Source: an optimization exercise on an open RTL-to-GDS flow (aim: small area, a short achievable clock period and few clock cycles per item). Production flows keep margins and buffers that such runs may drop.
Where RTL was checked, it was by simulation tests only, not by an equivalence proof against the original.
Not every run is shown, and edits may drop behaviour that the tests do not exercise.
No functional check of the RTL was part of runs 10 to 12.

==> run_1/closeup.png <==
Window x 173 to 193, y 173 to 193 um. Cells in grey, sequential cells in the stronger grey; small squares are vias.
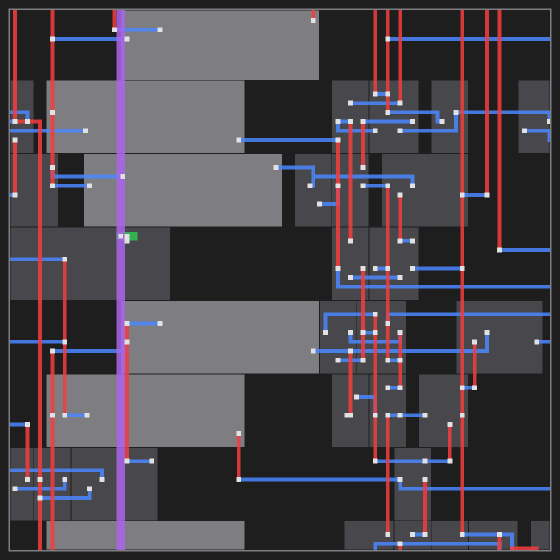
==> run_1/layers.png <==
The bar under the picture is 50 um long. Two of the layers only.
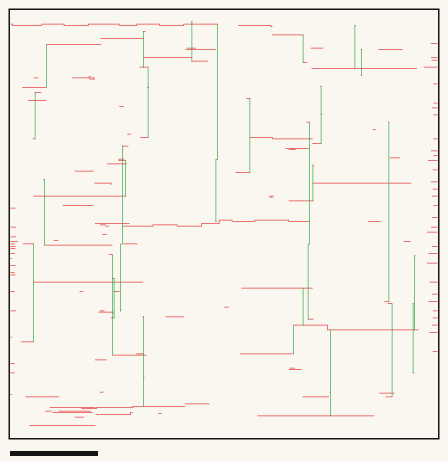
==> run_1/class_map.png <==
The bar under the picture is 50 um long.
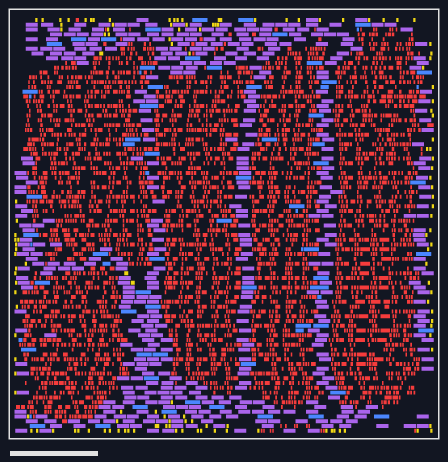
File: design/flow/design.v
module divmod
#(parameter W = 32)
(
    input  wire [W-1:0] n,    
    input  wire [31:0]  b,    
    output wire [W-1:0] ro,   
    output wire         qo    
);
wire [W:0]   c;
wire [W-1:0] x = c[W-1:0] ^ ~b[W-1:0];
assign c[0] = 1'b1;
genvar k;
generate for (k = 0; k < W; k = k + 1) begin : chain
    assign c[k+1] = x[k] ? n[k] : c[k];
end endgenerate
generate if (W < 32) begin : narrow
    assign qo = c[W] & ~|b[31:W];
end else begin : full
    assign qo = c[W];
end endgenerate
assign ro = n ^ ({W{qo}} & x);
endmodule
module div32
(
    input  wire        clk,
    input  wire        rst,
    input  wire        in_valid,
    output wire        in_ready,
    input  wire [31:0] in_q,
    input  wire [31:0] in_b,
    output reg         out_valid,
    output reg  [31:0] out_q,
    output reg  [31:0] out_r
);
assign in_ready = 1'b1;
reg        v0;
reg [31:0] d0;
reg [31:0] b0;
always @(posedge clk) begin
    v0 <= in_valid & ~rst;
    d0 <= in_q;
    b0 <= in_b;
end
wire [0:0] r0;
wire        q0;
divmod #(.W(1)) Stage0 (.n(d0[31]), .b(b0), .ro(r0), .qo(q0));
wire [31:0] e0 = {d0[30:0], q0};
wire [1:0] r1;
wire        q1;
divmod #(.W(2)) Stage1 (.n({r0, e0[31]}), .b(b0), .ro(r1), .qo(q1));
wire [31:0] e1 = {e0[30:0], q1};
wire [2:0] r2;
wire        q2;
divmod #(.W(3)) Stage2 (.n({r1, e1[31]}), .b(b0), .ro(r2), .qo(q2));
wire [31:0] e2 = {e1[30:0], q2};
wire [3:0] r3;
wire        q3;
divmod #(.W(4)) Stage3 (.n({r2, e2[31]}), .b(b0), .ro(r3), .qo(q3));
wire [31:0] e3 = {e2[30:0], q3};
wire [4:0] r4;
wire        q4;
divmod #(.W(5)) Stage4 (.n({r3, e3[31]}), .b(b0), .ro(r4), .qo(q4));
wire [31:0] e4 = {e3[30:0], q4};
wire [5:0] r5;
wire        q5;
divmod #(.W(6)) Stage5 (.n({r4, e4[31]}), .b(b0), .ro(r5), .qo(q5));
wire [31:0] e5 = {e4[30:0], q5};
wire [6:0] r6;
wire        q6;
divmod #(.W(7)) Stage6 (.n({r5, e5[31]}), .b(b0), .ro(r6), .qo(q6));
wire [31:0] e6 = {e5[30:0], q6};
wire [7:0] r7;
wire        q7;
divmod #(.W(8)) Stage7 (.n({r6, e6[31]}), .b(b0), .ro(r7), .qo(q7));
wire [31:0] e7 = {e6[30:0], q7};
wire [8:0] r8;
wire        q8;
divmod #(.W(9)) Stage8 (.n({r7, e7[31]}), .b(b0), .ro(r8), .qo(q8));
wire [31:0] e8 = {e7[30:0], q8};
wire [9:0] r9;
wire        q9;
divmod #(.W(10)) Stage9 (.n({r8, e8[31]}), .b(b0), .ro(r9), .qo(q9));
wire [31:0] e9 = {e8[30:0], q9};
wire [10:0] r10;
wire        q10;
divmod #(.W(11)) Stage10 (.n({r9, e9[31]}), .b(b0), .ro(r10), .qo(q10));
wire [31:0] e10 = {e9[30:0], q10};
wire [11:0] r11;
wire        q11;
divmod #(.W(12)) Stage11 (.n({r10, e10[31]}), .b(b0), .ro(r11), .qo(q11));
wire [31:0] e11 = {e10[30:0], q11};
reg        v1;
reg [31:0] d1;
reg [31:0] b1;
reg [11:0] r1_q;
always @(posedge clk) begin
    v1 <= v0 & ~rst;
    d1 <= e11;
    b1 <= b0;
    r1_q <= r11;
end
wire [12:0] r12;
wire        q12;
divmod #(.W(13)) Stage12 (.n({r1_q, d1[31]}), .b(b1), .ro(r12), .qo(q12));
wire [31:0] e12 = {d1[30:0], q12};
wire [13:0] r13;
wire        q13;
divmod #(.W(14)) Stage13 (.n({r12, e12[31]}), .b(b1), .ro(r13), .qo(q13));
wire [31:0] e13 = {e12[30:0], q13};
wire [14:0] r14;
wire        q14;
divmod #(.W(15)) Stage14 (.n({r13, e13[31]}), .b(b1), .ro(r14), .qo(q14));
wire [31:0] e14 = {e13[30:0], q14};
wire [15:0] r15;
wire        q15;
divmod #(.W(16)) Stage15 (.n({r14, e14[31]}), .b(b1), .ro(r15), .qo(q15));
wire [31:0] e15 = {e14[30:0], q15};
wire [16:0] r16;
wire        q16;
divmod #(.W(17)) Stage16 (.n({r15, e15[31]}), .b(b1), .ro(r16), .qo(q16));
wire [31:0] e16 = {e15[30:0], q16};
wire [17:0] r17;
wire        q17;
divmod #(.W(18)) Stage17 (.n({r16, e16[31]}), .b(b1), .ro(r17), .qo(q17));
wire [31:0] e17 = {e16[30:0], q17};
wire [18:0] r18;
wire        q18;
divmod #(.W(19)) Stage18 (.n({r17, e17[31]}), .b(b1), .ro(r18), .qo(q18));
wire [31:0] e18 = {e17[30:0], q18};
reg        v2;
reg [31:0] d2;
reg [31:0] b2;
reg [18:0] r2_q;
always @(posedge clk) begin
    v2 <= v1 & ~rst;
    d2 <= e18;
    b2 <= b1;
    r2_q <= r18;
end
wire [19:0] r19;
wire        q19;
divmod #(.W(20)) Stage19 (.n({r2_q, d2[31]}), .b(b2), .ro(r19), .qo(q19));
wire [31:0] e19 = {d2[30:0], q19};
wire [20:0] r20;
wire        q20;
divmod #(.W(21)) Stage20 (.n({r19, e19[31]}), .b(b2), .ro(r20), .qo(q20));
wire [31:0] e20 = {e19[30:0], q20};
wire [21:0] r21;
wire        q21;
divmod #(.W(22)) Stage21 (.n({r20, e20[31]}), .b(b2), .ro(r21), .qo(q21));
wire [31:0] e21 = {e20[30:0], q21};
wire [22:0] r22;
wire        q22;
divmod #(.W(23)) Stage22 (.n({r21, e21[31]}), .b(b2), .ro(r22), .qo(q22));
wire [31:0] e22 = {e21[30:0], q22};
wire [23:0] r23;
wire        q23;
divmod #(.W(24)) Stage23 (.n({r22, e22[31]}), .b(b2), .ro(r23), .qo(q23));
wire [31:0] e23 = {e22[30:0], q23};
reg        v3;
reg [31:0] d3;
reg [31:0] b3;
reg [23:0] r3_q;
always @(posedge clk) begin
    v3 <= v2 & ~rst;
    d3 <= e23;
    b3 <= b2;
    r3_q <= r23;
end
wire [24:0] r24;
wire        q24;
divmod #(.W(25)) Stage24 (.n({r3_q, d3[31]}), .b(b3), .ro(r24), .qo(q24));
wire [31:0] e24 = {d3[30:0], q24};
wire [25:0] r25;
wire        q25;
divmod #(.W(26)) Stage25 (.n({r24, e24[31]}), .b(b3), .ro(r25), .qo(q25));
wire [31:0] e25 = {e24[30:0], q25};
wire [26:0] r26;
wire        q26;
divmod #(.W(27)) Stage26 (.n({r25, e25[31]}), .b(b3), .ro(r26), .qo(q26));
wire [31:0] e26 = {e25[30:0], q26};
wire [27:0] r27;
wire        q27;
divmod #(.W(28)) Stage27 (.n({r26, e26[31]}), .b(b3), .ro(r27), .qo(q27));
wire [31:0] e27 = {e26[30:0], q27};
reg        v4;
reg [31:0] d4;
reg [31:0] b4;
reg [27:0] r4_q;
always @(posedge clk) begin
    v4 <= v3 & ~rst;
    d4 <= e27;
    b4 <= b3;
    r4_q <= r27;
end
wire [28:0] r28;
wire        q28;
divmod #(.W(29)) Stage28 (.n({r4_q, d4[31]}), .b(b4), .ro(r28), .qo(q28));
wire [31:0] e28 = {d4[30:0], q28};
wire [29:0] r29;
wire        q29;
divmod #(.W(30)) Stage29 (.n({r28, e28[31]}), .b(b4), .ro(r29), .qo(q29));
wire [31:0] e29 = {e28[30:0], q29};
wire [30:0] r30;
wire        q30;
divmod #(.W(31)) Stage30 (.n({r29, e29[31]}), .b(b4), .ro(r30), .qo(q30));
wire [31:0] e30 = {e29[30:0], q30};
wire [31:0] r31;
wire        q31;
divmod #(.W(32)) Stage31 (.n({r30, e30[31]}), .b(b4), .ro(r31), .qo(q31));
wire [31:0] e31 = {e30[30:0], q31};
always @(posedge clk) begin
    out_valid <= v4 & ~rst;
    out_q     <= e31;
    out_r     <= r31;
end
endmodule
File: design/flow/config.mk
export PLATFORM = sky130hd
export DESIGN_NAME = div32
export DESIGN_NICKNAME = div32
export VERILOG_FILES = /design/flow/design.v
export SDC_FILE = /design/flow/constraint.sdc
export NUM_CORES = 4
export LEC_CHECK = 0
export ABC_AREA = 1
export CAP_MARGIN = 20
export CORE_MARGIN = 2
export CORE_UTILIZATION = 50
export CTS_BUF_LIST = sky130_fd_sc_hd__clkbuf_8 sky130_fd_sc_hd__clkbuf_16
export CTS_CLUSTER_SIZE = 10
export SLEW_MARGIN = 20
File: design/flow/flow/run.sh
#!/bin/bash
# The standard layout, with plain buf_1 cells as the port buffers.
set -euo pipefail
export BUFFER_PORTS_ARGS="-buffer_cell sky130_fd_sc_hd__buf_1"
bash standard.sh finish > flow.log 2>&1
File: design/flow/standard.sh
#!/bin/bash
# synth_recipe.tcl (not shown) runs the flow's synth.tcl, then flattens the netlist and writes it again
# the make line also repeats each setting of config.mk as NAME=value (left out here)
make -C /OpenROAD-flow-scripts/flow DESIGN_CONFIG=/design/flow/config.mk WORK_HOME=/design/flow/orfs CLKGATE_MAP_FILE= SYNTH_SCRIPT=/design/flow/synth_recipe.tcl "${@:-finish}"
File: design/flow/constraint.sdc
create_clock -name core_clock -period 140.0 [get_ports {clk}]
set_input_delay 28.0000 -clock core_clock [delete_from_list [all_inputs] [get_ports {clk}]]
set_output_delay 28.0000 -clock core_clock [all_outputs]
set_load 0.01 [all_outputs]
==> impl_metrics.toml, run 1 <==
[placement]
hpwl_um = 46950
port_buffers = 131
routabilityCongestion = 0.8927
dp.cells = 5122
post-place-ws_ns = 111.55
placedInstanceArea_um2 = 29500

[clocking]
post_cts_buffers = 0
cts_buffers = 56
ctsResizeCount = 0
htreeDepth = 2
clkSinkCount = 473
clock_path_buffers = 3
root_buffer = "clkbuf_16"
insertion_delay_ns = 0.63
cts_tree = "built"
ctsHoldBuffers = 0
path_clk_slew_ns = 0.05

[setup_path]
cpMaxStageDelayCell = "dfxtp_1"
crit_end = "out_q[12]"
crit_fanout = 1
critPathLaunchType = "flip-flop"
cp-startpoint = "out_q[12]"
cp.depth = 1
endpoint_kind = "primary output"
cp_data_arrival_time_ns = 1.08
r2r_slack_ns = 115.19
path_class = "flip-flop to primary output"
path_delay_family = "flip-flops"
critPathBufInv = 1
rr_endpoint = "r2_q[8]"
required_ns = 112.00
cpPeakStageDelay_ns = 0.30
worstReg2RegStart = "b1[1]"
worstRegToRegCells = 238
crit_path_cell_trace = "buf_1"

[yosys]
syn_inst = 4345
synth_xor_area_share_pct = 15.55
synth_most_common_cell = "nand2_1"
synth_compound_area_share_pct = 3.436
syn_area_per_cell_um2 = 6.612
synth_common_cells = "nand2_1 (1,595), nand3_1 (737), dfxtp_1 (473)"
yosys.area.top_type = "dfxtp_1"
synth_top_family_by_area = "simple AND/OR/NAND/NOR gates"
yosys_warnings = 1
synth.cell_area_um2 = 28730
synthAdderAreaFrac_pct = 0
yosys.area_share.simple_pct = 39.16
synthFlopType = "dfxtp_1"
synth.top_cell.area_share_pct = 32.96
synth-edff-count = 0
synth_cell_types = 53
synth_mux_area_share_pct = 0
ys_ff_latch = 473
synth_area_leaders = "dfxtp_1 (33%), nand2_1 (21%), nand3_1 (13%)"
synthArstFlopShare_pct = 0
ys_seq_area_share_pct = 32.96

[detailed_routing]
totalWireLength_um = 57740
first_iter_violations = 819
top_layer = "met4"
wl_met1_um = 27400
wl_met2_um = 27510
remaining_drc_errors = 0
vias_per_cell = 4.767
vias = 24770
ant_nets = 0
first_pass_iters = 5
routedWlPerCell_um = 11.11
wl_met3_um = 1652

[floorplan]
rows = 87
core_um2 = 56600
dieArea_um2 = 59400
die_w_um = 243.7
io_pins = 133
initial_core_util_pct = 50.76
die_h_um = 243.7

[sta]
period_share_pct = 20.77
hold_viol_final = 0
rsz0062_at_grt = "false"
fin_skew_ns = 0.02113
finalSetupViolations = 0
tightest_slew_ns = 0.9732
fmax_mhz = 34.39
min_period_ns = 29.08
whs_ns = 0.3112
relSlewSlack_pct = 34.96
setup_slack_ns = 110.92
tns_ns = 0
finalMaxSlewViolations = 0

[run_status]
status = "timing/DRC/antenna clean"

[worst_hold_path]
min_to = "d4[5]"
holdPathStages = 0
hold_path.startpoint = "d3[1]"
hold_path_class = "flip-flop to flip-flop"

[global_routing]
antenna_found_initial = 0
top_usage_layer = "met2"
grt_pass1_wl_um = 102500
grt_max_degree = 63
grt_util_met2_pct = 36.97
grtUsageTotal_pct = 20.04
overflow = 0
gr-usage-met1_pct = 24.24
grt_pass1_vias = 23200
met3_usage_pct = 2.622

[layout]
antennaDiodeCount = 0
area_delta_synth_final_pct = 8.235
fin_cells = 5196
drive_gt1_share_pct = 5.113
design_area_um2 = 31100
ff_latch_area_um2 = 9469
finish.utilization_pct = 54.94
fin_nets = 4491
multi_input_area_um2 = 16710
fillCellCount = 5736

[job]
cap_viol_max_count = 0
Testbench counts for the RTL of run 1, summed over its fixed seeds: cycles 16,048, items 16,000.
Notes on closeup.png above:
- M3: green
- M2: red
- M1: blue
- M4: purple
- netlist names of flops here include: `r4_q` (3), `b4` (2)
- cells with their middle in the window: 27
- most frequent: nand2_1 (7), nand3_1 (5), dfxtp_1 (5)
- sequential cells in the window: 5

Notes on layers.png above:
- M3: red (wire length 1,650 um)
- M4: green (wire length 1,170 um)

Notes on class_map.png above:
- sequential cells: purple (cells 473)
- remaining logic cells: red (cells 3,759)
- remaining buffers and delay cells: yellow (cells 134)
- clock drivers and dummy loads: blue (cells 74)

## run 1: layout make-up
class / instances / area share (%)
flip-flops and latches: 473 / 30.45
inverters: 494 / 5.979
well taps: 756 / 3.042
repair buffers: 134 / 1.654
multi-input cells: 3265 / 53.74
clock buffers: 59 / 4.639
clock inverters: 15 / 0.4989
## run 1: cell usage in the layout, fill, tap and decap left out, drive strengths merged
cell      count
or4           1
nor4          9
and2          1
o2111ai       1
inv         501
buf         134
a31oi         2
o21ai        72
a21o          4
a31o          1
o21a          3
nand2      1619
nor2        165
a21boi        6
bufinv        1
o211ai        5
xor2        355
a211oi        3
xnor2       138
nand4        36
clkinv        4
or2          32
clkbuf       59
a21oi        18
nand3       743
nand3b       10
a41oi         1
conb          1
dfxtp       473
nor3          1
clkinvlp      3
o21bai       38
## run 1: worst register-to-register path: cells and delay by family (launching register included)
| family | cells | cell delay, ns |
|---|---|---|
| AO/OA/AOI/OAI | 14 | 2.33 |
| buffers and inverters | 9 | 1.52 |
| XOR/XNOR | 4 | 0.98 |
| AND/OR/NAND/NOR | 211 | 19.34 |
| flip-flops | 1 | 0.52 |
==> run_1/congestion_map.png <==
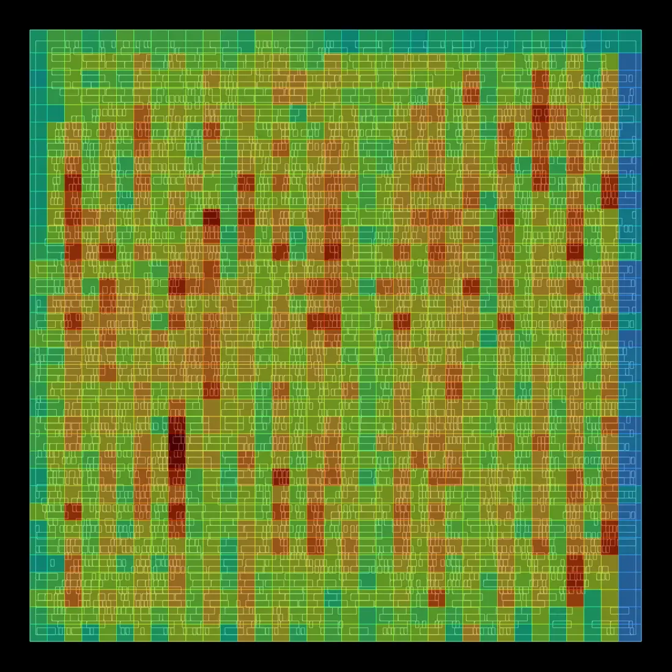

==> run 2, diff against run 1 <==
--- a/design/flow/config.mk
+++ b/design/flow/config.mk
@@ -8,7 +8,7 @@
 export ABC_AREA = 1
 export CAP_MARGIN = 20
 export CORE_MARGIN = 2
-export CORE_UTILIZATION = 50
-export CTS_BUF_LIST = sky130_fd_sc_hd__clkbuf_8 sky130_fd_sc_hd__clkbuf_16
-export CTS_CLUSTER_SIZE = 10
+export CORE_UTILIZATION = 60
+export CTS_BUF_LIST = sky130_fd_sc_hd__clkbuf_16
+export CTS_CLUSTER_SIZE = 25
 export SLEW_MARGIN = 20
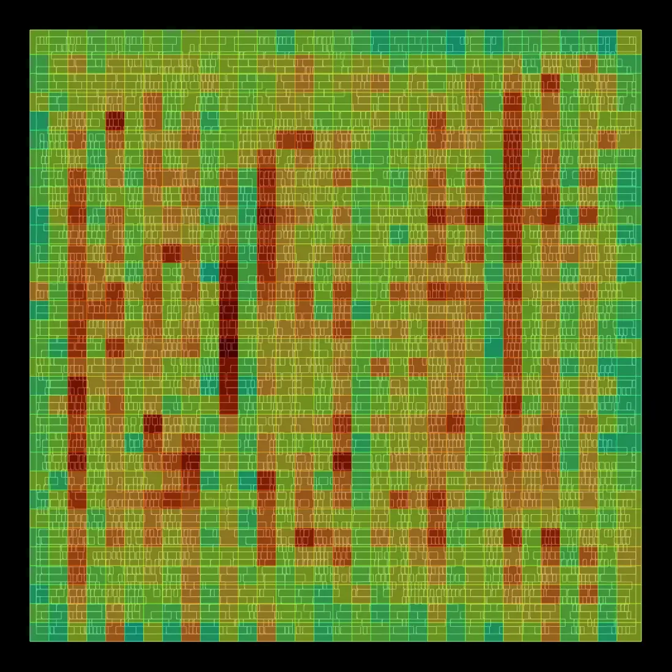
(run_2/congestion_map.png)
global-route usage over all layers: 23.04%
M2 GR Usage: 41.07%
GR peak layer: met2
Wirelength per Cell: 10.96 um

==> run 2 against run 1 <==
Wire length fell by 3.8%. Die area decreased by 16%. Via count up 1.2%. Non-clock buffer count down 3. Fmax barely moved. Register-to-register slack got worse by 0.18 ns. Synthesized cell count unchanged. Largest cell class unchanged.
==> impl_metrics.toml, run 2 <==
[run_status]
status = "timing/DRC/antenna clean"

[layout]
clock_buffer_count = 50
design.seq.count = 473
multi_input_area_um2 = 16710
drive_gt1_share_pct = 5.119
nNonClkInverters = 494
multi_input_area_share_pct = 53.97
fillCellCount = 4434
buffer_area_share_pct = 1.588
sh_seq_area_pct = 30.58
fin_cells = 5069
buffers = 131
layout_common_cells = "nand2_1 (1,595), nand3_1 (737), dfxtp_1 (473)"
antennaDiodeCount = 0
largestClassByArea = "multi-input gates"

[setup_path]
crit_fanout = 1
required_ns = 112.00
path_delay_family = "flip-flops"
endpoint_kind = "primary output"
cpMaxStageDelayCell = "dfxtp_1"
critPathLaunchType = "flip-flop"
crit_path_cell_trace = "buf_1"
cpPeakStageDelay_ns = 0.32

[clocking]
insertion_delay_ns = 0.60
ctsHoldBuffers = 0
ctsResizeCount = 0
root_buffer = "clkbuf_16"
htreeDepth = 2
cts_tree = "built"
path_clk_slew_ns = 0.06

[global_routing]
overflow = 0
grt_max_degree = 63
gr-usage-met1_pct = 28.29
grt_pass1_vias = 22700

[floorplan]
core_um2 = 47550
n_tap_cell = 615
rows = 80
die_h_um = 222.8
die_w_um = 222.8

[placement]
routabilityCongestion = 0.8807
dp.cells = 4978
hpwl_um = 44390
post-place-ws_ns = 111.55

[detailed_routing]
first_pass_iters = 5
first_iter_violations = 1122
vias_per_cell = 4.943
wl_met1_um = 26280
wl_met2_um = 25690
top_layer = "met4"
ant_nets = 0
wl_met3_um = 1687

[yosys]
synthArstFlopShare_pct = 0
ys_ff_latch = 473
yosys_warnings = 1
ys_seq_area_share_pct = 32.96
synth.cell_area_um2 = 28730
syn_area_per_cell_um2 = 6.612
synth_common_cells = "nand2_1 (1,595), nand3_1 (737), dfxtp_1 (473)"
syn_inst = 4345

[sta]
relSlewSlack_pct = 26.93
finalMaxSlewViolations = 0
fmax_mhz = 34.39
rsz0062_at_grt = "false"
period_share_pct = 20.77
fin_skew_ns = 0.01745
finalSetupViolations = 0
setup_slack_ns = 110.92
min_period_ns = 29.08

[job]
cap_viol_max_count = 0
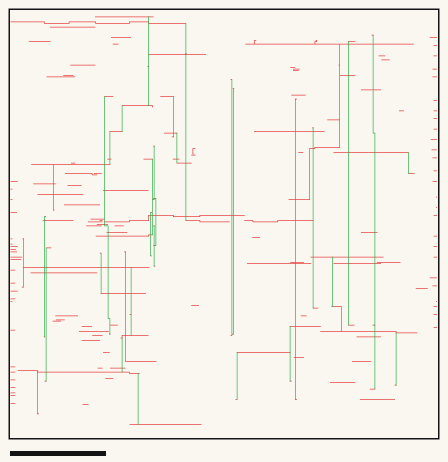
(run_2/layers.png)
The bar under the picture is 50 um long. Two of the layers only.
- M4: green (wire length 1,890 um)
- M3: red (wire length 1,690 um)

## run 2: cell families (layout without fill, tap and decap cells)
family,Yosys count,in the layout,synth area share [%]
AOI/OAI and AO/OA,154,154,3.436
xor gates and xnor gates,493,493,15.55
buffers and inverters,607,716,8.880
other,1,1,0.01305
and+or+nand+nor,2617,2617,39.16
DFF,473,473,32.96
## run 2: path summary, 6_finish.rpt
| kind | to | startpoint | slack [ns] | cells after the start |
|---|---|---|---|---|
| worst max-delay path | out_q[22] | out_q[22] | 110.92 | 1 |
| worst min-delay path | d3[30] | d2[25] | 0.32 | 0 |
| worst max register to register | r2_q[0] | b1[0] | 115.01 | 238 |
| worst min register to register | d3[30] | d2[25] | 0.32 | 0 |
## run 2: through the flow
step	hold WS (ns)	util [%]
floorplan	0.3096	-
global placement	0.3098	61.63
detailed placement	0.3121	61.63
CTS	0.3188	65.12
global route	0.3280	65.12
finish	0.3172	65.12
==> run_2/sizing.png <==
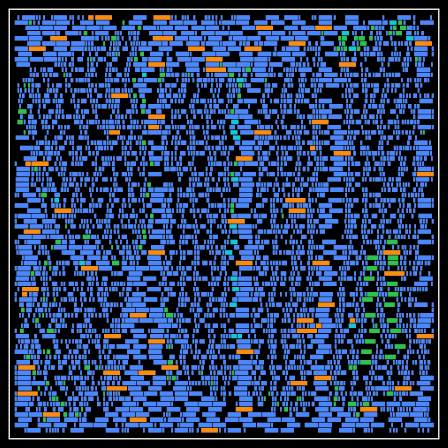

==> run 3, diff against run 2 <==
--- a/design/flow/config.mk
+++ b/design/flow/config.mk
@@ -9,6 +9,7 @@
 export CAP_MARGIN = 20
 export CORE_MARGIN = 2
 export CORE_UTILIZATION = 60
-export CTS_BUF_LIST = sky130_fd_sc_hd__clkbuf_16
-export CTS_CLUSTER_SIZE = 25
+export CTS_BUF_LIST = sky130_fd_sc_hd__clkbuf_8
+export CTS_CLUSTER_DIAMETER = 50
+export CTS_CLUSTER_SIZE = 20
 export SLEW_MARGIN = 20
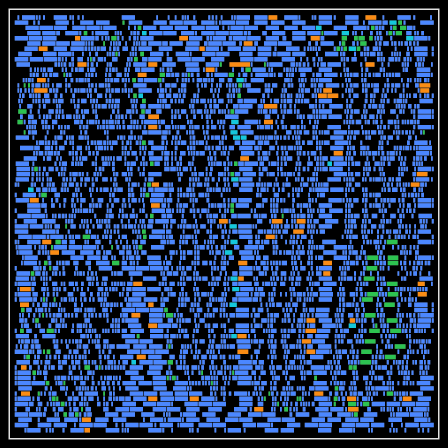
(run_3/sizing.png)
- x3 and x4: cyan (cells 24; share 0.54%)
- x1 and smaller: blue (cells 4,209; share 95%)
- x6 and larger: orange (cells 70; share 1.6%)
- x2: green (cells 140; share 3.2%)
design area: 30,340 um^2
final worst slack: 110.87 ns
Area Overhead vs Synth: 5.609%

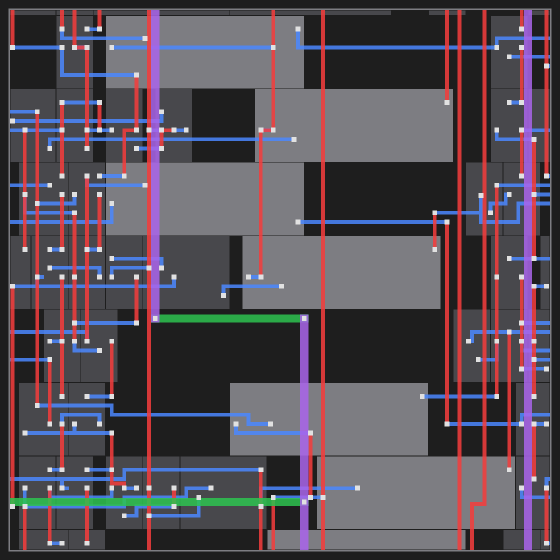
(run_3/closeup.png)
Window x 157 to 177, y 157 to 177 um. Cells in grey, sequential cells in the stronger grey; small squares are vias.
- M2: red
- M4: purple
- M1: blue
- M3: green
- netlist names of flops here include: `b4` (3), `r4_q` (3)
- most frequent: nand2_1 (20), dfxtp_1 (6)
- sequential cells in the window: 6
- cells with their middle in the window: 36

==> run 3 against run 2 <==
Via count shrank 0.62%. Cell count fell by 0.22%. Wire length fell by 2.0%. Final area shrank 2.0%. Sequential cell count did not move. Clock skew up 0.017 ns. Sequential share of layout area up 0.62 points. Global-route usage shrank 0.45 points. Setup slack got worse by 0.055 ns.
==> impl_metrics.toml, run 3 <==
[run_status]
status = "timing/DRC/antenna clean"

[yosys]
synth.top_cell.area_share_pct = 32.96
syn_inst = 4345
synth_cell_types = 53
yosys_warnings = 1
synth.cell_area_um2 = 28730
ys_seq_area_share_pct = 32.96
ys_ff_latch = 473
synthFlopType = "dfxtp_1"
syn_area_per_cell_um2 = 6.612
synth-edff-count = 0
synth_most_common_cell = "nand2_1"
yosys.area.top_type = "dfxtp_1"
synth_area_leaders = "dfxtp_1 (33%), nand2_1 (21%), nand3_1 (13%)"
synth_common_cells = "nand2_1 (1,595), nand3_1 (737), dfxtp_1 (473)"
synthArstFlopShare_pct = 0

[placement]
routabilityCongestion = 0.8807
post-place-ws_ns = 111.55
placedInstanceArea_um2 = 29300
hpwl_um = 44390
port_buffers = 131
dp.cells = 4978

[sta]
rsz0062_at_grt = "false"
fin_skew_ns = 0.03488
finalSetupViolations = 0
fmax_mhz = 34.33
finalMaxSlewViolations = 0
relSlewSlack_pct = 24.78
min_period_ns = 29.13
tightest_slew_ns = 1.118
tns_ns = 0
period_share_pct = 20.81
whs_ns = 0.3283
hold_viol_final = 0

[floorplan]
rows = 80
dieArea_um2 = 49650
die_h_um = 222.8
die_w_um = 222.8
core_um2 = 47550
io_pins = 133
initial_core_util_pct = 60.43

[global_routing]
grtUsageTotal_pct = 22.58
met3_usage_pct = 3.055
antenna_found_initial = 0
grt_max_degree = 63
grt_util_met2_pct = 40.84
grt_pass1_vias = 22310
top_usage_layer = "met2"
overflow = 0
grt_pass1_wl_um = 97060
gr-usage-met1_pct = 27.98

[clocking]
root_buffer = "clkbuf_8"
cts_tree = "built"
post_cts_buffers = 0
clkSinkCount = 473
htreeDepth = 2
clock_path_buffers = 3
path_clk_slew_ns = 0.11
insertion_delay_ns = 0.66
ctsResizeCount = 0
cts_buffers = 44
ctsHoldBuffers = 0

[setup_path]
worstRegToRegCells = 238
path_class = "flip-flop to primary output"
r2r_slack_ns = 115.08
cp.depth = 1
crit_fanout = 1
endpoint_kind = "primary output"
path_delay_family = "flip-flops"
crit_path_cell_trace = "buf_1"
critPathLaunchType = "flip-flop"
worstReg2RegStart = "b1[0]"
cp_data_arrival_time_ns = 1.13
cpMaxStageDelayCell = "dfxtp_1"
cpPeakStageDelay_ns = 0.33
critPathBufInv = 1
required_ns = 112.00
rr_endpoint = "r2_q[0]"

[worst_hold_path]
hold_path_class = "flip-flop to flip-flop"
hold_path.startpoint = "d3[25]"
min_to = "d4[29]"
holdPathStages = 0

[layout]
layout_common_cells = "nand2_1 (1,595), nand3_1 (737), dfxtp_1 (473)"
ff_latch_area_um2 = 9469
drive_gt1_share_pct = 5.267
fillCellCount = 4529
fin_nets = 4476
multi_input_area_um2 = 16710
fin_cells = 5058
final_common_cell = "nand2_1"
finish.utilization_pct = 63.82
antennaDiodeCount = 0

[detailed_routing]
wl_met3_um = 1542
vias = 24900
first_iter_violations = 1135
first_pass_iters = 5
wl_met1_um = 26130
vias_per_cell = 4.923
top_layer = "met4"
totalWireLength_um = 54440
ant_nets = 0
wl_met2_um = 25470
routedWlPerCell_um = 10.76
remaining_drc_errors = 0

[job]
cap_viol_max_count = 0
[run 3: cells by family (layout without fill, tap and decap cells)]
logic type                after synthesis  count (layout)  share of synthesized area [%]
AOI/OAI and AO/OA                     154             154                          3.436
xor gates and xnor gates              493             493                          15.55
buffers and inverters                 607             705                          8.880
DFF                                   473             473                          32.96
other                                   1               1                        0.01305
and+or+nand+nor                      2617            2617                          39.16
[run 3: worst max-delay path by stage]
stage	startpoint	endpoint	slack [ns]
after floorplan	out_q[0]	out_q[0]	111.67
after global placement	out_valid	out_valid	111.56
after detailed placement	out_q[26]	out_q[26]	111.55
after CTS	out_r[1]	out_r[1]	110.80
after global routing	out_q[26]	out_q[26]	110.78
final	out_q[25]	out_q[25]	110.87
[run 3: final cells by class]
cell class / instances / share of cell area [%]
multi-input cells: 3265 / 55.07
flip-flops and latches: 473 / 31.21
inverters: 494 / 6.128
well taps: 615 / 2.536
clock buffers: 46 / 2.087
repair buffers: 131 / 1.621
clock inverters: 34 / 1.348
==> run_3/congestion_map.png <==
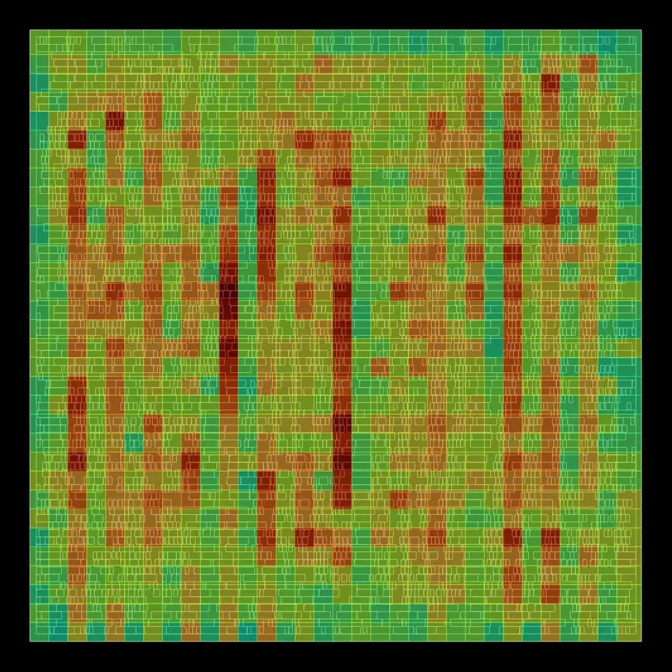

==> run 4, diff against run 3 <==
==> design/flow/run.sh (new file) <==
#!/bin/bash
# synth_recipe.tcl (not shown) runs the flow's synth.tcl, then flattens the netlist and writes it again
# the make line also repeats each setting of config.mk as NAME=value (left out here)
make -C /OpenROAD-flow-scripts/flow DESIGN_CONFIG=/design/flow/config.mk WORK_HOME=/design/flow/orfs CLKGATE_MAP_FILE= SYNTH_SCRIPT=/design/flow/synth_recipe.tcl finish
==> design/flow/config.mk (replaced) <==
export PLATFORM = sky130hd
export DESIGN_NAME = div32
export DESIGN_NICKNAME = div32
export VERILOG_FILES = /design/flow/design.v
export SDC_FILE = /design/flow/constraint.sdc
export NUM_CORES = 4
export LEC_CHECK = 0
export ABC_AREA = 1
export CAP_MARGIN = 20
export CORE_MARGIN = 2
export CORE_UTILIZATION = 65
export CTS_BUF_LIST = sky130_fd_sc_hd__clkbuf_4 sky130_fd_sc_hd__clkbuf_8
export CTS_CLUSTER_SIZE = 30
export PLACE_DENSITY = 0.75
export SLEW_MARGIN = 20
removed: design/flow/flow/run.sh
removed: design/flow/standard.sh
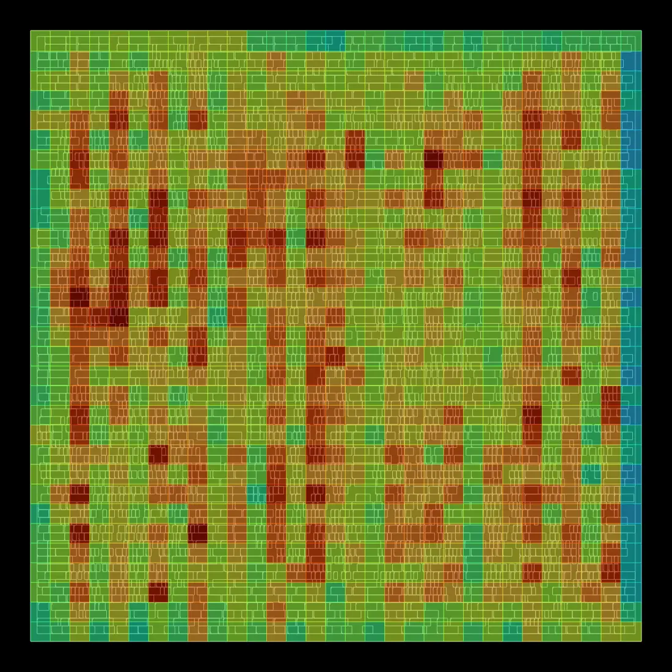
(run_4/congestion_map.png)
M2 GR Usage: 44.20%
met3 GRT Util: 3.943%

==> run 4 against run 3 <==
Fmax shrank 1.3%. Hold slack got worse by 0.020 ns. Still clean on timing, DRC and antenna. Sequential cell count unchanged. Critical path depth unchanged. Clock-buffer cell count rose by 61. Utilization grew 8.3 points. Highest routed layer unchanged. Area after synthesis stayed put. Final area grew 4.4%.
==> impl_metrics.toml, run 4 <==
[setup_path]
worstRegToRegCells = 238
path_class = "flip-flop to primary output"
crit_path_cell_trace = "clkdlybuf4s50_1"
cp_data_arrival_time_ns = 1.52
worstReg2RegStart = "b1[0]"
cpPeakStageDelay_ns = 0.55
endpoint_kind = "primary output"
cpMaxStageDelayCell = "clkdlybuf4s50_1"

[floorplan]
rows = 77
die_h_um = 214.2
n_tap_cell = 592

[sta]
period_share_pct = 21.09
setup_slack_ns = 110.48
relSlewSlack_pct = 24.29
tightest_slew_ns = 1.125
fin_skew_ns = 0.02549
tns_ns = 0
finalMaxSlewViolations = 0
finalSetupViolations = 0

[detailed_routing]
wl_met2_um = 25500
wl_met3_um = 1903
remaining_drc_errors = 0
wl_met1_um = 24400
ant_nets = 0
vias_per_cell = 4.987
first_iter_violations = 1222

[yosys]
ys_ff_latch = 473
yosys_warnings = 1
synth_most_common_cell = "nand2_1"
synth_common_cells = "nand2_1 (1,595), nand3_1 (737), dfxtp_1 (473)"
synth_area_leaders = "dfxtp_1 (33%), nand2_1 (21%), nand3_1 (13%)"
synth-edff-count = 0
syn_area_per_cell_um2 = 6.612

[clocking]
path_clk_slew_ns = 0.06
post_cts_buffers = 0
ctsResizeCount = 0
htreeDepth = 3
cts_tree = "built"

[placement]
hpwl_um = 43570
placedInstanceArea_um2 = 30110
routabilityCongestion = 0.8755

[layout]
antennaDiodeCount = 2
fillCellCount = 3832
largestClassByArea = "multi-input gates"
clock_area_share_pct = 4.975
buffers = 133
design_area_um2 = 31690
buffer_area_share_pct = 4.185
final_common_cell = "nand2_1"

[worst_hold_path]
hold_path.startpoint = "d2[8]"
holdPathStages = 0

[global_routing]
antenna_found_initial = 2
grt_max_degree = 63
grt_pass1_wl_um = 97010

[run_status]
status = "timing/DRC/antenna clean"
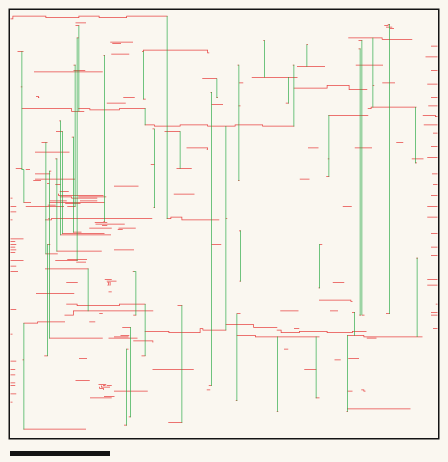
(run_4/layers.png)
The bar under the picture is 50 um long. Two of the layers only.
- M3: red (wire length 1,900 um)
- M4: green (wire length 2,380 um)
WL final: 54,190 um
global-route usage over all layers: 24.34%
Wirelength per Cell: 10.65 um
via count: 25,370

-- run 4: cell counts after synthesis --
No cell type changed its count.
-- run 4: worst max-delay path by stage --
stage	endpoint	slack, ns	depth (start not counted)
final	out_q[17]	110.48	1
after global routing	out_q[17]	110.41	1
after CTS	out_q[17]	110.41	1
after detailed placement	out_q[21]	111.16	1
after global placement	out_q[26]	111.18	1
after floorplan	out_q[0]	111.67	0
-- run 4: cell families (layout without fill, tap and decap cells) --
family / count (synthesis) / in the layout / share of synthesized area, %
xor gates and xnor gates: 493 / 493 / 15.55
AOI/OAI and AO/OA: 154 / 154 / 3.436
DFF: 473 / 473 / 32.96
and+or+nand+nor: 2617 / 2617 / 39.16
buffers and inverters: 607 / 756 / 8.880
other: 1 / 3 / 0.01305
-- run 4: layer usage --
| metal | up-vias | GRT usage, % |
|---|---|---|
| met5 | - | 0 |
| met1 | 11090 | 27.89 |
| met3 | 109 | 3.943 |
| met2 | 357 | 44.20 |
| met4 | 0 | 11.46 |
| li1 | 13820 | - |
==> run_4/clock_nets.png <==
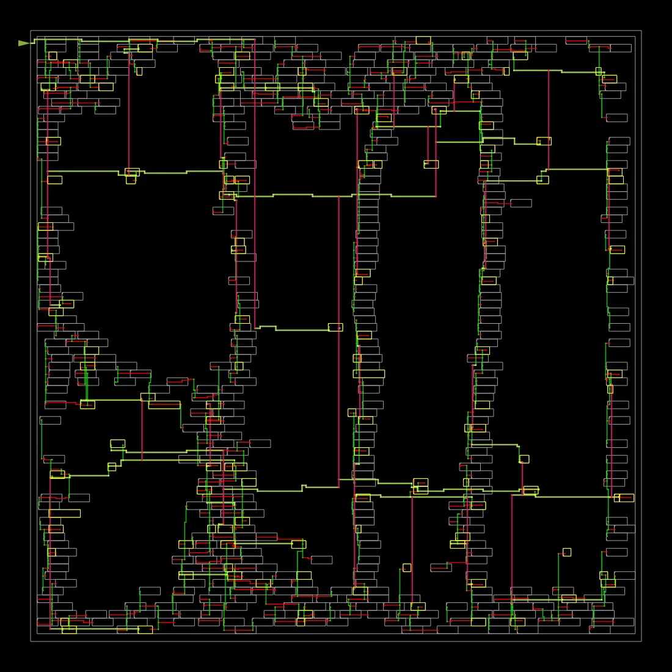

==> run 5, diff against run 4 <==
==> design/flow/config.mk (replaced) <==
export PLATFORM = sky130hd
export DESIGN_NAME = div32
export DESIGN_NICKNAME = div32
export VERILOG_FILES = /design/flow/design.v
export SDC_FILE = /design/flow/constraint.sdc
export NUM_CORES = 4
export LEC_CHECK = 0
export ABC_AREA = 1
export CAP_MARGIN = 20
export CORE_MARGIN = 2
export CORE_UTILIZATION = 50
export CTS_BUF_LIST = sky130_fd_sc_hd__clkbuf_8 sky130_fd_sc_hd__clkbuf_16
export CTS_CLUSTER_SIZE = 10
export SLEW_MARGIN = 20
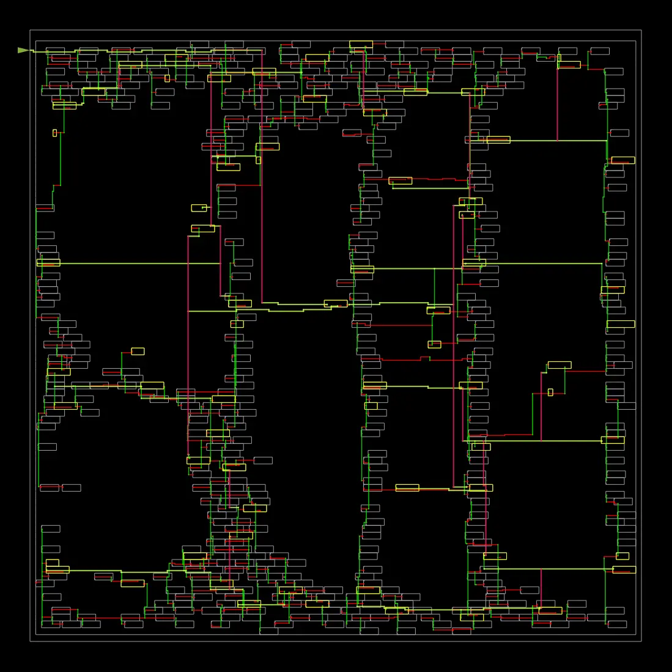
(run_5/clock_nets.png)
clk_skew: 0.02186 ns

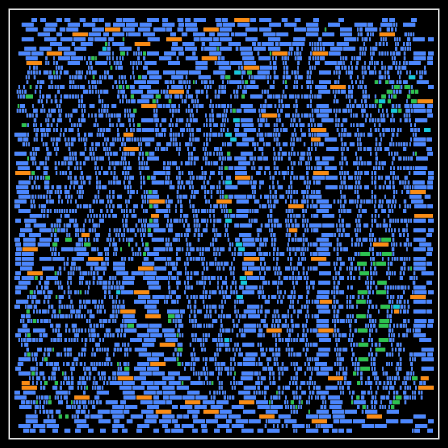
(run_5/sizing.png)
- x1 and smaller: blue (cells 4,209; share 95%)
- x3 and x4: cyan (cells 19; share 0.43%)
- x2: green (cells 141; share 3.2%)
- x6 and larger: orange (cells 66; share 1.5%)
design area: 31,880 um^2
final worst slack: 110.55 ns

==> run 5 against run 4 <==
Via count shrank 2.3%. First-iteration DRC count shrank 27%. Cell count grew 2.0%. Hold slack gained 0.013 ns. Global-route usage shrank 4.1 points. Utilization shrank 16 points. Register-to-register slack lost 0.08 ns. Critical path depth is the same. Still clean. Clock-buffer cell count shrank 46.
==> impl_metrics.toml, run 5 <==
[placement]
post-place-ws_ns = 111.16
port_buffers = 131
routabilityCongestion = 0.9145
dp.cells = 5121
hpwl_um = 47320
placedInstanceArea_um2 = 30310

[setup_path]
crit_path_cell_trace = "clkdlybuf4s50_1"
path_class = "flip-flop to primary output"
crit_fanout = 1
critPathLaunchType = "flip-flop"
cp_data_arrival_time_ns = 1.46
path_delay_family = "buffers and inverters"
cpMaxStageDelayCell = "clkdlybuf4s50_1"
cpPeakStageDelay_ns = 0.55
endpoint_kind = "primary output"
critPathBufInv = 1
required_ns = 112.00

[sta]
finalMaxSlewViolations = 0
min_period_ns = 29.46
hold_viol_final = 0
tns_ns = 0
fmax_mhz = 33.95
whs_ns = 0.3210
relSlewSlack_pct = 35.38
tightest_slew_ns = 0.9669
rsz0062_at_grt = "false"
finalSetupViolations = 0
period_share_pct = 21.04

[layout]
ff_latch_area_um2 = 9469
fillCellCount = 5607
layout_common_cells = "nand2_1 (1,595), nand3_1 (737), dfxtp_1 (473)"
final_common_cell = "nand2_1"
fin_nets = 4489
area_delta_synth_final_pct = 10.94
finish.utilization_pct = 56.31
multi_input_area_um2 = 16710
antennaDiodeCount = 0
drive_gt1_share_pct = 5.096
fin_cells = 5191

[yosys]
synthAdderAreaFrac_pct = 0
syn_inst = 4345
synth.top_cell.area_share_pct = 32.96
ys_seq_area_share_pct = 32.96
synthArstFlopShare_pct = 0
synth_area_leaders = "dfxtp_1 (33%), nand2_1 (21%), nand3_1 (13%)"
synth_xor_area_share_pct = 15.55
synth_cell_types = 53
yosys_warnings = 1
synthFlopType = "dfxtp_1"
yosys.area_share.simple_pct = 39.16
synth_top_family_by_area = "simple AND/OR/NAND/NOR gates"
synth.cell_area_um2 = 28730
synth-edff-count = 0
ys_ff_latch = 473
yosys.area.top_type = "dfxtp_1"
syn_area_per_cell_um2 = 6.612
synth_compound_area_share_pct = 3.436
synth_mux_area_share_pct = 0
synth_most_common_cell = "nand2_1"
synth_common_cells = "nand2_1 (1,595), nand3_1 (737), dfxtp_1 (473)"

[floorplan]
io_pins = 133
initial_core_util_pct = 50.76
dieArea_um2 = 59400
die_h_um = 243.7
die_w_um = 243.7
rows = 87
core_um2 = 56600

[clocking]
path_clk_slew_ns = 0.05
htreeDepth = 2
root_buffer = "clkbuf_16"
post_cts_buffers = 0
clkSinkCount = 473
ctsResizeCount = 0
cts_tree = "built"
clock_path_buffers = 3
ctsHoldBuffers = 0
insertion_delay_ns = 0.61
cts_buffers = 55

[worst_hold_path]
hold_path_class = "flip-flop to flip-flop"

[global_routing]
grt_max_degree = 63
overflow = 0
grt_pass1_vias = 23730
grtUsageTotal_pct = 20.23
antenna_found_initial = 1
grt_pass1_wl_um = 103600

[detailed_routing]
routedWlPerCell_um = 11.17
vias = 24790
totalWireLength_um = 57960
remaining_drc_errors = 0
first_pass_iters = 5
ant_nets = 0
first_iter_violations = 890
vias_per_cell = 4.775

[run_status]
status = "timing/DRC/antenna clean"

[job]
cap_viol_max_count = 0
-- run 5: cell types whose count changed in the layout (fill, tap and decap cells not counted), moves of 3 or more --
cell        previous run  this run
clkbuf_16              0        55
clkbuf_4              18         0
clkbuf_8              89         6
clkinv_2              10         3
clkinvlp_4             4         0
inv_6                  4         1
-- run 5: worst paths after layout --
path	from	to	slack, ns	depth (start not counted)
setup reg to reg	b1[1]	r2_q[8]	114.90	238
hold reg to reg	d4[3]	out_q[7]	0.32	0
hold / removal	d4[3]	out_q[7]	0.32	0
setup / recovery	out_q[23]	out_q[23]	110.55	1
-- run 5: final cells by class --
cell class              count  area share, %
clock inverters             9         0.3297
repair buffers            133          4.161
well taps                 756          2.967
multi-input cells        3265          52.43
clock buffers              61          4.577
flip-flops and latches    473          29.71
inverters                 494          5.833
-- run 5: per-layer routing --
layer	part of all wire, %	vias up	GRT usage, %
met1	47	10780	23.99
met3	3.0	57	2.611
met2	48	236	38.21
met4	1.8	0	4.932
met5	0	-	0
li1	-	13710	-
==> run_5/class_map.png <==
The bar under the picture is 50 um long.
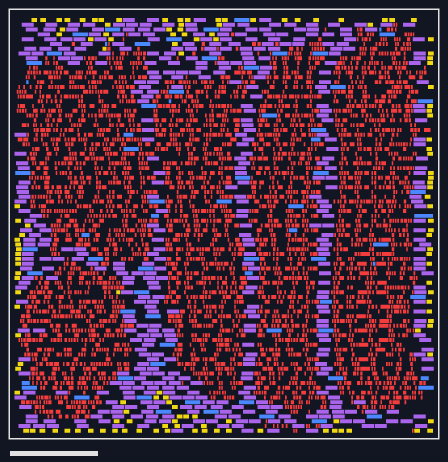

==> run 6, diff against run 5 <==
==> design/flow/flow/run.sh (new file) <==
#!/bin/bash
# Own layout flow: the standard layout (standard.sh) with two changes.
#  1. Synthesis is the standard synthesis script (synth_recipe.tcl) except
#     that ABC maps with flow/abc.script (area-oriented mapping without
#     ABC's own buffering and sizing; the placer's repair fixes fanout).
#     Everything else, registers and their names included, is as standard.
#  2. The port buffers are plain sky130_fd_sc_hd__buf_1 cells.
# Each tool's output goes to its own log in this folder (and ORFS's logs).
set -euo pipefail
here=$(pwd)
abc_script=$here/flow/abc.script
# synthesis script: synth_recipe.tcl with the ABC script swapped
{
  head -n 1 synth_recipe.tcl
  cat <<TCL
proc abc {args} {
  set i [lsearch -exact \$args -script]
  if {\$i >= 0} { lset args [expr {\$i + 1}] $abc_script }
  yosys abc {*}\$args
}
TCL
  tail -n +2 synth_recipe.tcl
} > own_synth.tcl
sed "s#SYNTH_SCRIPT=[^ ]*synth_recipe.tcl#SYNTH_SCRIPT=$here/own_synth.tcl#" standard.sh > own_standard.sh
grep -q "own_synth.tcl" own_standard.sh
export BUFFER_PORTS_ARGS="-buffer_cell sky130_fd_sc_hd__buf_1"
bash own_standard.sh synth > synth.log 2>&1
bash own_standard.sh finish > layout.log 2>&1
==> design/flow/flow/abc.script (new file) <==
strash
dch
map -B 0.9
==> design/flow/standard.sh (new file) <==
#!/bin/bash
# synth_recipe.tcl (not shown) runs the flow's synth.tcl, then flattens the netlist and writes it again
# the make line also repeats each setting of config.mk as NAME=value (left out here)
make -C /OpenROAD-flow-scripts/flow DESIGN_CONFIG=/design/flow/config.mk WORK_HOME=/design/flow/orfs CLKGATE_MAP_FILE= SYNTH_SCRIPT=/design/flow/synth_recipe.tcl "${@:-finish}"
removed: design/flow/run.sh
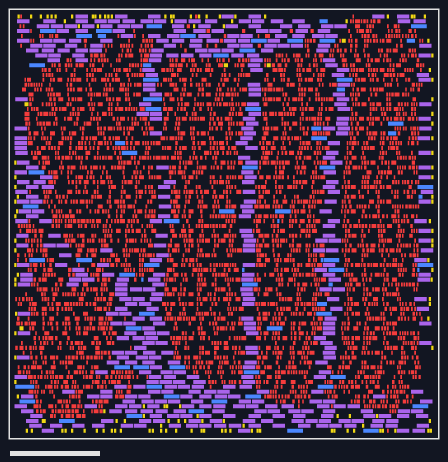
(run_6/class_map.png)
The bar under the picture is 50 um long.
- clock drivers and dummy loads: blue (cells 74)
- remaining buffers and delay cells: yellow (cells 137)
- remaining logic cells: red (cells 3,759)
- sequential cells: purple (cells 473)

==> run 6 against run 5 <==
Still clean on timing, DRC and antenna. Sequential share of layout area up 1.2 points. Utilization shrank 0.40 points. Non-clock buffer count grew 4. Final area decreased by 3.9%. Hold slack got worse by 0.0039 ns. Register-to-register slack worse by 2.1 ns. Wire length is 3.9% lower. Setup slack improved by 0.39 ns. First-iteration DRC count down 16%. Sequential cell count is the same. Critical path type unchanged.
==> impl_metrics.toml, run 6 <==
[layout]
area_delta_synth_final_pct = 11.03
layout_common_cells = "nand2_1 (1,617), nand3_1 (743), clkinv_1 (494)"

[floorplan]
die_w_um = 238.9
io_pins = 133
core_um2 = 54770

[sta]
tns_ns = 0
period_share_pct = 20.76
finalSetupViolations = 0
finalMaxSlewViolations = 0
fin_skew_ns = 0.01749
setup_slack_ns = 110.94
hold_viol_final = 0
tightest_slew_ns = 1.141

[yosys]
synth_mux_area_share_pct = 0
synth_area_leaders = "dfxtp_1 (34%), nand2_1 (22%), nand3_1 (13%)"
synth_cell_types = 28
ys_seq_area_share_pct = 34.33
synth.top_cell.area_share_pct = 34.33
yosys.area.top_type = "dfxtp_1"
syn_area_per_cell_um2 = 6.516
synth.cell_area_um2 = 27580
yosys_warnings = 1
synth_compound_area_share_pct = 3.398
synth_most_common_cell = "nand2_1"
syn_inst = 4233
synthFlopType = "dfxtp_1"
synthAdderAreaFrac_pct = 0
synth_xor_area_share_pct = 15.65
synth_common_cells = "nand2_1 (1,619), nand3_1 (743), clkinv_1 (494)"
synthArstFlopShare_pct = 0

[setup_path]
path_delay_family = "flip-flops"
cp-startpoint = "out_q[15]"
worstReg2RegStart = "b0[28]"
cp_data_arrival_time_ns = 1.06
path_class = "flip-flop to primary output"
crit_fanout = 1
crit_end = "out_q[15]"
cpMaxStageDelayCell = "dfxtp_1"
critPathBufInv = 1

[worst_hold_path]
hold_path_class = "flip-flop to flip-flop"
hold_path.startpoint = "d2[13]"

[clocking]
ctsHoldBuffers = 0
clkSinkCount = 473
cts_buffers = 56
post_cts_buffers = 0
ctsResizeCount = 0

[detailed_routing]
remaining_drc_errors = 0
totalWireLength_um = 55720
first_iter_violations = 746
ant_nets = 0

[global_routing]
grt_pass1_wl_um = 99410
overflow = 0
grt_pass1_vias = 22730
grt_max_degree = 63

[run_status]
status = "timing/DRC/antenna clean"

[placement]
routabilityCongestion = 0.8591

[job]
cap_viol_max_count = 0
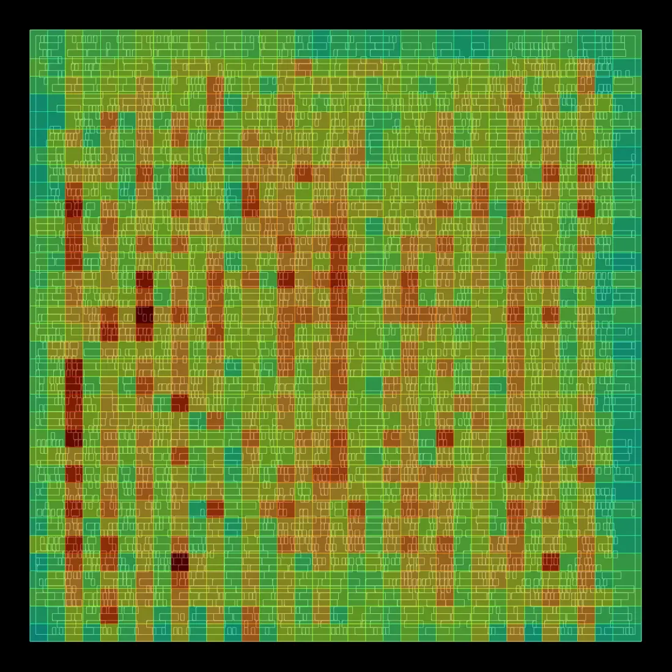
(run_6/congestion_map.png)
Util after Layout: 55.92%
met3 GRT Util: 3.095%
Wirelength per Cell: 10.83 um
M2 GR Usage: 37.61%

==> run 6: cell types whose count changed in the layout (fill, tap and decap cells not counted), moves of 22 or more <==
cell	before	now
nor2_2	22	0
nand2_1	1595	1617
inv_2	40	0
clkdlybuf4s50_1	131	0
o21ai_1	53	0
inv_1	454	4
o21ai_0	13	72
clkinv_1	1	494
buf_1	0	131
nor2_1	132	165
==> run 6: layer usage <==
metal  share of wire (%)  wire length, um  vias up  global-route usage, %
met1                  47            26360    10700                  24.06
met3                 2.7             1510       74                  3.095
li1                    -                -    13790                      -
met5                   0                0        -                      0
met4                 2.3             1286        0                  5.606
met2                  48            26570      220                  37.61
==> run 6: layout make-up <==
cell class | count | area, um^2
clock buffers | 62 | 1484
well taps | 704 | 880.8
repair buffers | 137 | 536.8
clock inverters | 12 | 143.9
fillers | 5495 | 24140
multi-input cells | 3265 | 16260
inverters | 494 | 1854
flip-flops and latches | 473 | 9469
==> run_6/layers.png <==
The bar under the picture is 50 um long. Two of the layers only.
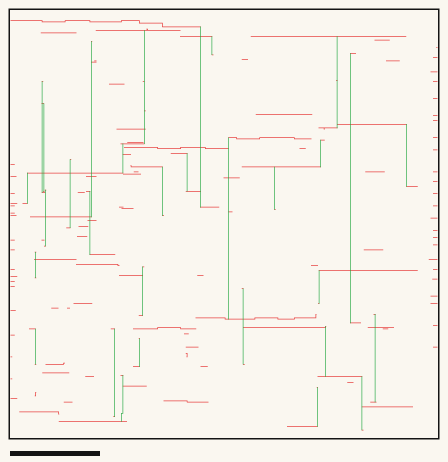

==> run 7, diff against run 6 <==
--- a/design/flow/config.mk
+++ b/design/flow/config.mk
@@ -8,7 +8,8 @@
 export ABC_AREA = 1
 export CAP_MARGIN = 20
 export CORE_MARGIN = 2
-export CORE_UTILIZATION = 50
-export CTS_BUF_LIST = sky130_fd_sc_hd__clkbuf_8 sky130_fd_sc_hd__clkbuf_16
-export CTS_CLUSTER_SIZE = 10
+export CORE_UTILIZATION = 60
+export CTS_BUF_LIST = sky130_fd_sc_hd__clkbuf_8
+export CTS_CLUSTER_DIAMETER = 50
+export CTS_CLUSTER_SIZE = 20
 export SLEW_MARGIN = 20
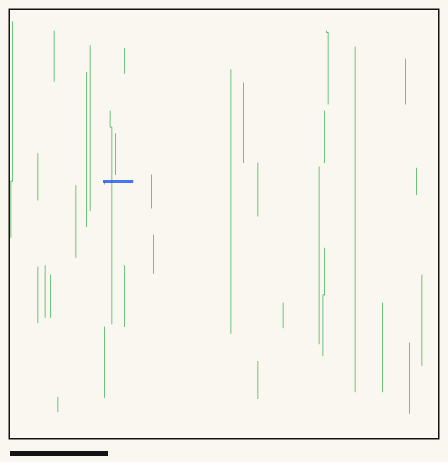
(run_7/layers.png)
The bar under the picture is 50 um long. Two of the layers only.
- M5: blue (wire length 13.8 um)
- M4: green (wire length 1,480 um)
WL final: 53,090 um
via count: 24,940

==> run 7 against run 6 <==
Register-to-register slack worse by 0.22 ns. Hold slack gained 0.0053 ns. Clock-buffer cell count fell by 16. Setup slack worse by 0.071 ns. Die area decreased by 16%. Cell count fell by 2.0%. Fmax down 0.24%. Via count grew 0.65%. Sequential cell count unchanged. Non-clock buffer count up 1. First-iteration DRC count is 31% higher.
==> impl_metrics.toml, run 7 <==
[sta]
tns_ns = 0
finalSetupViolations = 0
relSlewSlack_pct = 31.08
rsz0062_at_grt = "false"
fmax_mhz = 34.32
fin_skew_ns = 0.02969
period_share_pct = 20.81
finalMaxSlewViolations = 0
setup_slack_ns = 110.86
whs_ns = 0.3225
tightest_slew_ns = 1.025

[clocking]
clkSinkCount = 473
ctsHoldBuffers = 0
htreeDepth = 2
root_buffer = "clkbuf_8"
post_cts_buffers = 0
cts_buffers = 42
clock_path_buffers = 3
insertion_delay_ns = 0.65
path_clk_slew_ns = 0.11

[setup_path]
rr_endpoint = "r1_q[10]"
path_delay_family = "flip-flops"
r2r_slack_ns = 112.62
critPathBufInv = 1
cp.depth = 1
cp-startpoint = "out_q[31]"
required_ns = 112.00
crit_fanout = 1
critPathLaunchType = "flip-flop"
path_class = "flip-flop to primary output"
crit_end = "out_q[31]"
crit_path_cell_trace = "buf_1"
endpoint_kind = "primary output"
cpPeakStageDelay_ns = 0.33

[yosys]
synth_area_leaders = "dfxtp_1 (34%), nand2_1 (22%), nand3_1 (13%)"
synth_mux_area_share_pct = 0
syn_inst = 4233
synthFlopType = "dfxtp_1"
synth_xor_area_share_pct = 15.65
synth_cell_types = 28
synth_common_cells = "nand2_1 (1,619), nand3_1 (743), clkinv_1 (494)"
syn_area_per_cell_um2 = 6.516
synth_compound_area_share_pct = 3.398
synth.cell_area_um2 = 27580
synthArstFlopShare_pct = 0
ys_ff_latch = 473
synth_most_common_cell = "nand2_1"
yosys.area.top_type = "dfxtp_1"

[floorplan]
rows = 78
initial_core_util_pct = 60.78
dieArea_um2 = 47700
core_um2 = 45380
n_tap_cell = 600

[layout]
final_common_cell = "nand2_1"
multi_input_area_share_pct = 54.44
area_delta_synth_final_pct = 8.238
fillCellCount = 4308
clock_area_share_pct = 3.282
largestClassByArea = "multi-input gates"
buffers = 138
clock_buffer_count = 46
nNonClkInverters = 494
buffer_area_share_pct = 1.823
fin_cells = 5044
sh_seq_area_pct = 31.72
design_area_um2 = 29850
antennaDiodeCount = 1
ff_latch_area_um2 = 9469
drive_gt1_share_pct = 2.656
fin_nets = 4481
multi_input_comb_cells = 3265

[placement]
routabilityCongestion = 0.8854
port_buffers = 131
post-place-ws_ns = 111.53
dp.cells = 4970
hpwl_um = 43630

[detailed_routing]
ant_nets = 0
routedWlPerCell_um = 10.53
wl_met2_um = 25660
wl_met3_um = 1437
first_pass_iters = 5
top_layer = "met5"
vias_per_cell = 4.944

[global_routing]
grt_pass1_wl_um = 94590
grt_pass1_vias = 22270
met3_usage_pct = 2.756
gr-usage-met1_pct = 26.65

[run_status]
status = "timing/DRC/antenna clean"

[job]
cap_viol_max_count = 0
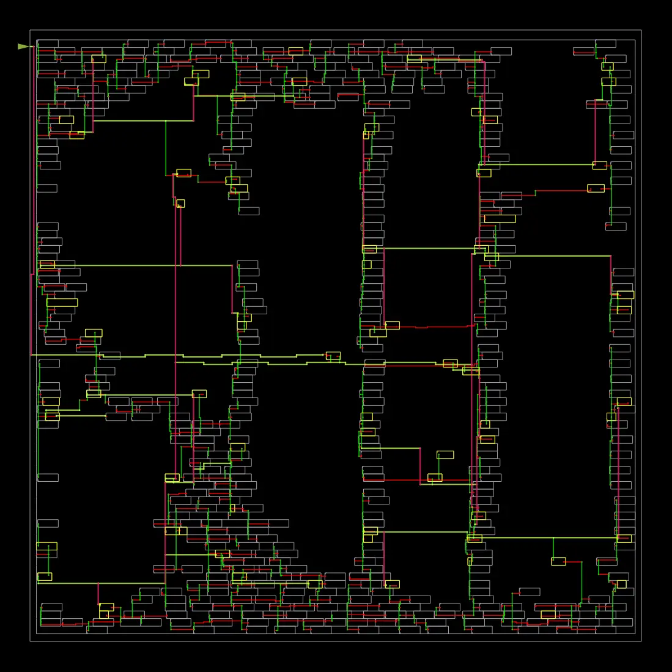
(run_7/clock_nets.png)
Seq Cell Count: 473

## run 7: how the worst min path moves through the flow
stage          endpoint  depth (start not counted)  slack (ns)   start
2_1_floorplan    d1[12]                          0        0.31   d0[0]
3_3_place_gp     d2[25]                          0        0.31  d1[18]
3_5_place_dp     d3[22]                          0        0.31  d2[17]
4_1_cts          d2[25]                          0        0.33  d1[18]
5_1_grt          d2[25]                          0        0.33  d1[18]
6_report         d2[22]                          0        0.32  d1[15]
## run 7: kinds of logic after synthesis
kind of cell,Yosys count
AND/OR/NAND/NOR,2617
buffers and inverters,495
flip-flops,473
XOR/XNOR,493
AO/OA/AOI/OAI,154
other,1
==> run_7/congestion_map.png <==
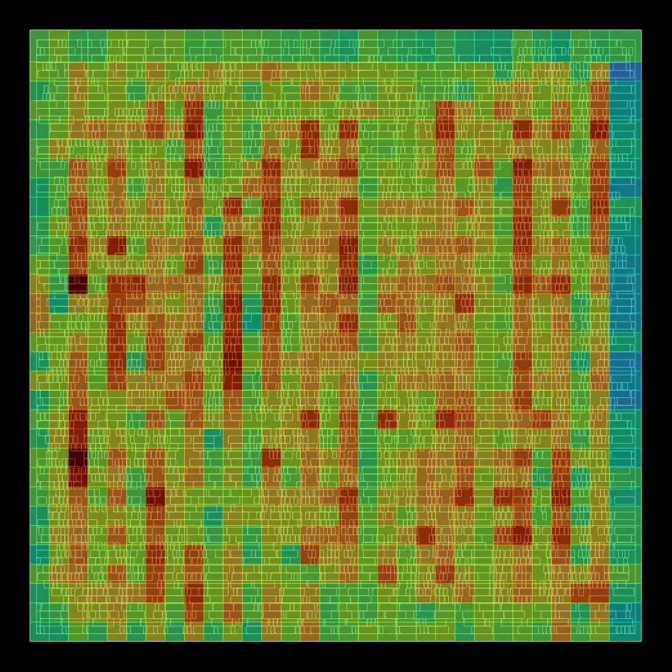

==> run 8, diff against run 7 <==
--- a/design/flow/config.mk
+++ b/design/flow/config.mk
@@ -8,7 +8,7 @@
 export ABC_AREA = 1
 export CAP_MARGIN = 20
 export CORE_MARGIN = 2
-export CORE_UTILIZATION = 60
+export CORE_UTILIZATION = 75
 export CTS_BUF_LIST = sky130_fd_sc_hd__clkbuf_8
 export CTS_CLUSTER_DIAMETER = 50
 export CTS_CLUSTER_SIZE = 20
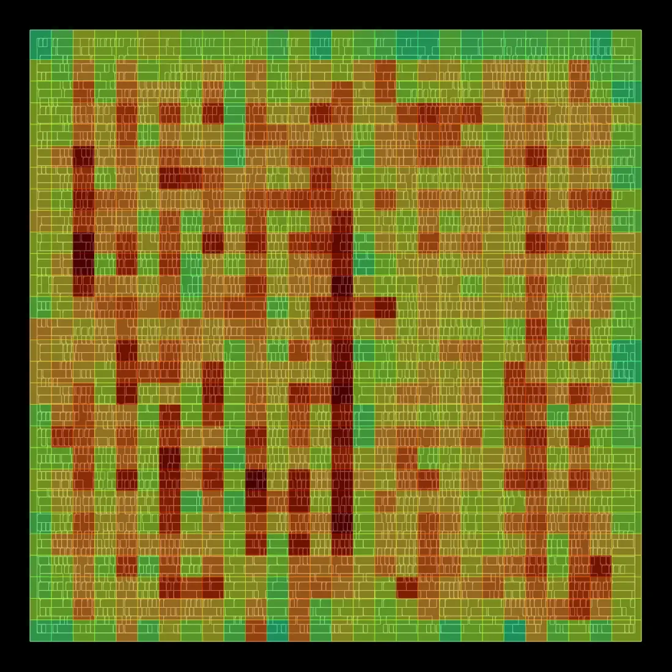
(run_8/congestion_map.png)
Util after Layout: 81.41%
global-route usage over all layers: 30.04%

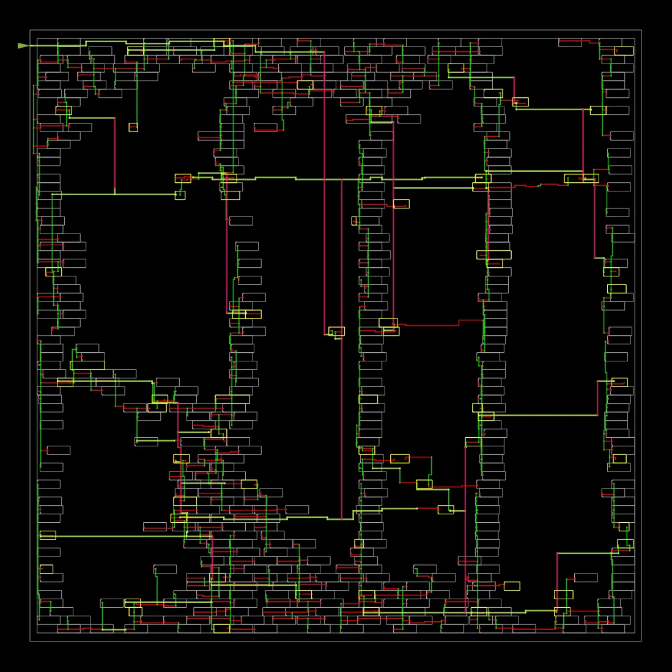
(run_8/clock_nets.png)
clock latency on the worst-skew pair: 0.65 ns
CTS sink count: 473

==> run 8 against run 7 <==
Wire length rose by 5.8%. Clock-buffer cell count down 3. Hold slack lost 0.0038 ns. Critical path depth is the same. Register-to-register slack got worse by 0.64 ns. Sequential cell count did not move. Cell count decreased by 2.8%. Synthesized cell count is the same. Area after synthesis is the same. Non-clock buffer count unchanged.
==> impl_metrics.toml, run 8 <==
[floorplan]
dieArea_um2 = 38330
io_pins = 133
die_h_um = 195.8
core_um2 = 36430
initial_core_util_pct = 75.70
die_w_um = 195.8
rows = 70

[sta]
period_share_pct = 20.83
tightest_slew_ns = 0.9377
tns_ns = 0
rsz0062_at_grt = "false"
relSlewSlack_pct = 36.91
fmax_mhz = 34.28
finalMaxSlewViolations = 0
finalSetupViolations = 0
fin_skew_ns = 0.02741
whs_ns = 0.3186
setup_slack_ns = 110.83
hold_viol_final = 0
min_period_ns = 29.17

[worst_hold_path]
hold_path_class = "flip-flop to flip-flop"
holdPathStages = 0

[setup_path]
required_ns = 112.00
endpoint_kind = "primary output"
crit_path_cell_trace = "buf_1"
cp.depth = 1
crit_fanout = 1
path_class = "flip-flop to primary output"
path_delay_family = "flip-flops"
cpPeakStageDelay_ns = 0.35
worstRegToRegCells = 184
cp_data_arrival_time_ns = 1.17
cpMaxStageDelayCell = "dfxtp_1"
critPathBufInv = 1
critPathLaunchType = "flip-flop"

[yosys]
synth.cell_area_um2 = 27580
yosys.area.top_type = "dfxtp_1"
synth.top_cell.area_share_pct = 34.33
ys_ff_latch = 473
yosys_warnings = 1
syn_area_per_cell_um2 = 6.516
synthArstFlopShare_pct = 0
syn_inst = 4233
synth_common_cells = "nand2_1 (1,619), nand3_1 (743), clkinv_1 (494)"
synth-edff-count = 0
synth_cell_types = 28
synth_most_common_cell = "nand2_1"
ys_seq_area_share_pct = 34.33
synth_area_leaders = "dfxtp_1 (34%), nand2_1 (22%), nand3_1 (13%)"
synthFlopType = "dfxtp_1"

[clocking]
ctsResizeCount = 0
clock_path_buffers = 3
path_clk_slew_ns = 0.11
htreeDepth = 2
cts_tree = "built"
root_buffer = "clkbuf_8"
ctsHoldBuffers = 0
post_cts_buffers = 0
cts_buffers = 40

[global_routing]
met3_usage_pct = 3.937
antenna_found_initial = 0
top_usage_layer = "met2"
grt_max_degree = 63
gr-usage-met1_pct = 33.23
grt_pass1_vias = 23540
overflow = 0
grt_util_met2_pct = 58.37
grt_pass1_wl_um = 99210

[detailed_routing]
remaining_drc_errors = 0
totalWireLength_um = 56170
vias_per_cell = 5.275
vias = 25870
top_layer = "met4"
first_iter_violations = 1022
first_pass_iters = 5
wl_met3_um = 1846
ant_nets = 0
wl_met1_um = 24230
wl_met2_um = 28360
routedWlPerCell_um = 11.45

[layout]
fin_cells = 4905
fin_nets = 4479
design_area_um2 = 29660
antennaDiodeCount = 0
drive_gt1_share_pct = 2.547
layout_common_cells = "nand2_1 (1,618), nand3_1 (743), clkinv_1 (494)"
area_delta_synth_final_pct = 7.539
final_common_cell = "nand2_1"

[placement]
hpwl_um = 43900
dp.cells = 4838
post-place-ws_ns = 111.49
routabilityCongestion = 0.8917
port_buffers = 131
placedInstanceArea_um2 = 28710

[job]
cap_viol_max_count = 0

[run_status]
status = "timing/DRC/antenna clean"
[run 8: worst paths after layout]
check	start	to	slack (ns)
hold reg to reg	d1[1]	d2[8]	0.32
setup / recovery	out_q[23]	out_q[23]	110.83
setup reg to reg	b0[24]	r1_q[9]	111.98
hold / removal	d1[1]	d2[8]	0.32
[run 8: cell type report]
| type | instances | area, um^2 |
|---|---|---|
| Multi-Input combinational cell | 3265 | 16250 |
| Clock buffer | 43 | 591.8 |
| Sequential cell | 473 | 9469 |
| Tap cell | 468 | 585.6 |
| Inverter | 494 | 1854 |
| Fill cell | 2713 | 6773 |
| Clock inverter | 24 | 362.8 |
| Timing Repair Buffer | 138 | 544.3 |
[run 8: logic make-up after synthesis]
| logic type | synth area share (%) |
|---|---|
| simple gates | 39.85 |
| buf+inv | 6.750 |
| xor+xnor | 15.65 |
| flops | 34.33 |
| compound gates | 3.398 |
| other cells | 0.01360 |
==> run_8/class_map.png <==
The bar under the picture is 50 um long.
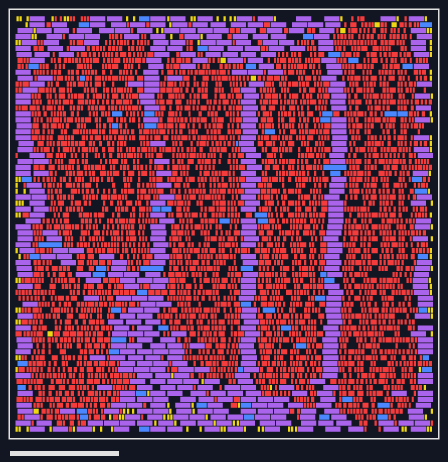

==> run 9, diff against run 8 <==
--- a/design/flow/flow/run.sh
+++ b/design/flow/flow/run.sh
@@ -24,5 +24,6 @@
 sed "s#SYNTH_SCRIPT=[^ ]*synth_recipe.tcl#SYNTH_SCRIPT=$here/own_synth.tcl#" standard.sh > own_standard.sh
 grep -q "own_synth.tcl" own_standard.sh
 export BUFFER_PORTS_ARGS="-buffer_cell sky130_fd_sc_hd__buf_1"
+export CTS_ARGS="-sink_clustering_enable -repair_clock_nets -sink_clustering_size 20 -sink_clustering_max_diameter 50 -buf_list sky130_fd_sc_hd__clkbuf_8 -dont_use_dummy_load"
 bash own_standard.sh synth > synth.log 2>&1
 bash own_standard.sh finish > layout.log 2>&1
--- a/design/flow/config.mk
+++ b/design/flow/config.mk
@@ -8,7 +8,7 @@
 export ABC_AREA = 1
 export CAP_MARGIN = 20
 export CORE_MARGIN = 2
-export CORE_UTILIZATION = 75
+export CORE_UTILIZATION = 60
 export CTS_BUF_LIST = sky130_fd_sc_hd__clkbuf_8
 export CTS_CLUSTER_DIAMETER = 50
 export CTS_CLUSTER_SIZE = 20
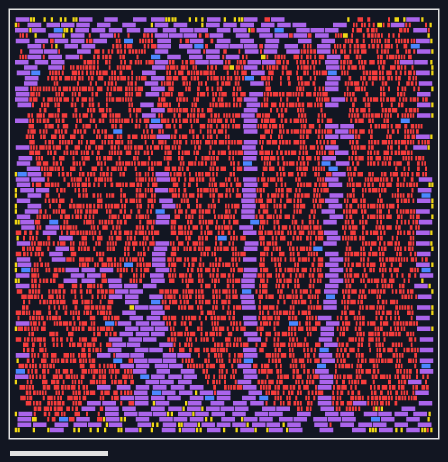
(run_9/class_map.png)
The bar under the picture is 50 um long.
- sequential cells: purple (cells 473)
- clock-net drivers: blue (cells 42)
- remaining buffers and delay cells: yellow (cells 138)
- remaining logic cells: red (cells 3,759)
# rows: 78
fraction of area in registers: 32.15%
Util after Layout: 64.90%
core box area: 45,380 um^2

==> run 9 against run 8 <==
Still clean on timing, DRC and antenna. Register-to-register slack improved by 0.58 ns. Setup slack gained 0.037 ns. Clock-buffer cell count down 1. Hold slack got worse by 0.021 ns. Sequential share of layout area rose by 0.23 points. Critical path depth unchanged. Non-clock buffer count stayed put. Cell count rose by 2.2%. First-iteration DRC count shrank 4.2%. Via count decreased by 4.1%. Highest routed layer is now met5.
==> impl_metrics.toml, run 9 <==
[run_status]
status = "timing/DRC/antenna clean"

[yosys]
yosys_warnings = 1
synth.top_cell.area_share_pct = 34.33
synthFlopType = "dfxtp_1"
synth.cell_area_um2 = 27580
ys_ff_latch = 473
yosys.area.top_type = "dfxtp_1"
synthArstFlopShare_pct = 0
syn_inst = 4233
synth_most_common_cell = "nand2_1"
synth_cell_types = 28
syn_area_per_cell_um2 = 6.516
synth_area_leaders = "dfxtp_1 (34%), nand2_1 (22%), nand3_1 (13%)"
synth-edff-count = 0
ys_seq_area_share_pct = 34.33
synth_common_cells = "nand2_1 (1,619), nand3_1 (743), clkinv_1 (494)"

[detailed_routing]
top_layer = "met5"
wl_met1_um = 24460
totalWireLength_um = 52850
wl_met3_um = 1429
vias_per_cell = 4.951
vias = 24820
wl_met2_um = 25420
ant_nets = 0
first_iter_violations = 979
routedWlPerCell_um = 10.54
remaining_drc_errors = 0
first_pass_iters = 6

[floorplan]
io_pins = 133
die_w_um = 218.4
dieArea_um2 = 47700
initial_core_util_pct = 60.78
n_tap_cell = 600
die_h_um = 218.4

[worst_hold_path]
min_to = "out_q[16]"
hold_path_class = "flip-flop to flip-flop"
holdPathStages = 0
hold_path.startpoint = "d4[12]"

[placement]
routabilityCongestion = 0.8854
hpwl_um = 43630
post-place-ws_ns = 111.53
placedInstanceArea_um2 = 28870
port_buffers = 131

[layout]
fillCellCount = 4354
ff_latch_area_um2 = 9469
fin_nets = 4481
largestClassByArea = "multi-input gates"
area_delta_synth_final_pct = 6.781
multi_input_area_share_pct = 55.19
final_common_cell = "nand2_1"
multi_input_area_um2 = 16250
layout_common_cells = "nand2_1 (1,618), nand3_1 (743), clkinv_1 (494)"
buffers = 138
multi_input_comb_cells = 3265
design_area_um2 = 29450
buffer_area_share_pct = 1.848
drive_gt1_share_pct = 2.017
nNonClkInverters = 494
design.seq.count = 473
antennaDiodeCount = 1
clock_area_share_pct = 1.963

[setup_path]
crit_fanout = 1
worstReg2RegStart = "b0[28]"
endpoint_kind = "primary output"
worstRegToRegCells = 183
required_ns = 112.00
cpPeakStageDelay_ns = 0.33
critPathLaunchType = "flip-flop"
path_class = "flip-flop to primary output"
cpMaxStageDelayCell = "dfxtp_1"
crit_path_cell_trace = "buf_1"
path_delay_family = "flip-flops"
critPathBufInv = 1
cp-startpoint = "out_q[31]"
rr_endpoint = "r1_q[6]"
cp_data_arrival_time_ns = 1.13
r2r_slack_ns = 112.56

[job]
cap_viol_max_count = 0

[clocking]
post_cts_buffers = 0
cts_tree = "built"
ctsResizeCount = 0
htreeDepth = 2
root_buffer = "clkbuf_8"
clkSinkCount = 473
clock_path_buffers = 3
ctsHoldBuffers = 0
path_clk_slew_ns = 0.11

[sta]
relSlewSlack_pct = 32.07
rsz0062_at_grt = "false"
tightest_slew_ns = 1.010
fmax_mhz = 34.33
period_share_pct = 20.81
setup_slack_ns = 110.87
tns_ns = 0
hold_viol_final = 0
finalMaxSlewViolations = 0
finalSetupViolations = 0
min_period_ns = 29.13

[global_routing]
grt_pass1_wl_um = 94280
overflow = 0
antenna_found_initial = 2
grtUsageTotal_pct = 22.97
grt_pass1_vias = 22200
met3_usage_pct = 2.756
top_usage_layer = "met2"
grt_util_met2_pct = 43.15
grt_max_degree = 63
gr-usage-met1_pct = 26.67
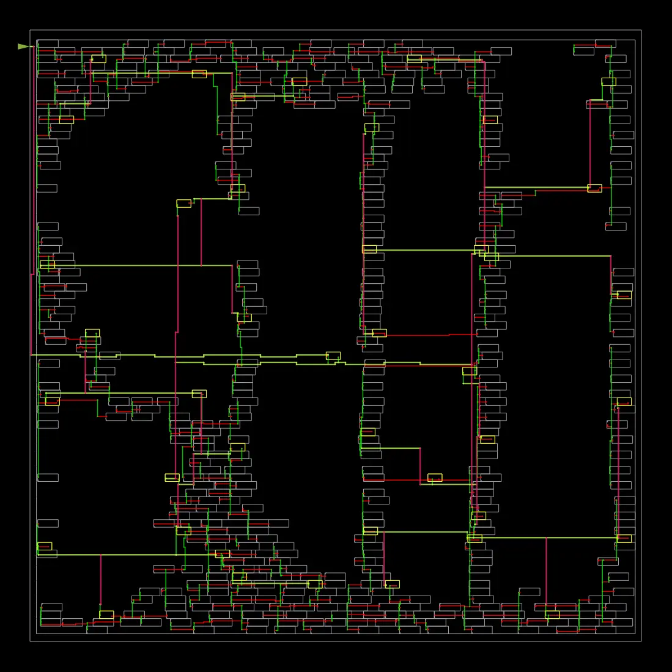
(run_9/clock_nets.png)
clk_skew: 0.07346 ns
CLK BUF: 42
clock latency on the worst-skew pair: 0.64 ns
CTS Buf Count: 42

-- run 9: cell types whose count changed in the layout (fill, tap and decap cells not counted), sizes merged --
cell / delta
clkinv: -6
bufinv: -3
diode: +1
clkbuf: -1
inv: -13
clkinvlp: -2
-- run 9: cell families (layout without fill, tap and decap cells) --
family	after synthesis	count (layout)	share of synthesized area [%]
and+or+nand+nor	2617	2617	39.85
AOI/OAI and AO/OA	154	154	3.398
other	1	2	0.01360
DFF	473	473	34.33
xor gates and xnor gates	493	493	15.65
buffers and inverters	495	674	6.750
-- run 9: worst max path at each step --
stage | endpoint | slack (ns) | cells past startpoint
finish | out_q[31] | 110.87 | 1
CTS | out_q[31] | 110.80 | 1
floorplan | out_q[0] | 111.67 | 0
detailed placement | out_q[31] | 111.53 | 1
global placement | out_q[25] | 111.56 | 1
global route | r1_q[7] | 108.92 | 183
-- run 9: through the flow --
stage	cells	hold WS, ns
floorplan	4233	0.3096
global placement	4970	0.3101
detailed placement	4970	0.3121
CTS	5012	0.2992
global route	5013	0.2979
finish	5013	0.2974
==> run_9/layers.png <==
The bar under the picture is 50 um long. Two of the layers only.
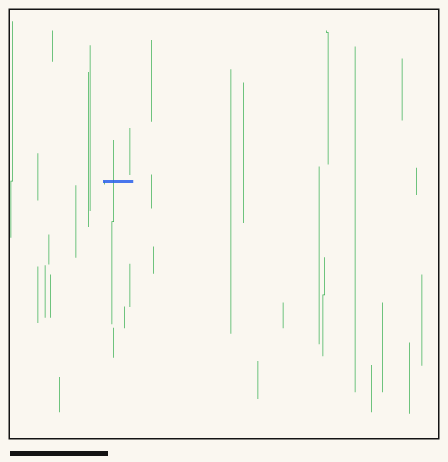

==> run 10, diff against run 9 <==
==> design/flow/design.v (replaced) <==
module divmod
#(parameter WIDTH = 32)
(
    input   wire    [(WIDTH-1):0]  q,            
    input   wire    [(WIDTH-1):0]  b,            
    input   wire    [(WIDTH-1):0]  r,            
    output  wire    [(WIDTH-1):0]  ro,           
    output  wire    [(WIDTH-1):0]  qo            
);
wire [(WIDTH-1):0] next = {r[(WIDTH-2):0], q[WIDTH-1]};
wire [ WIDTH   :0] subt = next - b;
assign ro = subt[WIDTH] ? next : subt[(WIDTH-1):0];
assign qo = {q[(WIDTH-2):0], ~subt[WIDTH]};
endmodule
module div32
(
    input  wire        clk,
    input  wire        rst,
    input  wire        in_valid,
    output wire        in_ready,
    input  wire [31:0] in_q,
    input  wire [31:0] in_b,
    output reg         out_valid,
    output reg  [31:0] out_q,
    output reg  [31:0] out_r
);
localparam depth = 32;
localparam width = 32;
wire [(width-1):0] ro[depth];
wire [(width-1):0] qo[depth];
reg  [(width-1):0] q;
reg  [(width-1):0] b;
reg                v;
wire [(width-1):0] zero = 1'b0;
assign in_ready = 1'b1;
divmod #(.WIDTH( width )) UnitDivMod
(
    .b  (b),
    .q  (q),     .r  (zero),
    .qo (qo[0]), .ro (ro[0])
);
genvar i;
generate
for (i = 0; i < depth-1; i=i+1) begin : DivModX
divmod #(.WIDTH(width)) UnitDivMod
(
    .b  (b),
    .q  (qo[i  ]), .r  (ro[i  ]),
    .qo (qo[i+1]), .ro (ro[i+1])
);
end
endgenerate
always @(posedge clk) begin
    if (rst) begin
        v         <= 1'b0;
        out_valid <= 1'b0;
    end else begin
        v         <= in_valid;
        out_valid <= v;
    end
    if (in_valid) begin
        q <= in_q;
        b <= in_b;
    end
    if (v) begin
        out_q <= qo[depth-1];
        out_r <= ro[depth-1];
    end
end
endmodule
==> design/flow/run.sh (new file) <==
#!/bin/bash
# synth_recipe.tcl (not shown) runs the flow's synth.tcl, then flattens the netlist and writes it again
# the make line also repeats each setting of config.mk as NAME=value (left out here)
make -C /OpenROAD-flow-scripts/flow DESIGN_CONFIG=/design/flow/config.mk WORK_HOME=/design/flow/orfs CLKGATE_MAP_FILE= SYNTH_SCRIPT=/design/flow/synth_recipe.tcl finish
==> design/flow/config.mk (replaced) <==
export PLATFORM = sky130hd
export DESIGN_NAME = div32
export DESIGN_NICKNAME = div32
export VERILOG_FILES = /design/flow/design.v
export SDC_FILE = /design/flow/constraint.sdc
export NUM_CORES = 4
export LEC_CHECK = 0
export CAP_MARGIN = 20
export CORE_MARGIN = 2
export CORE_UTILIZATION = 50
export CTS_BUF_LIST = sky130_fd_sc_hd__clkbuf_8 sky130_fd_sc_hd__clkbuf_16
export CTS_CLUSTER_SIZE = 10
export SLEW_MARGIN = 20
removed: design/flow/flow/run.sh
removed: design/flow/flow/abc.script
removed: design/flow/standard.sh
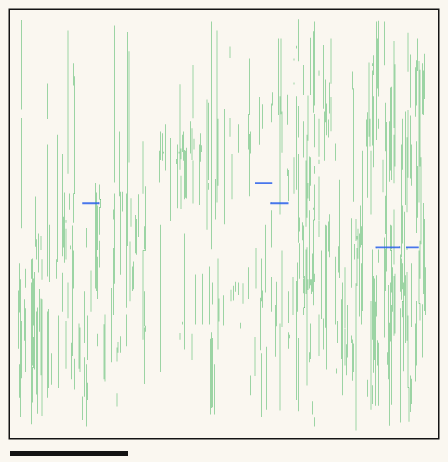
(run_10/layers.png)
The bar under the picture is 100 um long. Two of the layers only.
- M5: blue (wire length 68.1 um)
- M4: green (wire length 16,900 um)

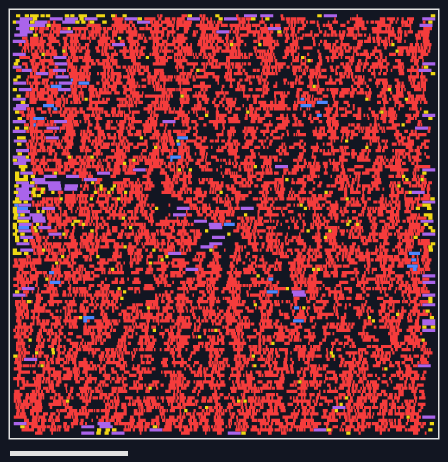
(run_10/class_map.png)
The bar under the picture is 100 um long.
- sequential cells: purple (cells 130)
- remaining buffers and delay cells: yellow (cells 269)
- remaining logic cells: red (cells 8,856)
- clock drivers and dummy loads: blue (cells 32)

==> run 10 against run 9 <==
Still clean on timing, DRC and antenna. Setup slack lost 87 ns. Critical path depth grew 407. Wire length grew to 5.5 times the previous value. Non-clock buffer count grew 131. Hold slack gained 0.36 ns. Clock-buffer cell count shrank 25. Largest cell class unchanged.
==> impl_metrics.toml, run 10 <==
[setup_path]
endpoint_kind = "flip-flop"
cp_common_cell = "buf_4"
critPathLaunchType = "flip-flop"
crit_fanout = 46
cp-startpoint = "b[0]"
critPathBufInv = 75
path_class = "flip-flop to flip-flop"
cpPeakStageDelay_ns = 0.96
cpMaxStageDelayCell = "a221oi_1"
worstReg2RegStart = "b[0]"
cp_data_arrival_time_ns = 115.97
path_delay_family = "compound AO/OA/AOI/OAI gates"
required_ns = 140.26

[layout]
multi_input_area_um2 = 58050
buffers = 269
layout_common_cells = "ha_1 (994), nor2_1 (945), nand2_1 (938)"
ff_latch_area_um2 = 3887
clock_area_share_pct = 0.8075
clock_buffer_count = 17
fin_nets = 10370
fillCellCount = 12850
nNonClkInverters = 417
sh_seq_area_pct = 5.677
final_common_cell = "ha_1"
design.seq.count = 130
antennaDiodeCount = 0
multi_input_area_share_pct = 84.77
drive_gt1_share_pct = 5.018
largestClassByArea = "multi-input gates"
buffer_area_share_pct = 3.424
area_delta_synth_final_pct = 6.530
finish.utilization_pct = 53.70
multi_input_comb_cells = 8439
design_area_um2 = 68480
fin_cells = 10950

[placement]
dp.cells = 10920
port_buffers = 131
placedInstanceArea_um2 = 67930
routabilityCongestion = 1.063
hpwl_um = 226000
post-place-ws_ns = 28.31

[detailed_routing]
totalWireLength_um = 288700
wl_met2_um = 116200
first_iter_violations = 9652
wl_met1_um = 121400
first_pass_iters = 9
top_layer = "met5"
remaining_drc_errors = 0
vias = 74660
vias_per_cell = 6.819
routedWlPerCell_um = 26.36
wl_met3_um = 34060
ant_nets = 0

[global_routing]
grt_util_met2_pct = 61.50
overflow = 0
top_usage_layer = "met2"
gr-usage-met1_pct = 57.42
grt_pass1_wl_um = 423000
antenna_found_initial = 6
grtUsageTotal_pct = 42.02
grt_pass1_vias = 67840
met3_usage_pct = 9.670

[clocking]
post_cts_buffers = 0
path_clk_slew_ns = 0.09
clkSinkCount = 130
clock_path_buffers = 2
cts_tree = "built"
root_buffer = "clkbuf_16"
insertion_delay_ns = 0.57
htreeDepth = 4
ctsHoldBuffers = 0
ctsResizeCount = 0
cts_buffers = 17

[run_status]
status = "timing/DRC/antenna clean"

[floorplan]
io_pins = 133
die_w_um = 362.6
rows = 131
initial_core_util_pct = 50.41
core_um2 = 127500
dieArea_um2 = 131500
n_tap_cell = 1662
die_h_um = 362.6

[sta]
fin_skew_ns = 0.03570
period_share_pct = 82.64
hold_viol_final = 0
finalSetupViolations = 0
min_period_ns = 115.70
tightest_slew_ns = 1.206
setup_slack_ns = 24.30
finalMaxSlewViolations = 0
fmax_mhz = 8.643
tns_ns = 0
rsz0062_at_grt = "false"
whs_ns = 0.6525

[yosys]
synthArstFlopShare_pct = 0
synth_common_cells = "ha_1 (994), nor2_1 (948), nand2_1 (938)"
synth_most_common_cell = "ha_1"
yosys_warnings = 1
synth-edff-count = 128
synthFlopType = "edfxtp_1"
syn_inst = 9218
synth.top_cell.area_share_pct = 19.35
syn_area_per_cell_um2 = 6.974
ys_seq_area_share_pct = 6.041
yosys.area.top_type = "ha_1"
synth_cell_types = 100
synth_area_leaders = "ha_1 (19%), a21oi_1 (6.8%), xnor2_1 (6.3%)"
synth.cell_area_um2 = 64290

[worst_hold_path]
hold_path.startpoint = "q[0]"
hold_path_class = "flip-flop to flip-flop"

[job]
cap_viol_max_count = 0
[run 10: cell types whose count changed after synthesis, moves of 259 or more]
| cell | change |
|---|---|
| a21o_1 | +357 |
| nand3_1 | -523 |
| a21oi_1 | +855 |
| nand2_1 | -681 |
| clkinv_1 | -490 |
| nor2_1 | +783 |
| inv_1 | +406 |
| o21a_1 | +259 |
| ha_1 | +994 |
| o21ai_0 | +574 |
| xnor2_1 | +324 |
| dfxtp_1 | -471 |
[run 10: path summary, 6_finish.rpt]
| path | end | slack [ns] | cells past startpoint |
|---|---|---|---|
| max reg2reg | out_r[12] | 24.30 | 408 |
| max | out_r[12] | 24.30 | 408 |
| min | out_r[0] | 0.65 | 2 |
| min reg2reg | out_r[0] | 0.65 | 2 |
[run 10: cells by family after synthesis]
family	after synthesis	synth area share [%]
AO/OA/AOI/OAI	3393	34.96
XOR/XNOR	697	9.496
flip-flops	130	6.041
buffers and inverters	663	3.885
AND/OR/NAND/NOR	3170	22.97
other	2	0.01168
adder cells (fa/ha/maj)	1025	20.31
multiplexers	138	2.330
==> run_10/closeup.png <==
Window x 262 to 282, y 262 to 282 um. Cells in grey, sequential cells in the stronger grey; small squares are vias.
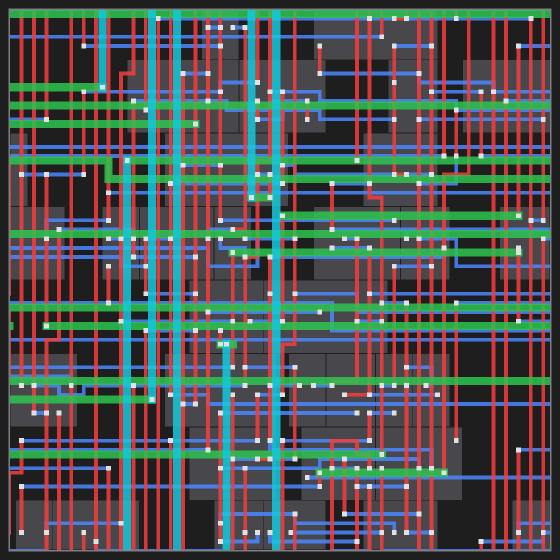

==> run 11: a larger rewrite; changed files in full <==
==> design/flow/design.v <==
module divmod
#(parameter W = 32)
(
    input  wire [W-1:0] n,    
    input  wire [31:0]  b,    
    output wire [W-1:0] ro,   
    output wire         qo    
);
wire [W:0]   c;
wire [W-1:0] x = c[W-1:0] ^ ~b[W-1:0];
assign c[0] = 1'b1;
genvar k;
generate for (k = 0; k < W; k = k + 1) begin : chain
    assign c[k+1] = x[k] ? n[k] : c[k];
end endgenerate
generate if (W < 32) begin : narrow
    assign qo = c[W] & ~|b[31:W];
end else begin : full
    assign qo = c[W];
end endgenerate
assign ro = n ^ ({W{qo}} & x);
endmodule
module div32
(
    input  wire        clk,
    input  wire        rst,
    input  wire        in_valid,
    output wire        in_ready,
    input  wire [31:0] in_q,
    input  wire [31:0] in_b,
    output reg         out_valid,
    output reg  [31:0] out_q,
    output reg  [31:0] out_r
);
assign in_ready = 1'b1;
reg        v0;
reg [31:0] d0;
reg [31:0] b0;
always @(posedge clk) begin
    v0 <= in_valid & ~rst;
    d0 <= in_q;
    b0 <= in_b;
end
wire [0:0] r0;
wire        q0;
divmod #(.W(1)) Stage0 (.n(d0[31]), .b(b0), .ro(r0), .qo(q0));
wire [31:0] e0 = {d0[30:0], q0};
wire [1:0] r1;
wire        q1;
divmod #(.W(2)) Stage1 (.n({r0, e0[31]}), .b(b0), .ro(r1), .qo(q1));
wire [31:0] e1 = {e0[30:0], q1};
wire [2:0] r2;
wire        q2;
divmod #(.W(3)) Stage2 (.n({r1, e1[31]}), .b(b0), .ro(r2), .qo(q2));
wire [31:0] e2 = {e1[30:0], q2};
wire [3:0] r3;
wire        q3;
divmod #(.W(4)) Stage3 (.n({r2, e2[31]}), .b(b0), .ro(r3), .qo(q3));
wire [31:0] e3 = {e2[30:0], q3};
wire [4:0] r4;
wire        q4;
divmod #(.W(5)) Stage4 (.n({r3, e3[31]}), .b(b0), .ro(r4), .qo(q4));
wire [31:0] e4 = {e3[30:0], q4};
wire [5:0] r5;
wire        q5;
divmod #(.W(6)) Stage5 (.n({r4, e4[31]}), .b(b0), .ro(r5), .qo(q5));
wire [31:0] e5 = {e4[30:0], q5};
wire [6:0] r6;
wire        q6;
divmod #(.W(7)) Stage6 (.n({r5, e5[31]}), .b(b0), .ro(r6), .qo(q6));
wire [31:0] e6 = {e5[30:0], q6};
wire [7:0] r7;
wire        q7;
divmod #(.W(8)) Stage7 (.n({r6, e6[31]}), .b(b0), .ro(r7), .qo(q7));
wire [31:0] e7 = {e6[30:0], q7};
wire [8:0] r8;
wire        q8;
divmod #(.W(9)) Stage8 (.n({r7, e7[31]}), .b(b0), .ro(r8), .qo(q8));
wire [31:0] e8 = {e7[30:0], q8};
wire [9:0] r9;
wire        q9;
divmod #(.W(10)) Stage9 (.n({r8, e8[31]}), .b(b0), .ro(r9), .qo(q9));
wire [31:0] e9 = {e8[30:0], q9};
wire [10:0] r10;
wire        q10;
divmod #(.W(11)) Stage10 (.n({r9, e9[31]}), .b(b0), .ro(r10), .qo(q10));
wire [31:0] e10 = {e9[30:0], q10};
wire [11:0] r11;
wire        q11;
divmod #(.W(12)) Stage11 (.n({r10, e10[31]}), .b(b0), .ro(r11), .qo(q11));
wire [31:0] e11 = {e10[30:0], q11};
wire [12:0] r12;
wire        q12;
divmod #(.W(13)) Stage12 (.n({r11, e11[31]}), .b(b0), .ro(r12), .qo(q12));
wire [31:0] e12 = {e11[30:0], q12};
reg        v1;
reg [31:0] d1;
reg [31:0] b1;
reg [12:0] r1_q;
always @(posedge clk) begin
    v1 <= v0 & ~rst;
    d1 <= e12;
    b1 <= b0;
    r1_q <= r12;
end
wire [13:0] r13;
wire        q13;
divmod #(.W(14)) Stage13 (.n({r1_q, d1[31]}), .b(b1), .ro(r13), .qo(q13));
wire [31:0] e13 = {d1[30:0], q13};
wire [14:0] r14;
wire        q14;
divmod #(.W(15)) Stage14 (.n({r13, e13[31]}), .b(b1), .ro(r14), .qo(q14));
wire [31:0] e14 = {e13[30:0], q14};
wire [15:0] r15;
wire        q15;
divmod #(.W(16)) Stage15 (.n({r14, e14[31]}), .b(b1), .ro(r15), .qo(q15));
wire [31:0] e15 = {e14[30:0], q15};
wire [16:0] r16;
wire        q16;
divmod #(.W(17)) Stage16 (.n({r15, e15[31]}), .b(b1), .ro(r16), .qo(q16));
wire [31:0] e16 = {e15[30:0], q16};
wire [17:0] r17;
wire        q17;
divmod #(.W(18)) Stage17 (.n({r16, e16[31]}), .b(b1), .ro(r17), .qo(q17));
wire [31:0] e17 = {e16[30:0], q17};
wire [18:0] r18;
wire        q18;
divmod #(.W(19)) Stage18 (.n({r17, e17[31]}), .b(b1), .ro(r18), .qo(q18));
wire [31:0] e18 = {e17[30:0], q18};
wire [19:0] r19;
wire        q19;
divmod #(.W(20)) Stage19 (.n({r18, e18[31]}), .b(b1), .ro(r19), .qo(q19));
wire [31:0] e19 = {e18[30:0], q19};
wire [20:0] r20;
wire        q20;
divmod #(.W(21)) Stage20 (.n({r19, e19[31]}), .b(b1), .ro(r20), .qo(q20));
wire [31:0] e20 = {e19[30:0], q20};
reg        v2;
reg [31:0] d2;
reg [31:0] b2;
reg [20:0] r2_q;
always @(posedge clk) begin
    v2 <= v1 & ~rst;
    d2 <= e20;
    b2 <= b1;
    r2_q <= r20;
end
wire [21:0] r21;
wire        q21;
divmod #(.W(22)) Stage21 (.n({r2_q, d2[31]}), .b(b2), .ro(r21), .qo(q21));
wire [31:0] e21 = {d2[30:0], q21};
wire [22:0] r22;
wire        q22;
divmod #(.W(23)) Stage22 (.n({r21, e21[31]}), .b(b2), .ro(r22), .qo(q22));
wire [31:0] e22 = {e21[30:0], q22};
wire [23:0] r23;
wire        q23;
divmod #(.W(24)) Stage23 (.n({r22, e22[31]}), .b(b2), .ro(r23), .qo(q23));
wire [31:0] e23 = {e22[30:0], q23};
wire [24:0] r24;
wire        q24;
divmod #(.W(25)) Stage24 (.n({r23, e23[31]}), .b(b2), .ro(r24), .qo(q24));
wire [31:0] e24 = {e23[30:0], q24};
wire [25:0] r25;
wire        q25;
divmod #(.W(26)) Stage25 (.n({r24, e24[31]}), .b(b2), .ro(r25), .qo(q25));
wire [31:0] e25 = {e24[30:0], q25};
wire [26:0] r26;
wire        q26;
divmod #(.W(27)) Stage26 (.n({r25, e25[31]}), .b(b2), .ro(r26), .qo(q26));
wire [31:0] e26 = {e25[30:0], q26};
reg        v3;
reg [31:0] d3;
reg [31:0] b3;
reg [26:0] r3_q;
always @(posedge clk) begin
    v3 <= v2 & ~rst;
    d3 <= e26;
    b3 <= b2;
    r3_q <= r26;
end
wire [27:0] r27;
wire        q27;
divmod #(.W(28)) Stage27 (.n({r3_q, d3[31]}), .b(b3), .ro(r27), .qo(q27));
wire [31:0] e27 = {d3[30:0], q27};
wire [28:0] r28;
wire        q28;
divmod #(.W(29)) Stage28 (.n({r27, e27[31]}), .b(b3), .ro(r28), .qo(q28));
wire [31:0] e28 = {e27[30:0], q28};
wire [29:0] r29;
wire        q29;
divmod #(.W(30)) Stage29 (.n({r28, e28[31]}), .b(b3), .ro(r29), .qo(q29));
wire [31:0] e29 = {e28[30:0], q29};
wire [30:0] r30;
wire        q30;
divmod #(.W(31)) Stage30 (.n({r29, e29[31]}), .b(b3), .ro(r30), .qo(q30));
wire [31:0] e30 = {e29[30:0], q30};
wire [31:0] r31;
wire        q31;
divmod #(.W(32)) Stage31 (.n({r30, e30[31]}), .b(b3), .ro(r31), .qo(q31));
wire [31:0] e31 = {e30[30:0], q31};
always @(posedge clk) begin
    out_valid <= v3 & ~rst;
    out_q     <= e31;
    out_r     <= r31;
end
endmodule
==> design/flow/config.mk <==
export PLATFORM = sky130hd
export DESIGN_NAME = div32
export DESIGN_NICKNAME = div32
export VERILOG_FILES = /design/flow/design.v
export SDC_FILE = /design/flow/constraint.sdc
export NUM_CORES = 4
export LEC_CHECK = 0
export ABC_AREA = 1
export CAP_MARGIN = 20
export CORE_MARGIN = 2
export CORE_UTILIZATION = 50
export CTS_BUF_LIST = sky130_fd_sc_hd__clkbuf_8 sky130_fd_sc_hd__clkbuf_16
export CTS_CLUSTER_SIZE = 10
export SLEW_MARGIN = 20
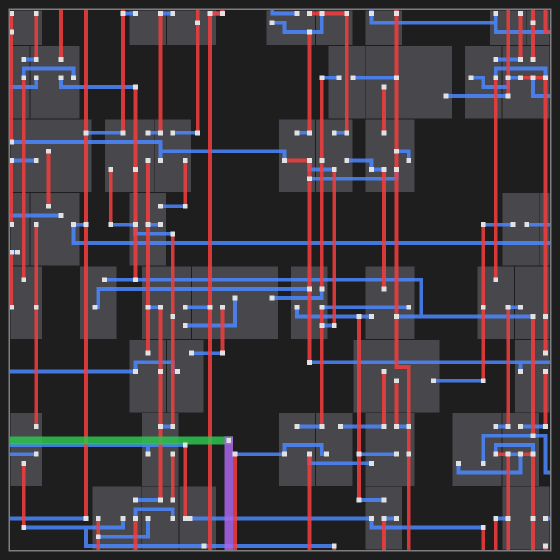
(run_11/closeup.png)
Window x 169 to 189, y 169 to 189 um. Cells in grey, sequential cells in the stronger grey; small squares are vias.
- M1: blue
- M4: purple
- M3: green
- M2: red
- sequential cells in the window: 0
- most frequent: nand2_1 (16), nand3_1 (13), inv_1 (7)
- cells with their middle in the window: 40

==> run 11 against run 10 <==
Critical endpoint is now r2_q[1]. Hold slack lost 0.33 ns. Fmax grew to 3.5 times the previous value. Final area shrank 56%. Critical path depth shrank 113.
==> impl_metrics.toml, run 11 <==
[setup_path]
path_delay_family = "simple AND/OR/NAND/NOR gates"
rr_endpoint = "r2_q[1]"
critPathLaunchType = "flip-flop"
cp-startpoint = "b1[0]"
cpMaxStageDelayCell = "dfxtp_1"
r2r_slack_ns = 107.25
crit_fanout = 22
worstReg2RegStart = "b1[0]"
worstRegToRegCells = 295
required_ns = 140.45
cp_data_arrival_time_ns = 33.20
endpoint_kind = "flip-flop"
path_class = "flip-flop to flip-flop"
crit_end = "r2_q[1]"
cpPeakStageDelay_ns = 0.83
critPathBufInv = 6

[floorplan]
dieArea_um2 = 57030
die_h_um = 238.8
rows = 86
io_pins = 133

[sta]
hold_viol_final = 0
tightest_slew_ns = 1.072
relSlewSlack_pct = 28.33
fin_skew_ns = 0.01480
tns_ns = 0
min_period_ns = 32.75
period_share_pct = 23.40
rsz0062_at_grt = "false"

[clocking]
ctsResizeCount = 0
clkSinkCount = 386
ctsHoldBuffers = 0
cts_buffers = 48
insertion_delay_ns = 0.58
cts_tree = "built"
clock_path_buffers = 3
path_clk_slew_ns = 0.06
post_cts_buffers = 0
htreeDepth = 2

[placement]
dp.cells = 5073
routabilityCongestion = 0.9487

[global_routing]
grt_max_degree = 66
gr-usage-met1_pct = 30.44
antenna_found_initial = 0
grt_pass1_vias = 23610
grt_pass1_wl_um = 115000
top_usage_layer = "met2"
grt_util_met2_pct = 44.88

[layout]
antennaDiodeCount = 0
multi_input_area_um2 = 16920
ff_latch_area_um2 = 7727
drive_gt1_share_pct = 5.546
fin_nets = 4486
fillCellCount = 5613
final_common_cell = "nand2_1"

[yosys]
syn_area_per_cell_um2 = 6.349
ys_seq_area_share_pct = 28.03
synth_compound_area_share_pct = 2.414
syn_inst = 4342
synth.top_cell.area_share_pct = 28.03
synth_cell_types = 54
synthFlopType = "dfxtp_1"
synth_area_leaders = "dfxtp_1 (28%), nand2_1 (22%), nand3_1 (15%)"
synth.cell_area_um2 = 27570
synth_most_common_cell = "nand2_1"
yosys_warnings = 1

[worst_hold_path]
min_to = "out_q[25]"
hold_path.startpoint = "d3[20]"

[job]
cap_viol_max_count = 0

[detailed_routing]
wl_met1_um = 31690
wl_met3_um = 2567
remaining_drc_errors = 0
first_iter_violations = 1283
ant_nets = 0
wl_met2_um = 34340
vias = 25870
first_pass_iters = 6
routedWlPerCell_um = 13.66
vias_per_cell = 5.034

[run_status]
status = "timing/DRC/antenna clean"
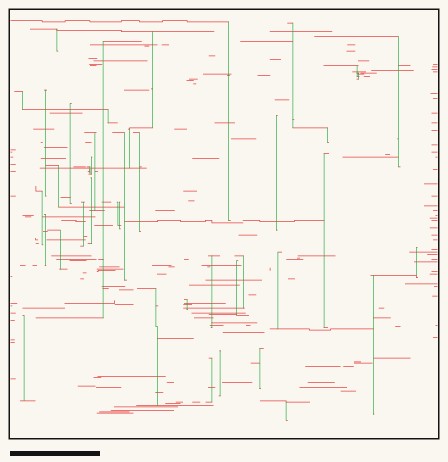
(run_11/layers.png)
The bar under the picture is 50 um long. Two of the layers only.
- M3: red (wire length 2,570 um)
- M4: green (wire length 1,620 um)
WL final: 70,220 um
global-route usage over all layers: 24.63%

-- run 11: cell count changes after synthesis, moves of 341 or more --
| cell | before | now |
|---|---|---|
| a21o_1 | 357 | 4 |
| a21oi_1 | 873 | 21 |
| o21ai_0 | 646 | 20 |
| nand3_1 | 220 | 839 |
| ha_1 | 994 | 0 |
| nand2_1 | 938 | 1610 |
| xnor2_1 | 462 | 121 |
| nor2_1 | 948 | 91 |
| dfxtp_1 | 2 | 386 |
-- run 11: area by class of cell --
cell class	count	share of cell area, %
clock buffer	49	4.045
clock inverter	18	0.4870
inverter	535	6.794
multi-input combinational	3312	55.83
sequential	386	25.49
tap	704	2.906
timing repair buffer	136	4.449
-- run 11: metrics by stage --
stage | setup slack (ns) | hold WS [ns] | cell area, um^2 | util [%]
after floorplan | 111.67 | 0.3096 | 27570 | -
after global placement | 107.76 | 0.3098 | 28940 | 52.84
after detailed placement | 107.58 | 0.3121 | 28940 | 52.84
after CTS | 107.49 | 0.3200 | 30310 | 55.35
after global routing | 102.29 | 0.3218 | 30310 | 55.35
final | 107.25 | 0.3187 | 30310 | 55.35
==> run_11/class_map.png <==
The bar under the picture is 50 um long.
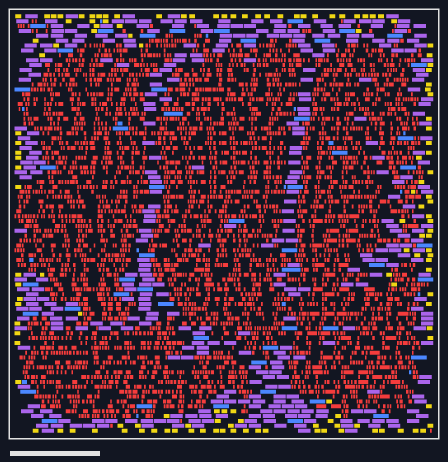

==> run 12, diff against run 11 <==
--- a/design/flow/config.mk
+++ b/design/flow/config.mk
@@ -8,7 +8,8 @@
 export ABC_AREA = 1
 export CAP_MARGIN = 20
 export CORE_MARGIN = 2
-export CORE_UTILIZATION = 50
+export CORE_UTILIZATION = 70
 export CTS_BUF_LIST = sky130_fd_sc_hd__clkbuf_8 sky130_fd_sc_hd__clkbuf_16
 export CTS_CLUSTER_SIZE = 10
+export PLACE_DENSITY = 0.8
 export SLEW_MARGIN = 20
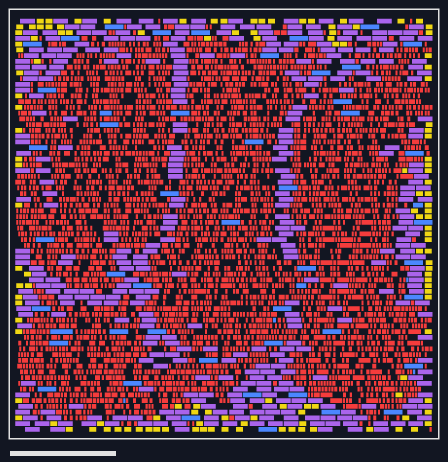
(run_12/class_map.png)
The bar under the picture is 50 um long.
- clock drivers and dummy loads: blue (cells 54)
- sequential cells: purple (cells 386)
- remaining logic cells: red (cells 3,847)
- remaining buffers and delay cells: yellow (cells 132)
# rows: 72
design area: 29,920 um^2
core box area: 38,740 um^2

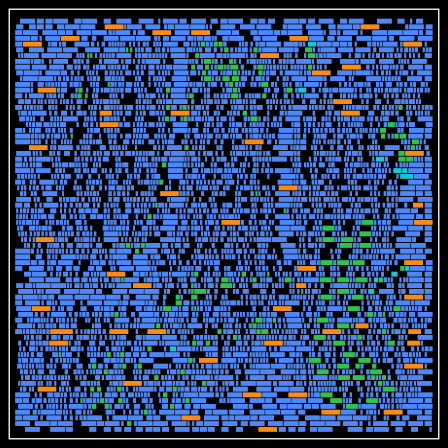
(run_12/sizing.png)
- x2: green (cells 169; share 3.8%)
- x3 and x4: cyan (cells 11; share 0.25%)
- x1 and smaller: blue (cells 4,186; share 95%)
- x6 and larger: orange (cells 53; share 1.2%)

==> run 12 against run 11 <==
Still clean. Via count increased by 3.8%. Synthesized cell count unchanged. Critical path depth decreased by 3. Clock-buffer cell count decreased by 1. Critical endpoint is now r3_q[7]. Largest cell class unchanged.
==> impl_metrics.toml, run 12 <==
[run_status]
status = "timing/DRC/antenna clean"

[setup_path]
cp-startpoint = "b2[0]"
path_class = "flip-flop to flip-flop"
critPathLaunchType = "flip-flop"
crit_end = "r3_q[7]"
worstRegToRegCells = 292
cp_data_arrival_time_ns = 32.44
crit_fanout = 53
path_delay_family = "simple AND/OR/NAND/NOR gates"
worstReg2RegStart = "b2[0]"
cpMaxStageDelayCell = "dfxtp_1"
rr_endpoint = "r3_q[7]"
endpoint_kind = "flip-flop"
critPathBufInv = 6
cp_common_cell = "nand2_1"
cpPeakStageDelay_ns = 0.76
required_ns = 140.46
cp.depth = 292
r2r_slack_ns = 108.02

[yosys]
yosys_warnings = 1
yosys.area.top_type = "dfxtp_1"
synthArstFlopShare_pct = 0
synth.top_cell.area_share_pct = 28.03
synth_most_common_cell = "nand2_1"
synthFlopType = "dfxtp_1"
ys_ff_latch = 386
syn_inst = 4342
synth_cell_types = 54
synth.cell_area_um2 = 27570
synth_common_cells = "nand2_1 (1,610), nand3_1 (839), inv_1 (506)"
synth_area_leaders = "dfxtp_1 (28%), nand2_1 (22%), nand3_1 (15%)"
syn_area_per_cell_um2 = 6.349
ys_seq_area_share_pct = 28.03
synth-edff-count = 0

[sta]
finalMaxSlewViolations = 0
period_share_pct = 22.84
fin_skew_ns = 0.03000
fmax_mhz = 31.27
setup_slack_ns = 108.02
whs_ns = 0.3214
hold_viol_final = 0
finalSetupViolations = 0
relSlewSlack_pct = 31.21
tightest_slew_ns = 1.022
tns_ns = 0
min_period_ns = 31.98
rsz0062_at_grt = "false"

[job]
cap_viol_max_count = 0

[worst_hold_path]
min_to = "d3[24]"
holdPathStages = 0
hold_path_class = "flip-flop to flip-flop"
hold_path.startpoint = "d2[18]"

[clocking]
path_clk_slew_ns = 0.06
root_buffer = "clkbuf_16"
clkSinkCount = 386
ctsHoldBuffers = 0
post_cts_buffers = 0
insertion_delay_ns = 0.58
cts_buffers = 45
clock_path_buffers = 3
cts_tree = "built"
htreeDepth = 2
ctsResizeCount = 0

[global_routing]
grtUsageTotal_pct = 32.45
grt_max_degree = 65
grt_pass1_wl_um = 112200
overflow = 0
grt_pass1_vias = 25040
antenna_found_initial = 0

[detailed_routing]
routedWlPerCell_um = 13.46
first_iter_violations = 2048
totalWireLength_um = 66460
first_pass_iters = 7
vias_per_cell = 5.441
ant_nets = 0
remaining_drc_errors = 0
vias = 26860

[floorplan]
die_h_um = 202.5
initial_core_util_pct = 71.17
dieArea_um2 = 40990
io_pins = 133
die_w_um = 202.5

[placement]
dp.cells = 4883
routabilityCongestion = 0.9477
port_buffers = 131
post-place-ws_ns = 108.75
hpwl_um = 49940
placedInstanceArea_um2 = 28680

[layout]
finish.utilization_pct = 77.24
layout_common_cells = "nand2_1 (1,610), nand3_1 (839), inv_1 (509)"
drive_gt1_share_pct = 5.273
final_common_cell = "nand2_1"
fin_cells = 4937
area_delta_synth_final_pct = 8.523
antennaDiodeCount = 0
fin_nets = 4479
[run 12: cell counts after synthesis]
Identical to the previous run, type by type.
[run 12: area by class of cell]
class	count	area, um^2
Tap cell	518	648.1
Sequential cell	386	7727
Timing Repair Buffer	132	1319
Inverter	535	2059
Clock inverter	6	62.56
Clock buffer	48	1179
Multi-Input combinational cell	3312	16920
Fill cell	3198	8818
[run 12: routing by layer]
layer | vias to the layer above | global-route usage, % | routed length [um]
li1 | 13770 | - | -
met1 | 12100 | 38.23 | 27880
met2 | 796 | 58.32 | 32150
met3 | 194 | 3.820 | 3598
met4 | 0 | 16.06 | 2832
met5 | - | 0 | 0
[run 12: cells by family after synthesis]
group / share of synthesized area, %
AND/OR/NAND/NOR: 43.59
XOR/XNOR: 15.37
AO/OA/AOI/OAI: 2.414
other: 0.01360
flip-flops: 28.03
buffers and inverters: 10.58

==> notes/layouts.md <==
Pictures saved along the way, in no particular order.

Clock wiring as the flow saved it.
shot_01.png
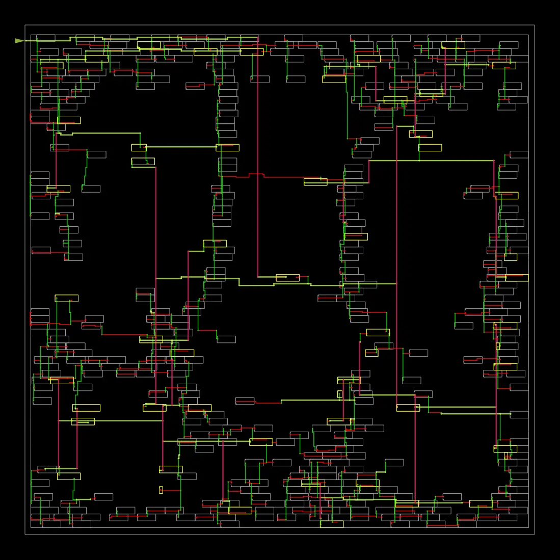
shot_02.png
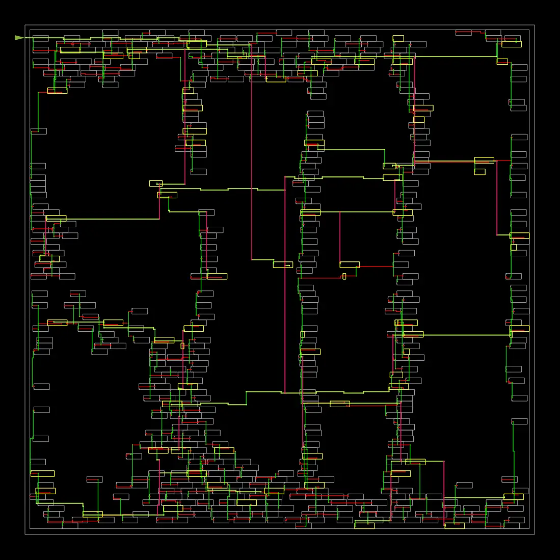
shot_03.png
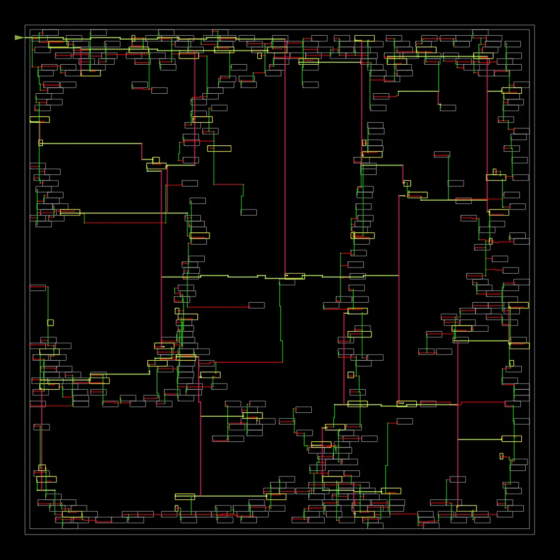
shot_04.png
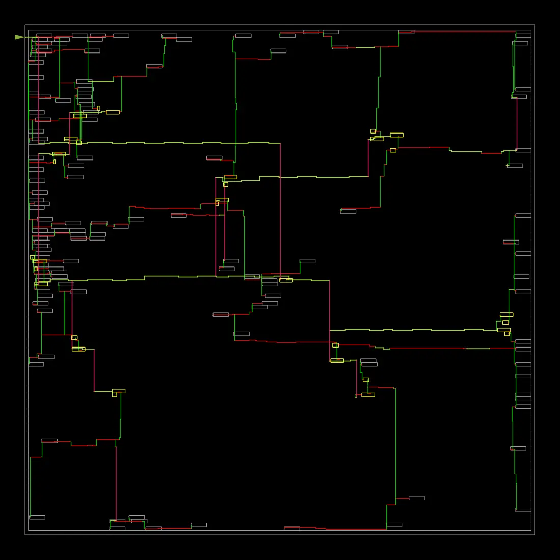
| picture | from |
|---|---|
| shot_02.png | run 6 |
| shot_01.png | run 12 |
| shot_04.png | run 10 |
| shot_03.png | run 11 |


==> notes/layouts.md <==
Pictures saved along the way, in no particular order.

Cells by drive strength.
(a)
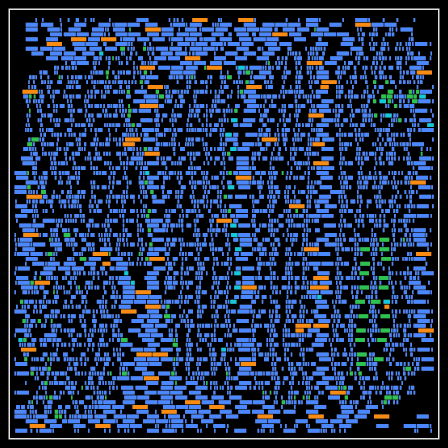
(b)
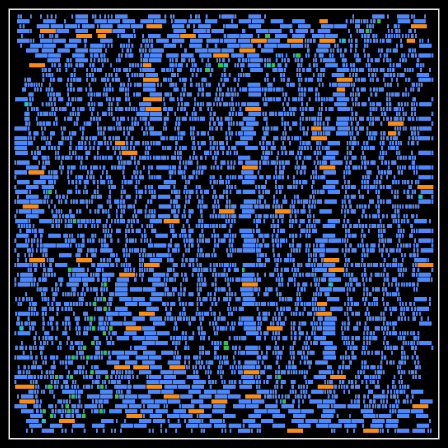
(c)
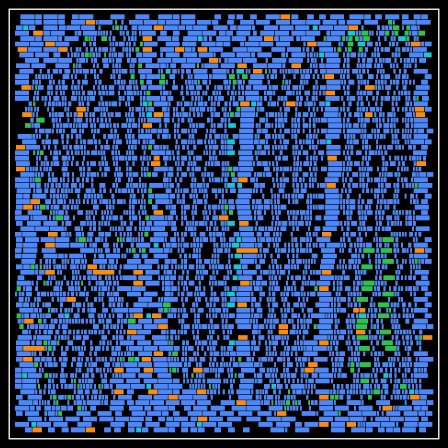
(d)
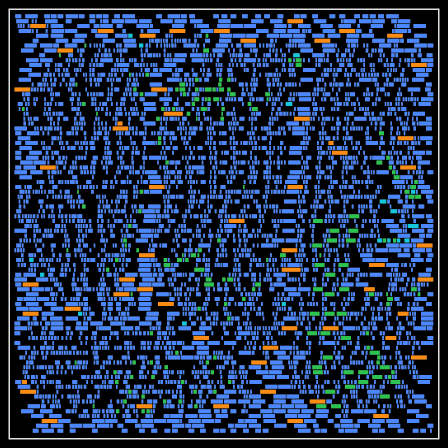
(e)
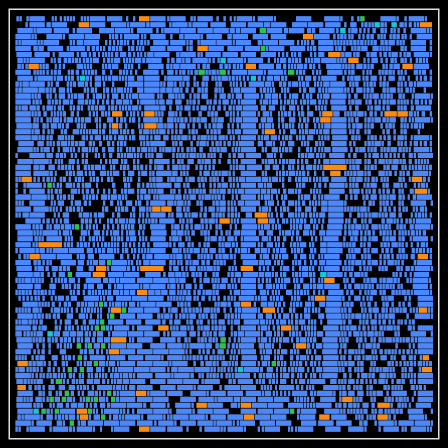
- (c) = run 4
- (e) = run 8
- (a) = run 1
- (b) = run 6
- (d) = run 11

Key to (e):
- x6 and larger: orange (cells 63; share 1.4%)
- x3 and x4: cyan (cells 10; share 0.23%)
- x1 and smaller: blue (cells 4,324; share 97%)
- x2: green (cells 40; share 0.90%)

==> what the ideal ports hide <==
The results above use ideal ports. As a check the final layouts listed here were re-extracted and re-timed, cells and wires unchanged. Step 1, drivers: a clkbuf_16 drives clk and a buf_2 each remaining input, both assumed. Step 2 moves the port delays by t, midway between the first and last clock arrival at a register: inputs arrive t later, outputs are due t later. That takes back most of the time a late clock gives input paths. Slacks: ideal / step 1 / step 2; pairs: ideal / step 1.
| run | t, ns | setup slack, ns | cell pins on the clock port's net |
|---|---|---|---|
| run 1 | 0.677 | 110.922 / 110.861 / 111.538 | 1 |
| run 2 | 0.652 | 110.922 / 110.864 / 111.516 | 1 |
| run 3 | 0.694 | 110.867 / 110.815 / 111.509 | 1 |
| run 4 | 0.698 | 110.476 / 110.422 / 111.120 | 1 |
| run 5 | 0.659 | 110.545 / 110.486 / 111.144 | 1 |
| run 6 | 0.653 | 110.935 / 110.878 / 111.531 | 1 |
| run 7 | 0.689 | 110.864 / 110.811 / 111.500 | 1 |
| run 8 | 0.686 | 110.831 / 110.778 / 111.464 | 1 |
| run 9 | 0.656 | 110.868 / 110.815 / 111.472 | 1 |
| run 10 | 0.640 | 24.297 / 24.297 / 24.297 | 1 |
| run 11 | 0.639 | 107.247 / 107.247 / 107.247 | 1 |
| run 12 | 0.626 | 108.021 / 108.021 / 108.021 | 1 |
After both steps every run listed still meets setup and hold.
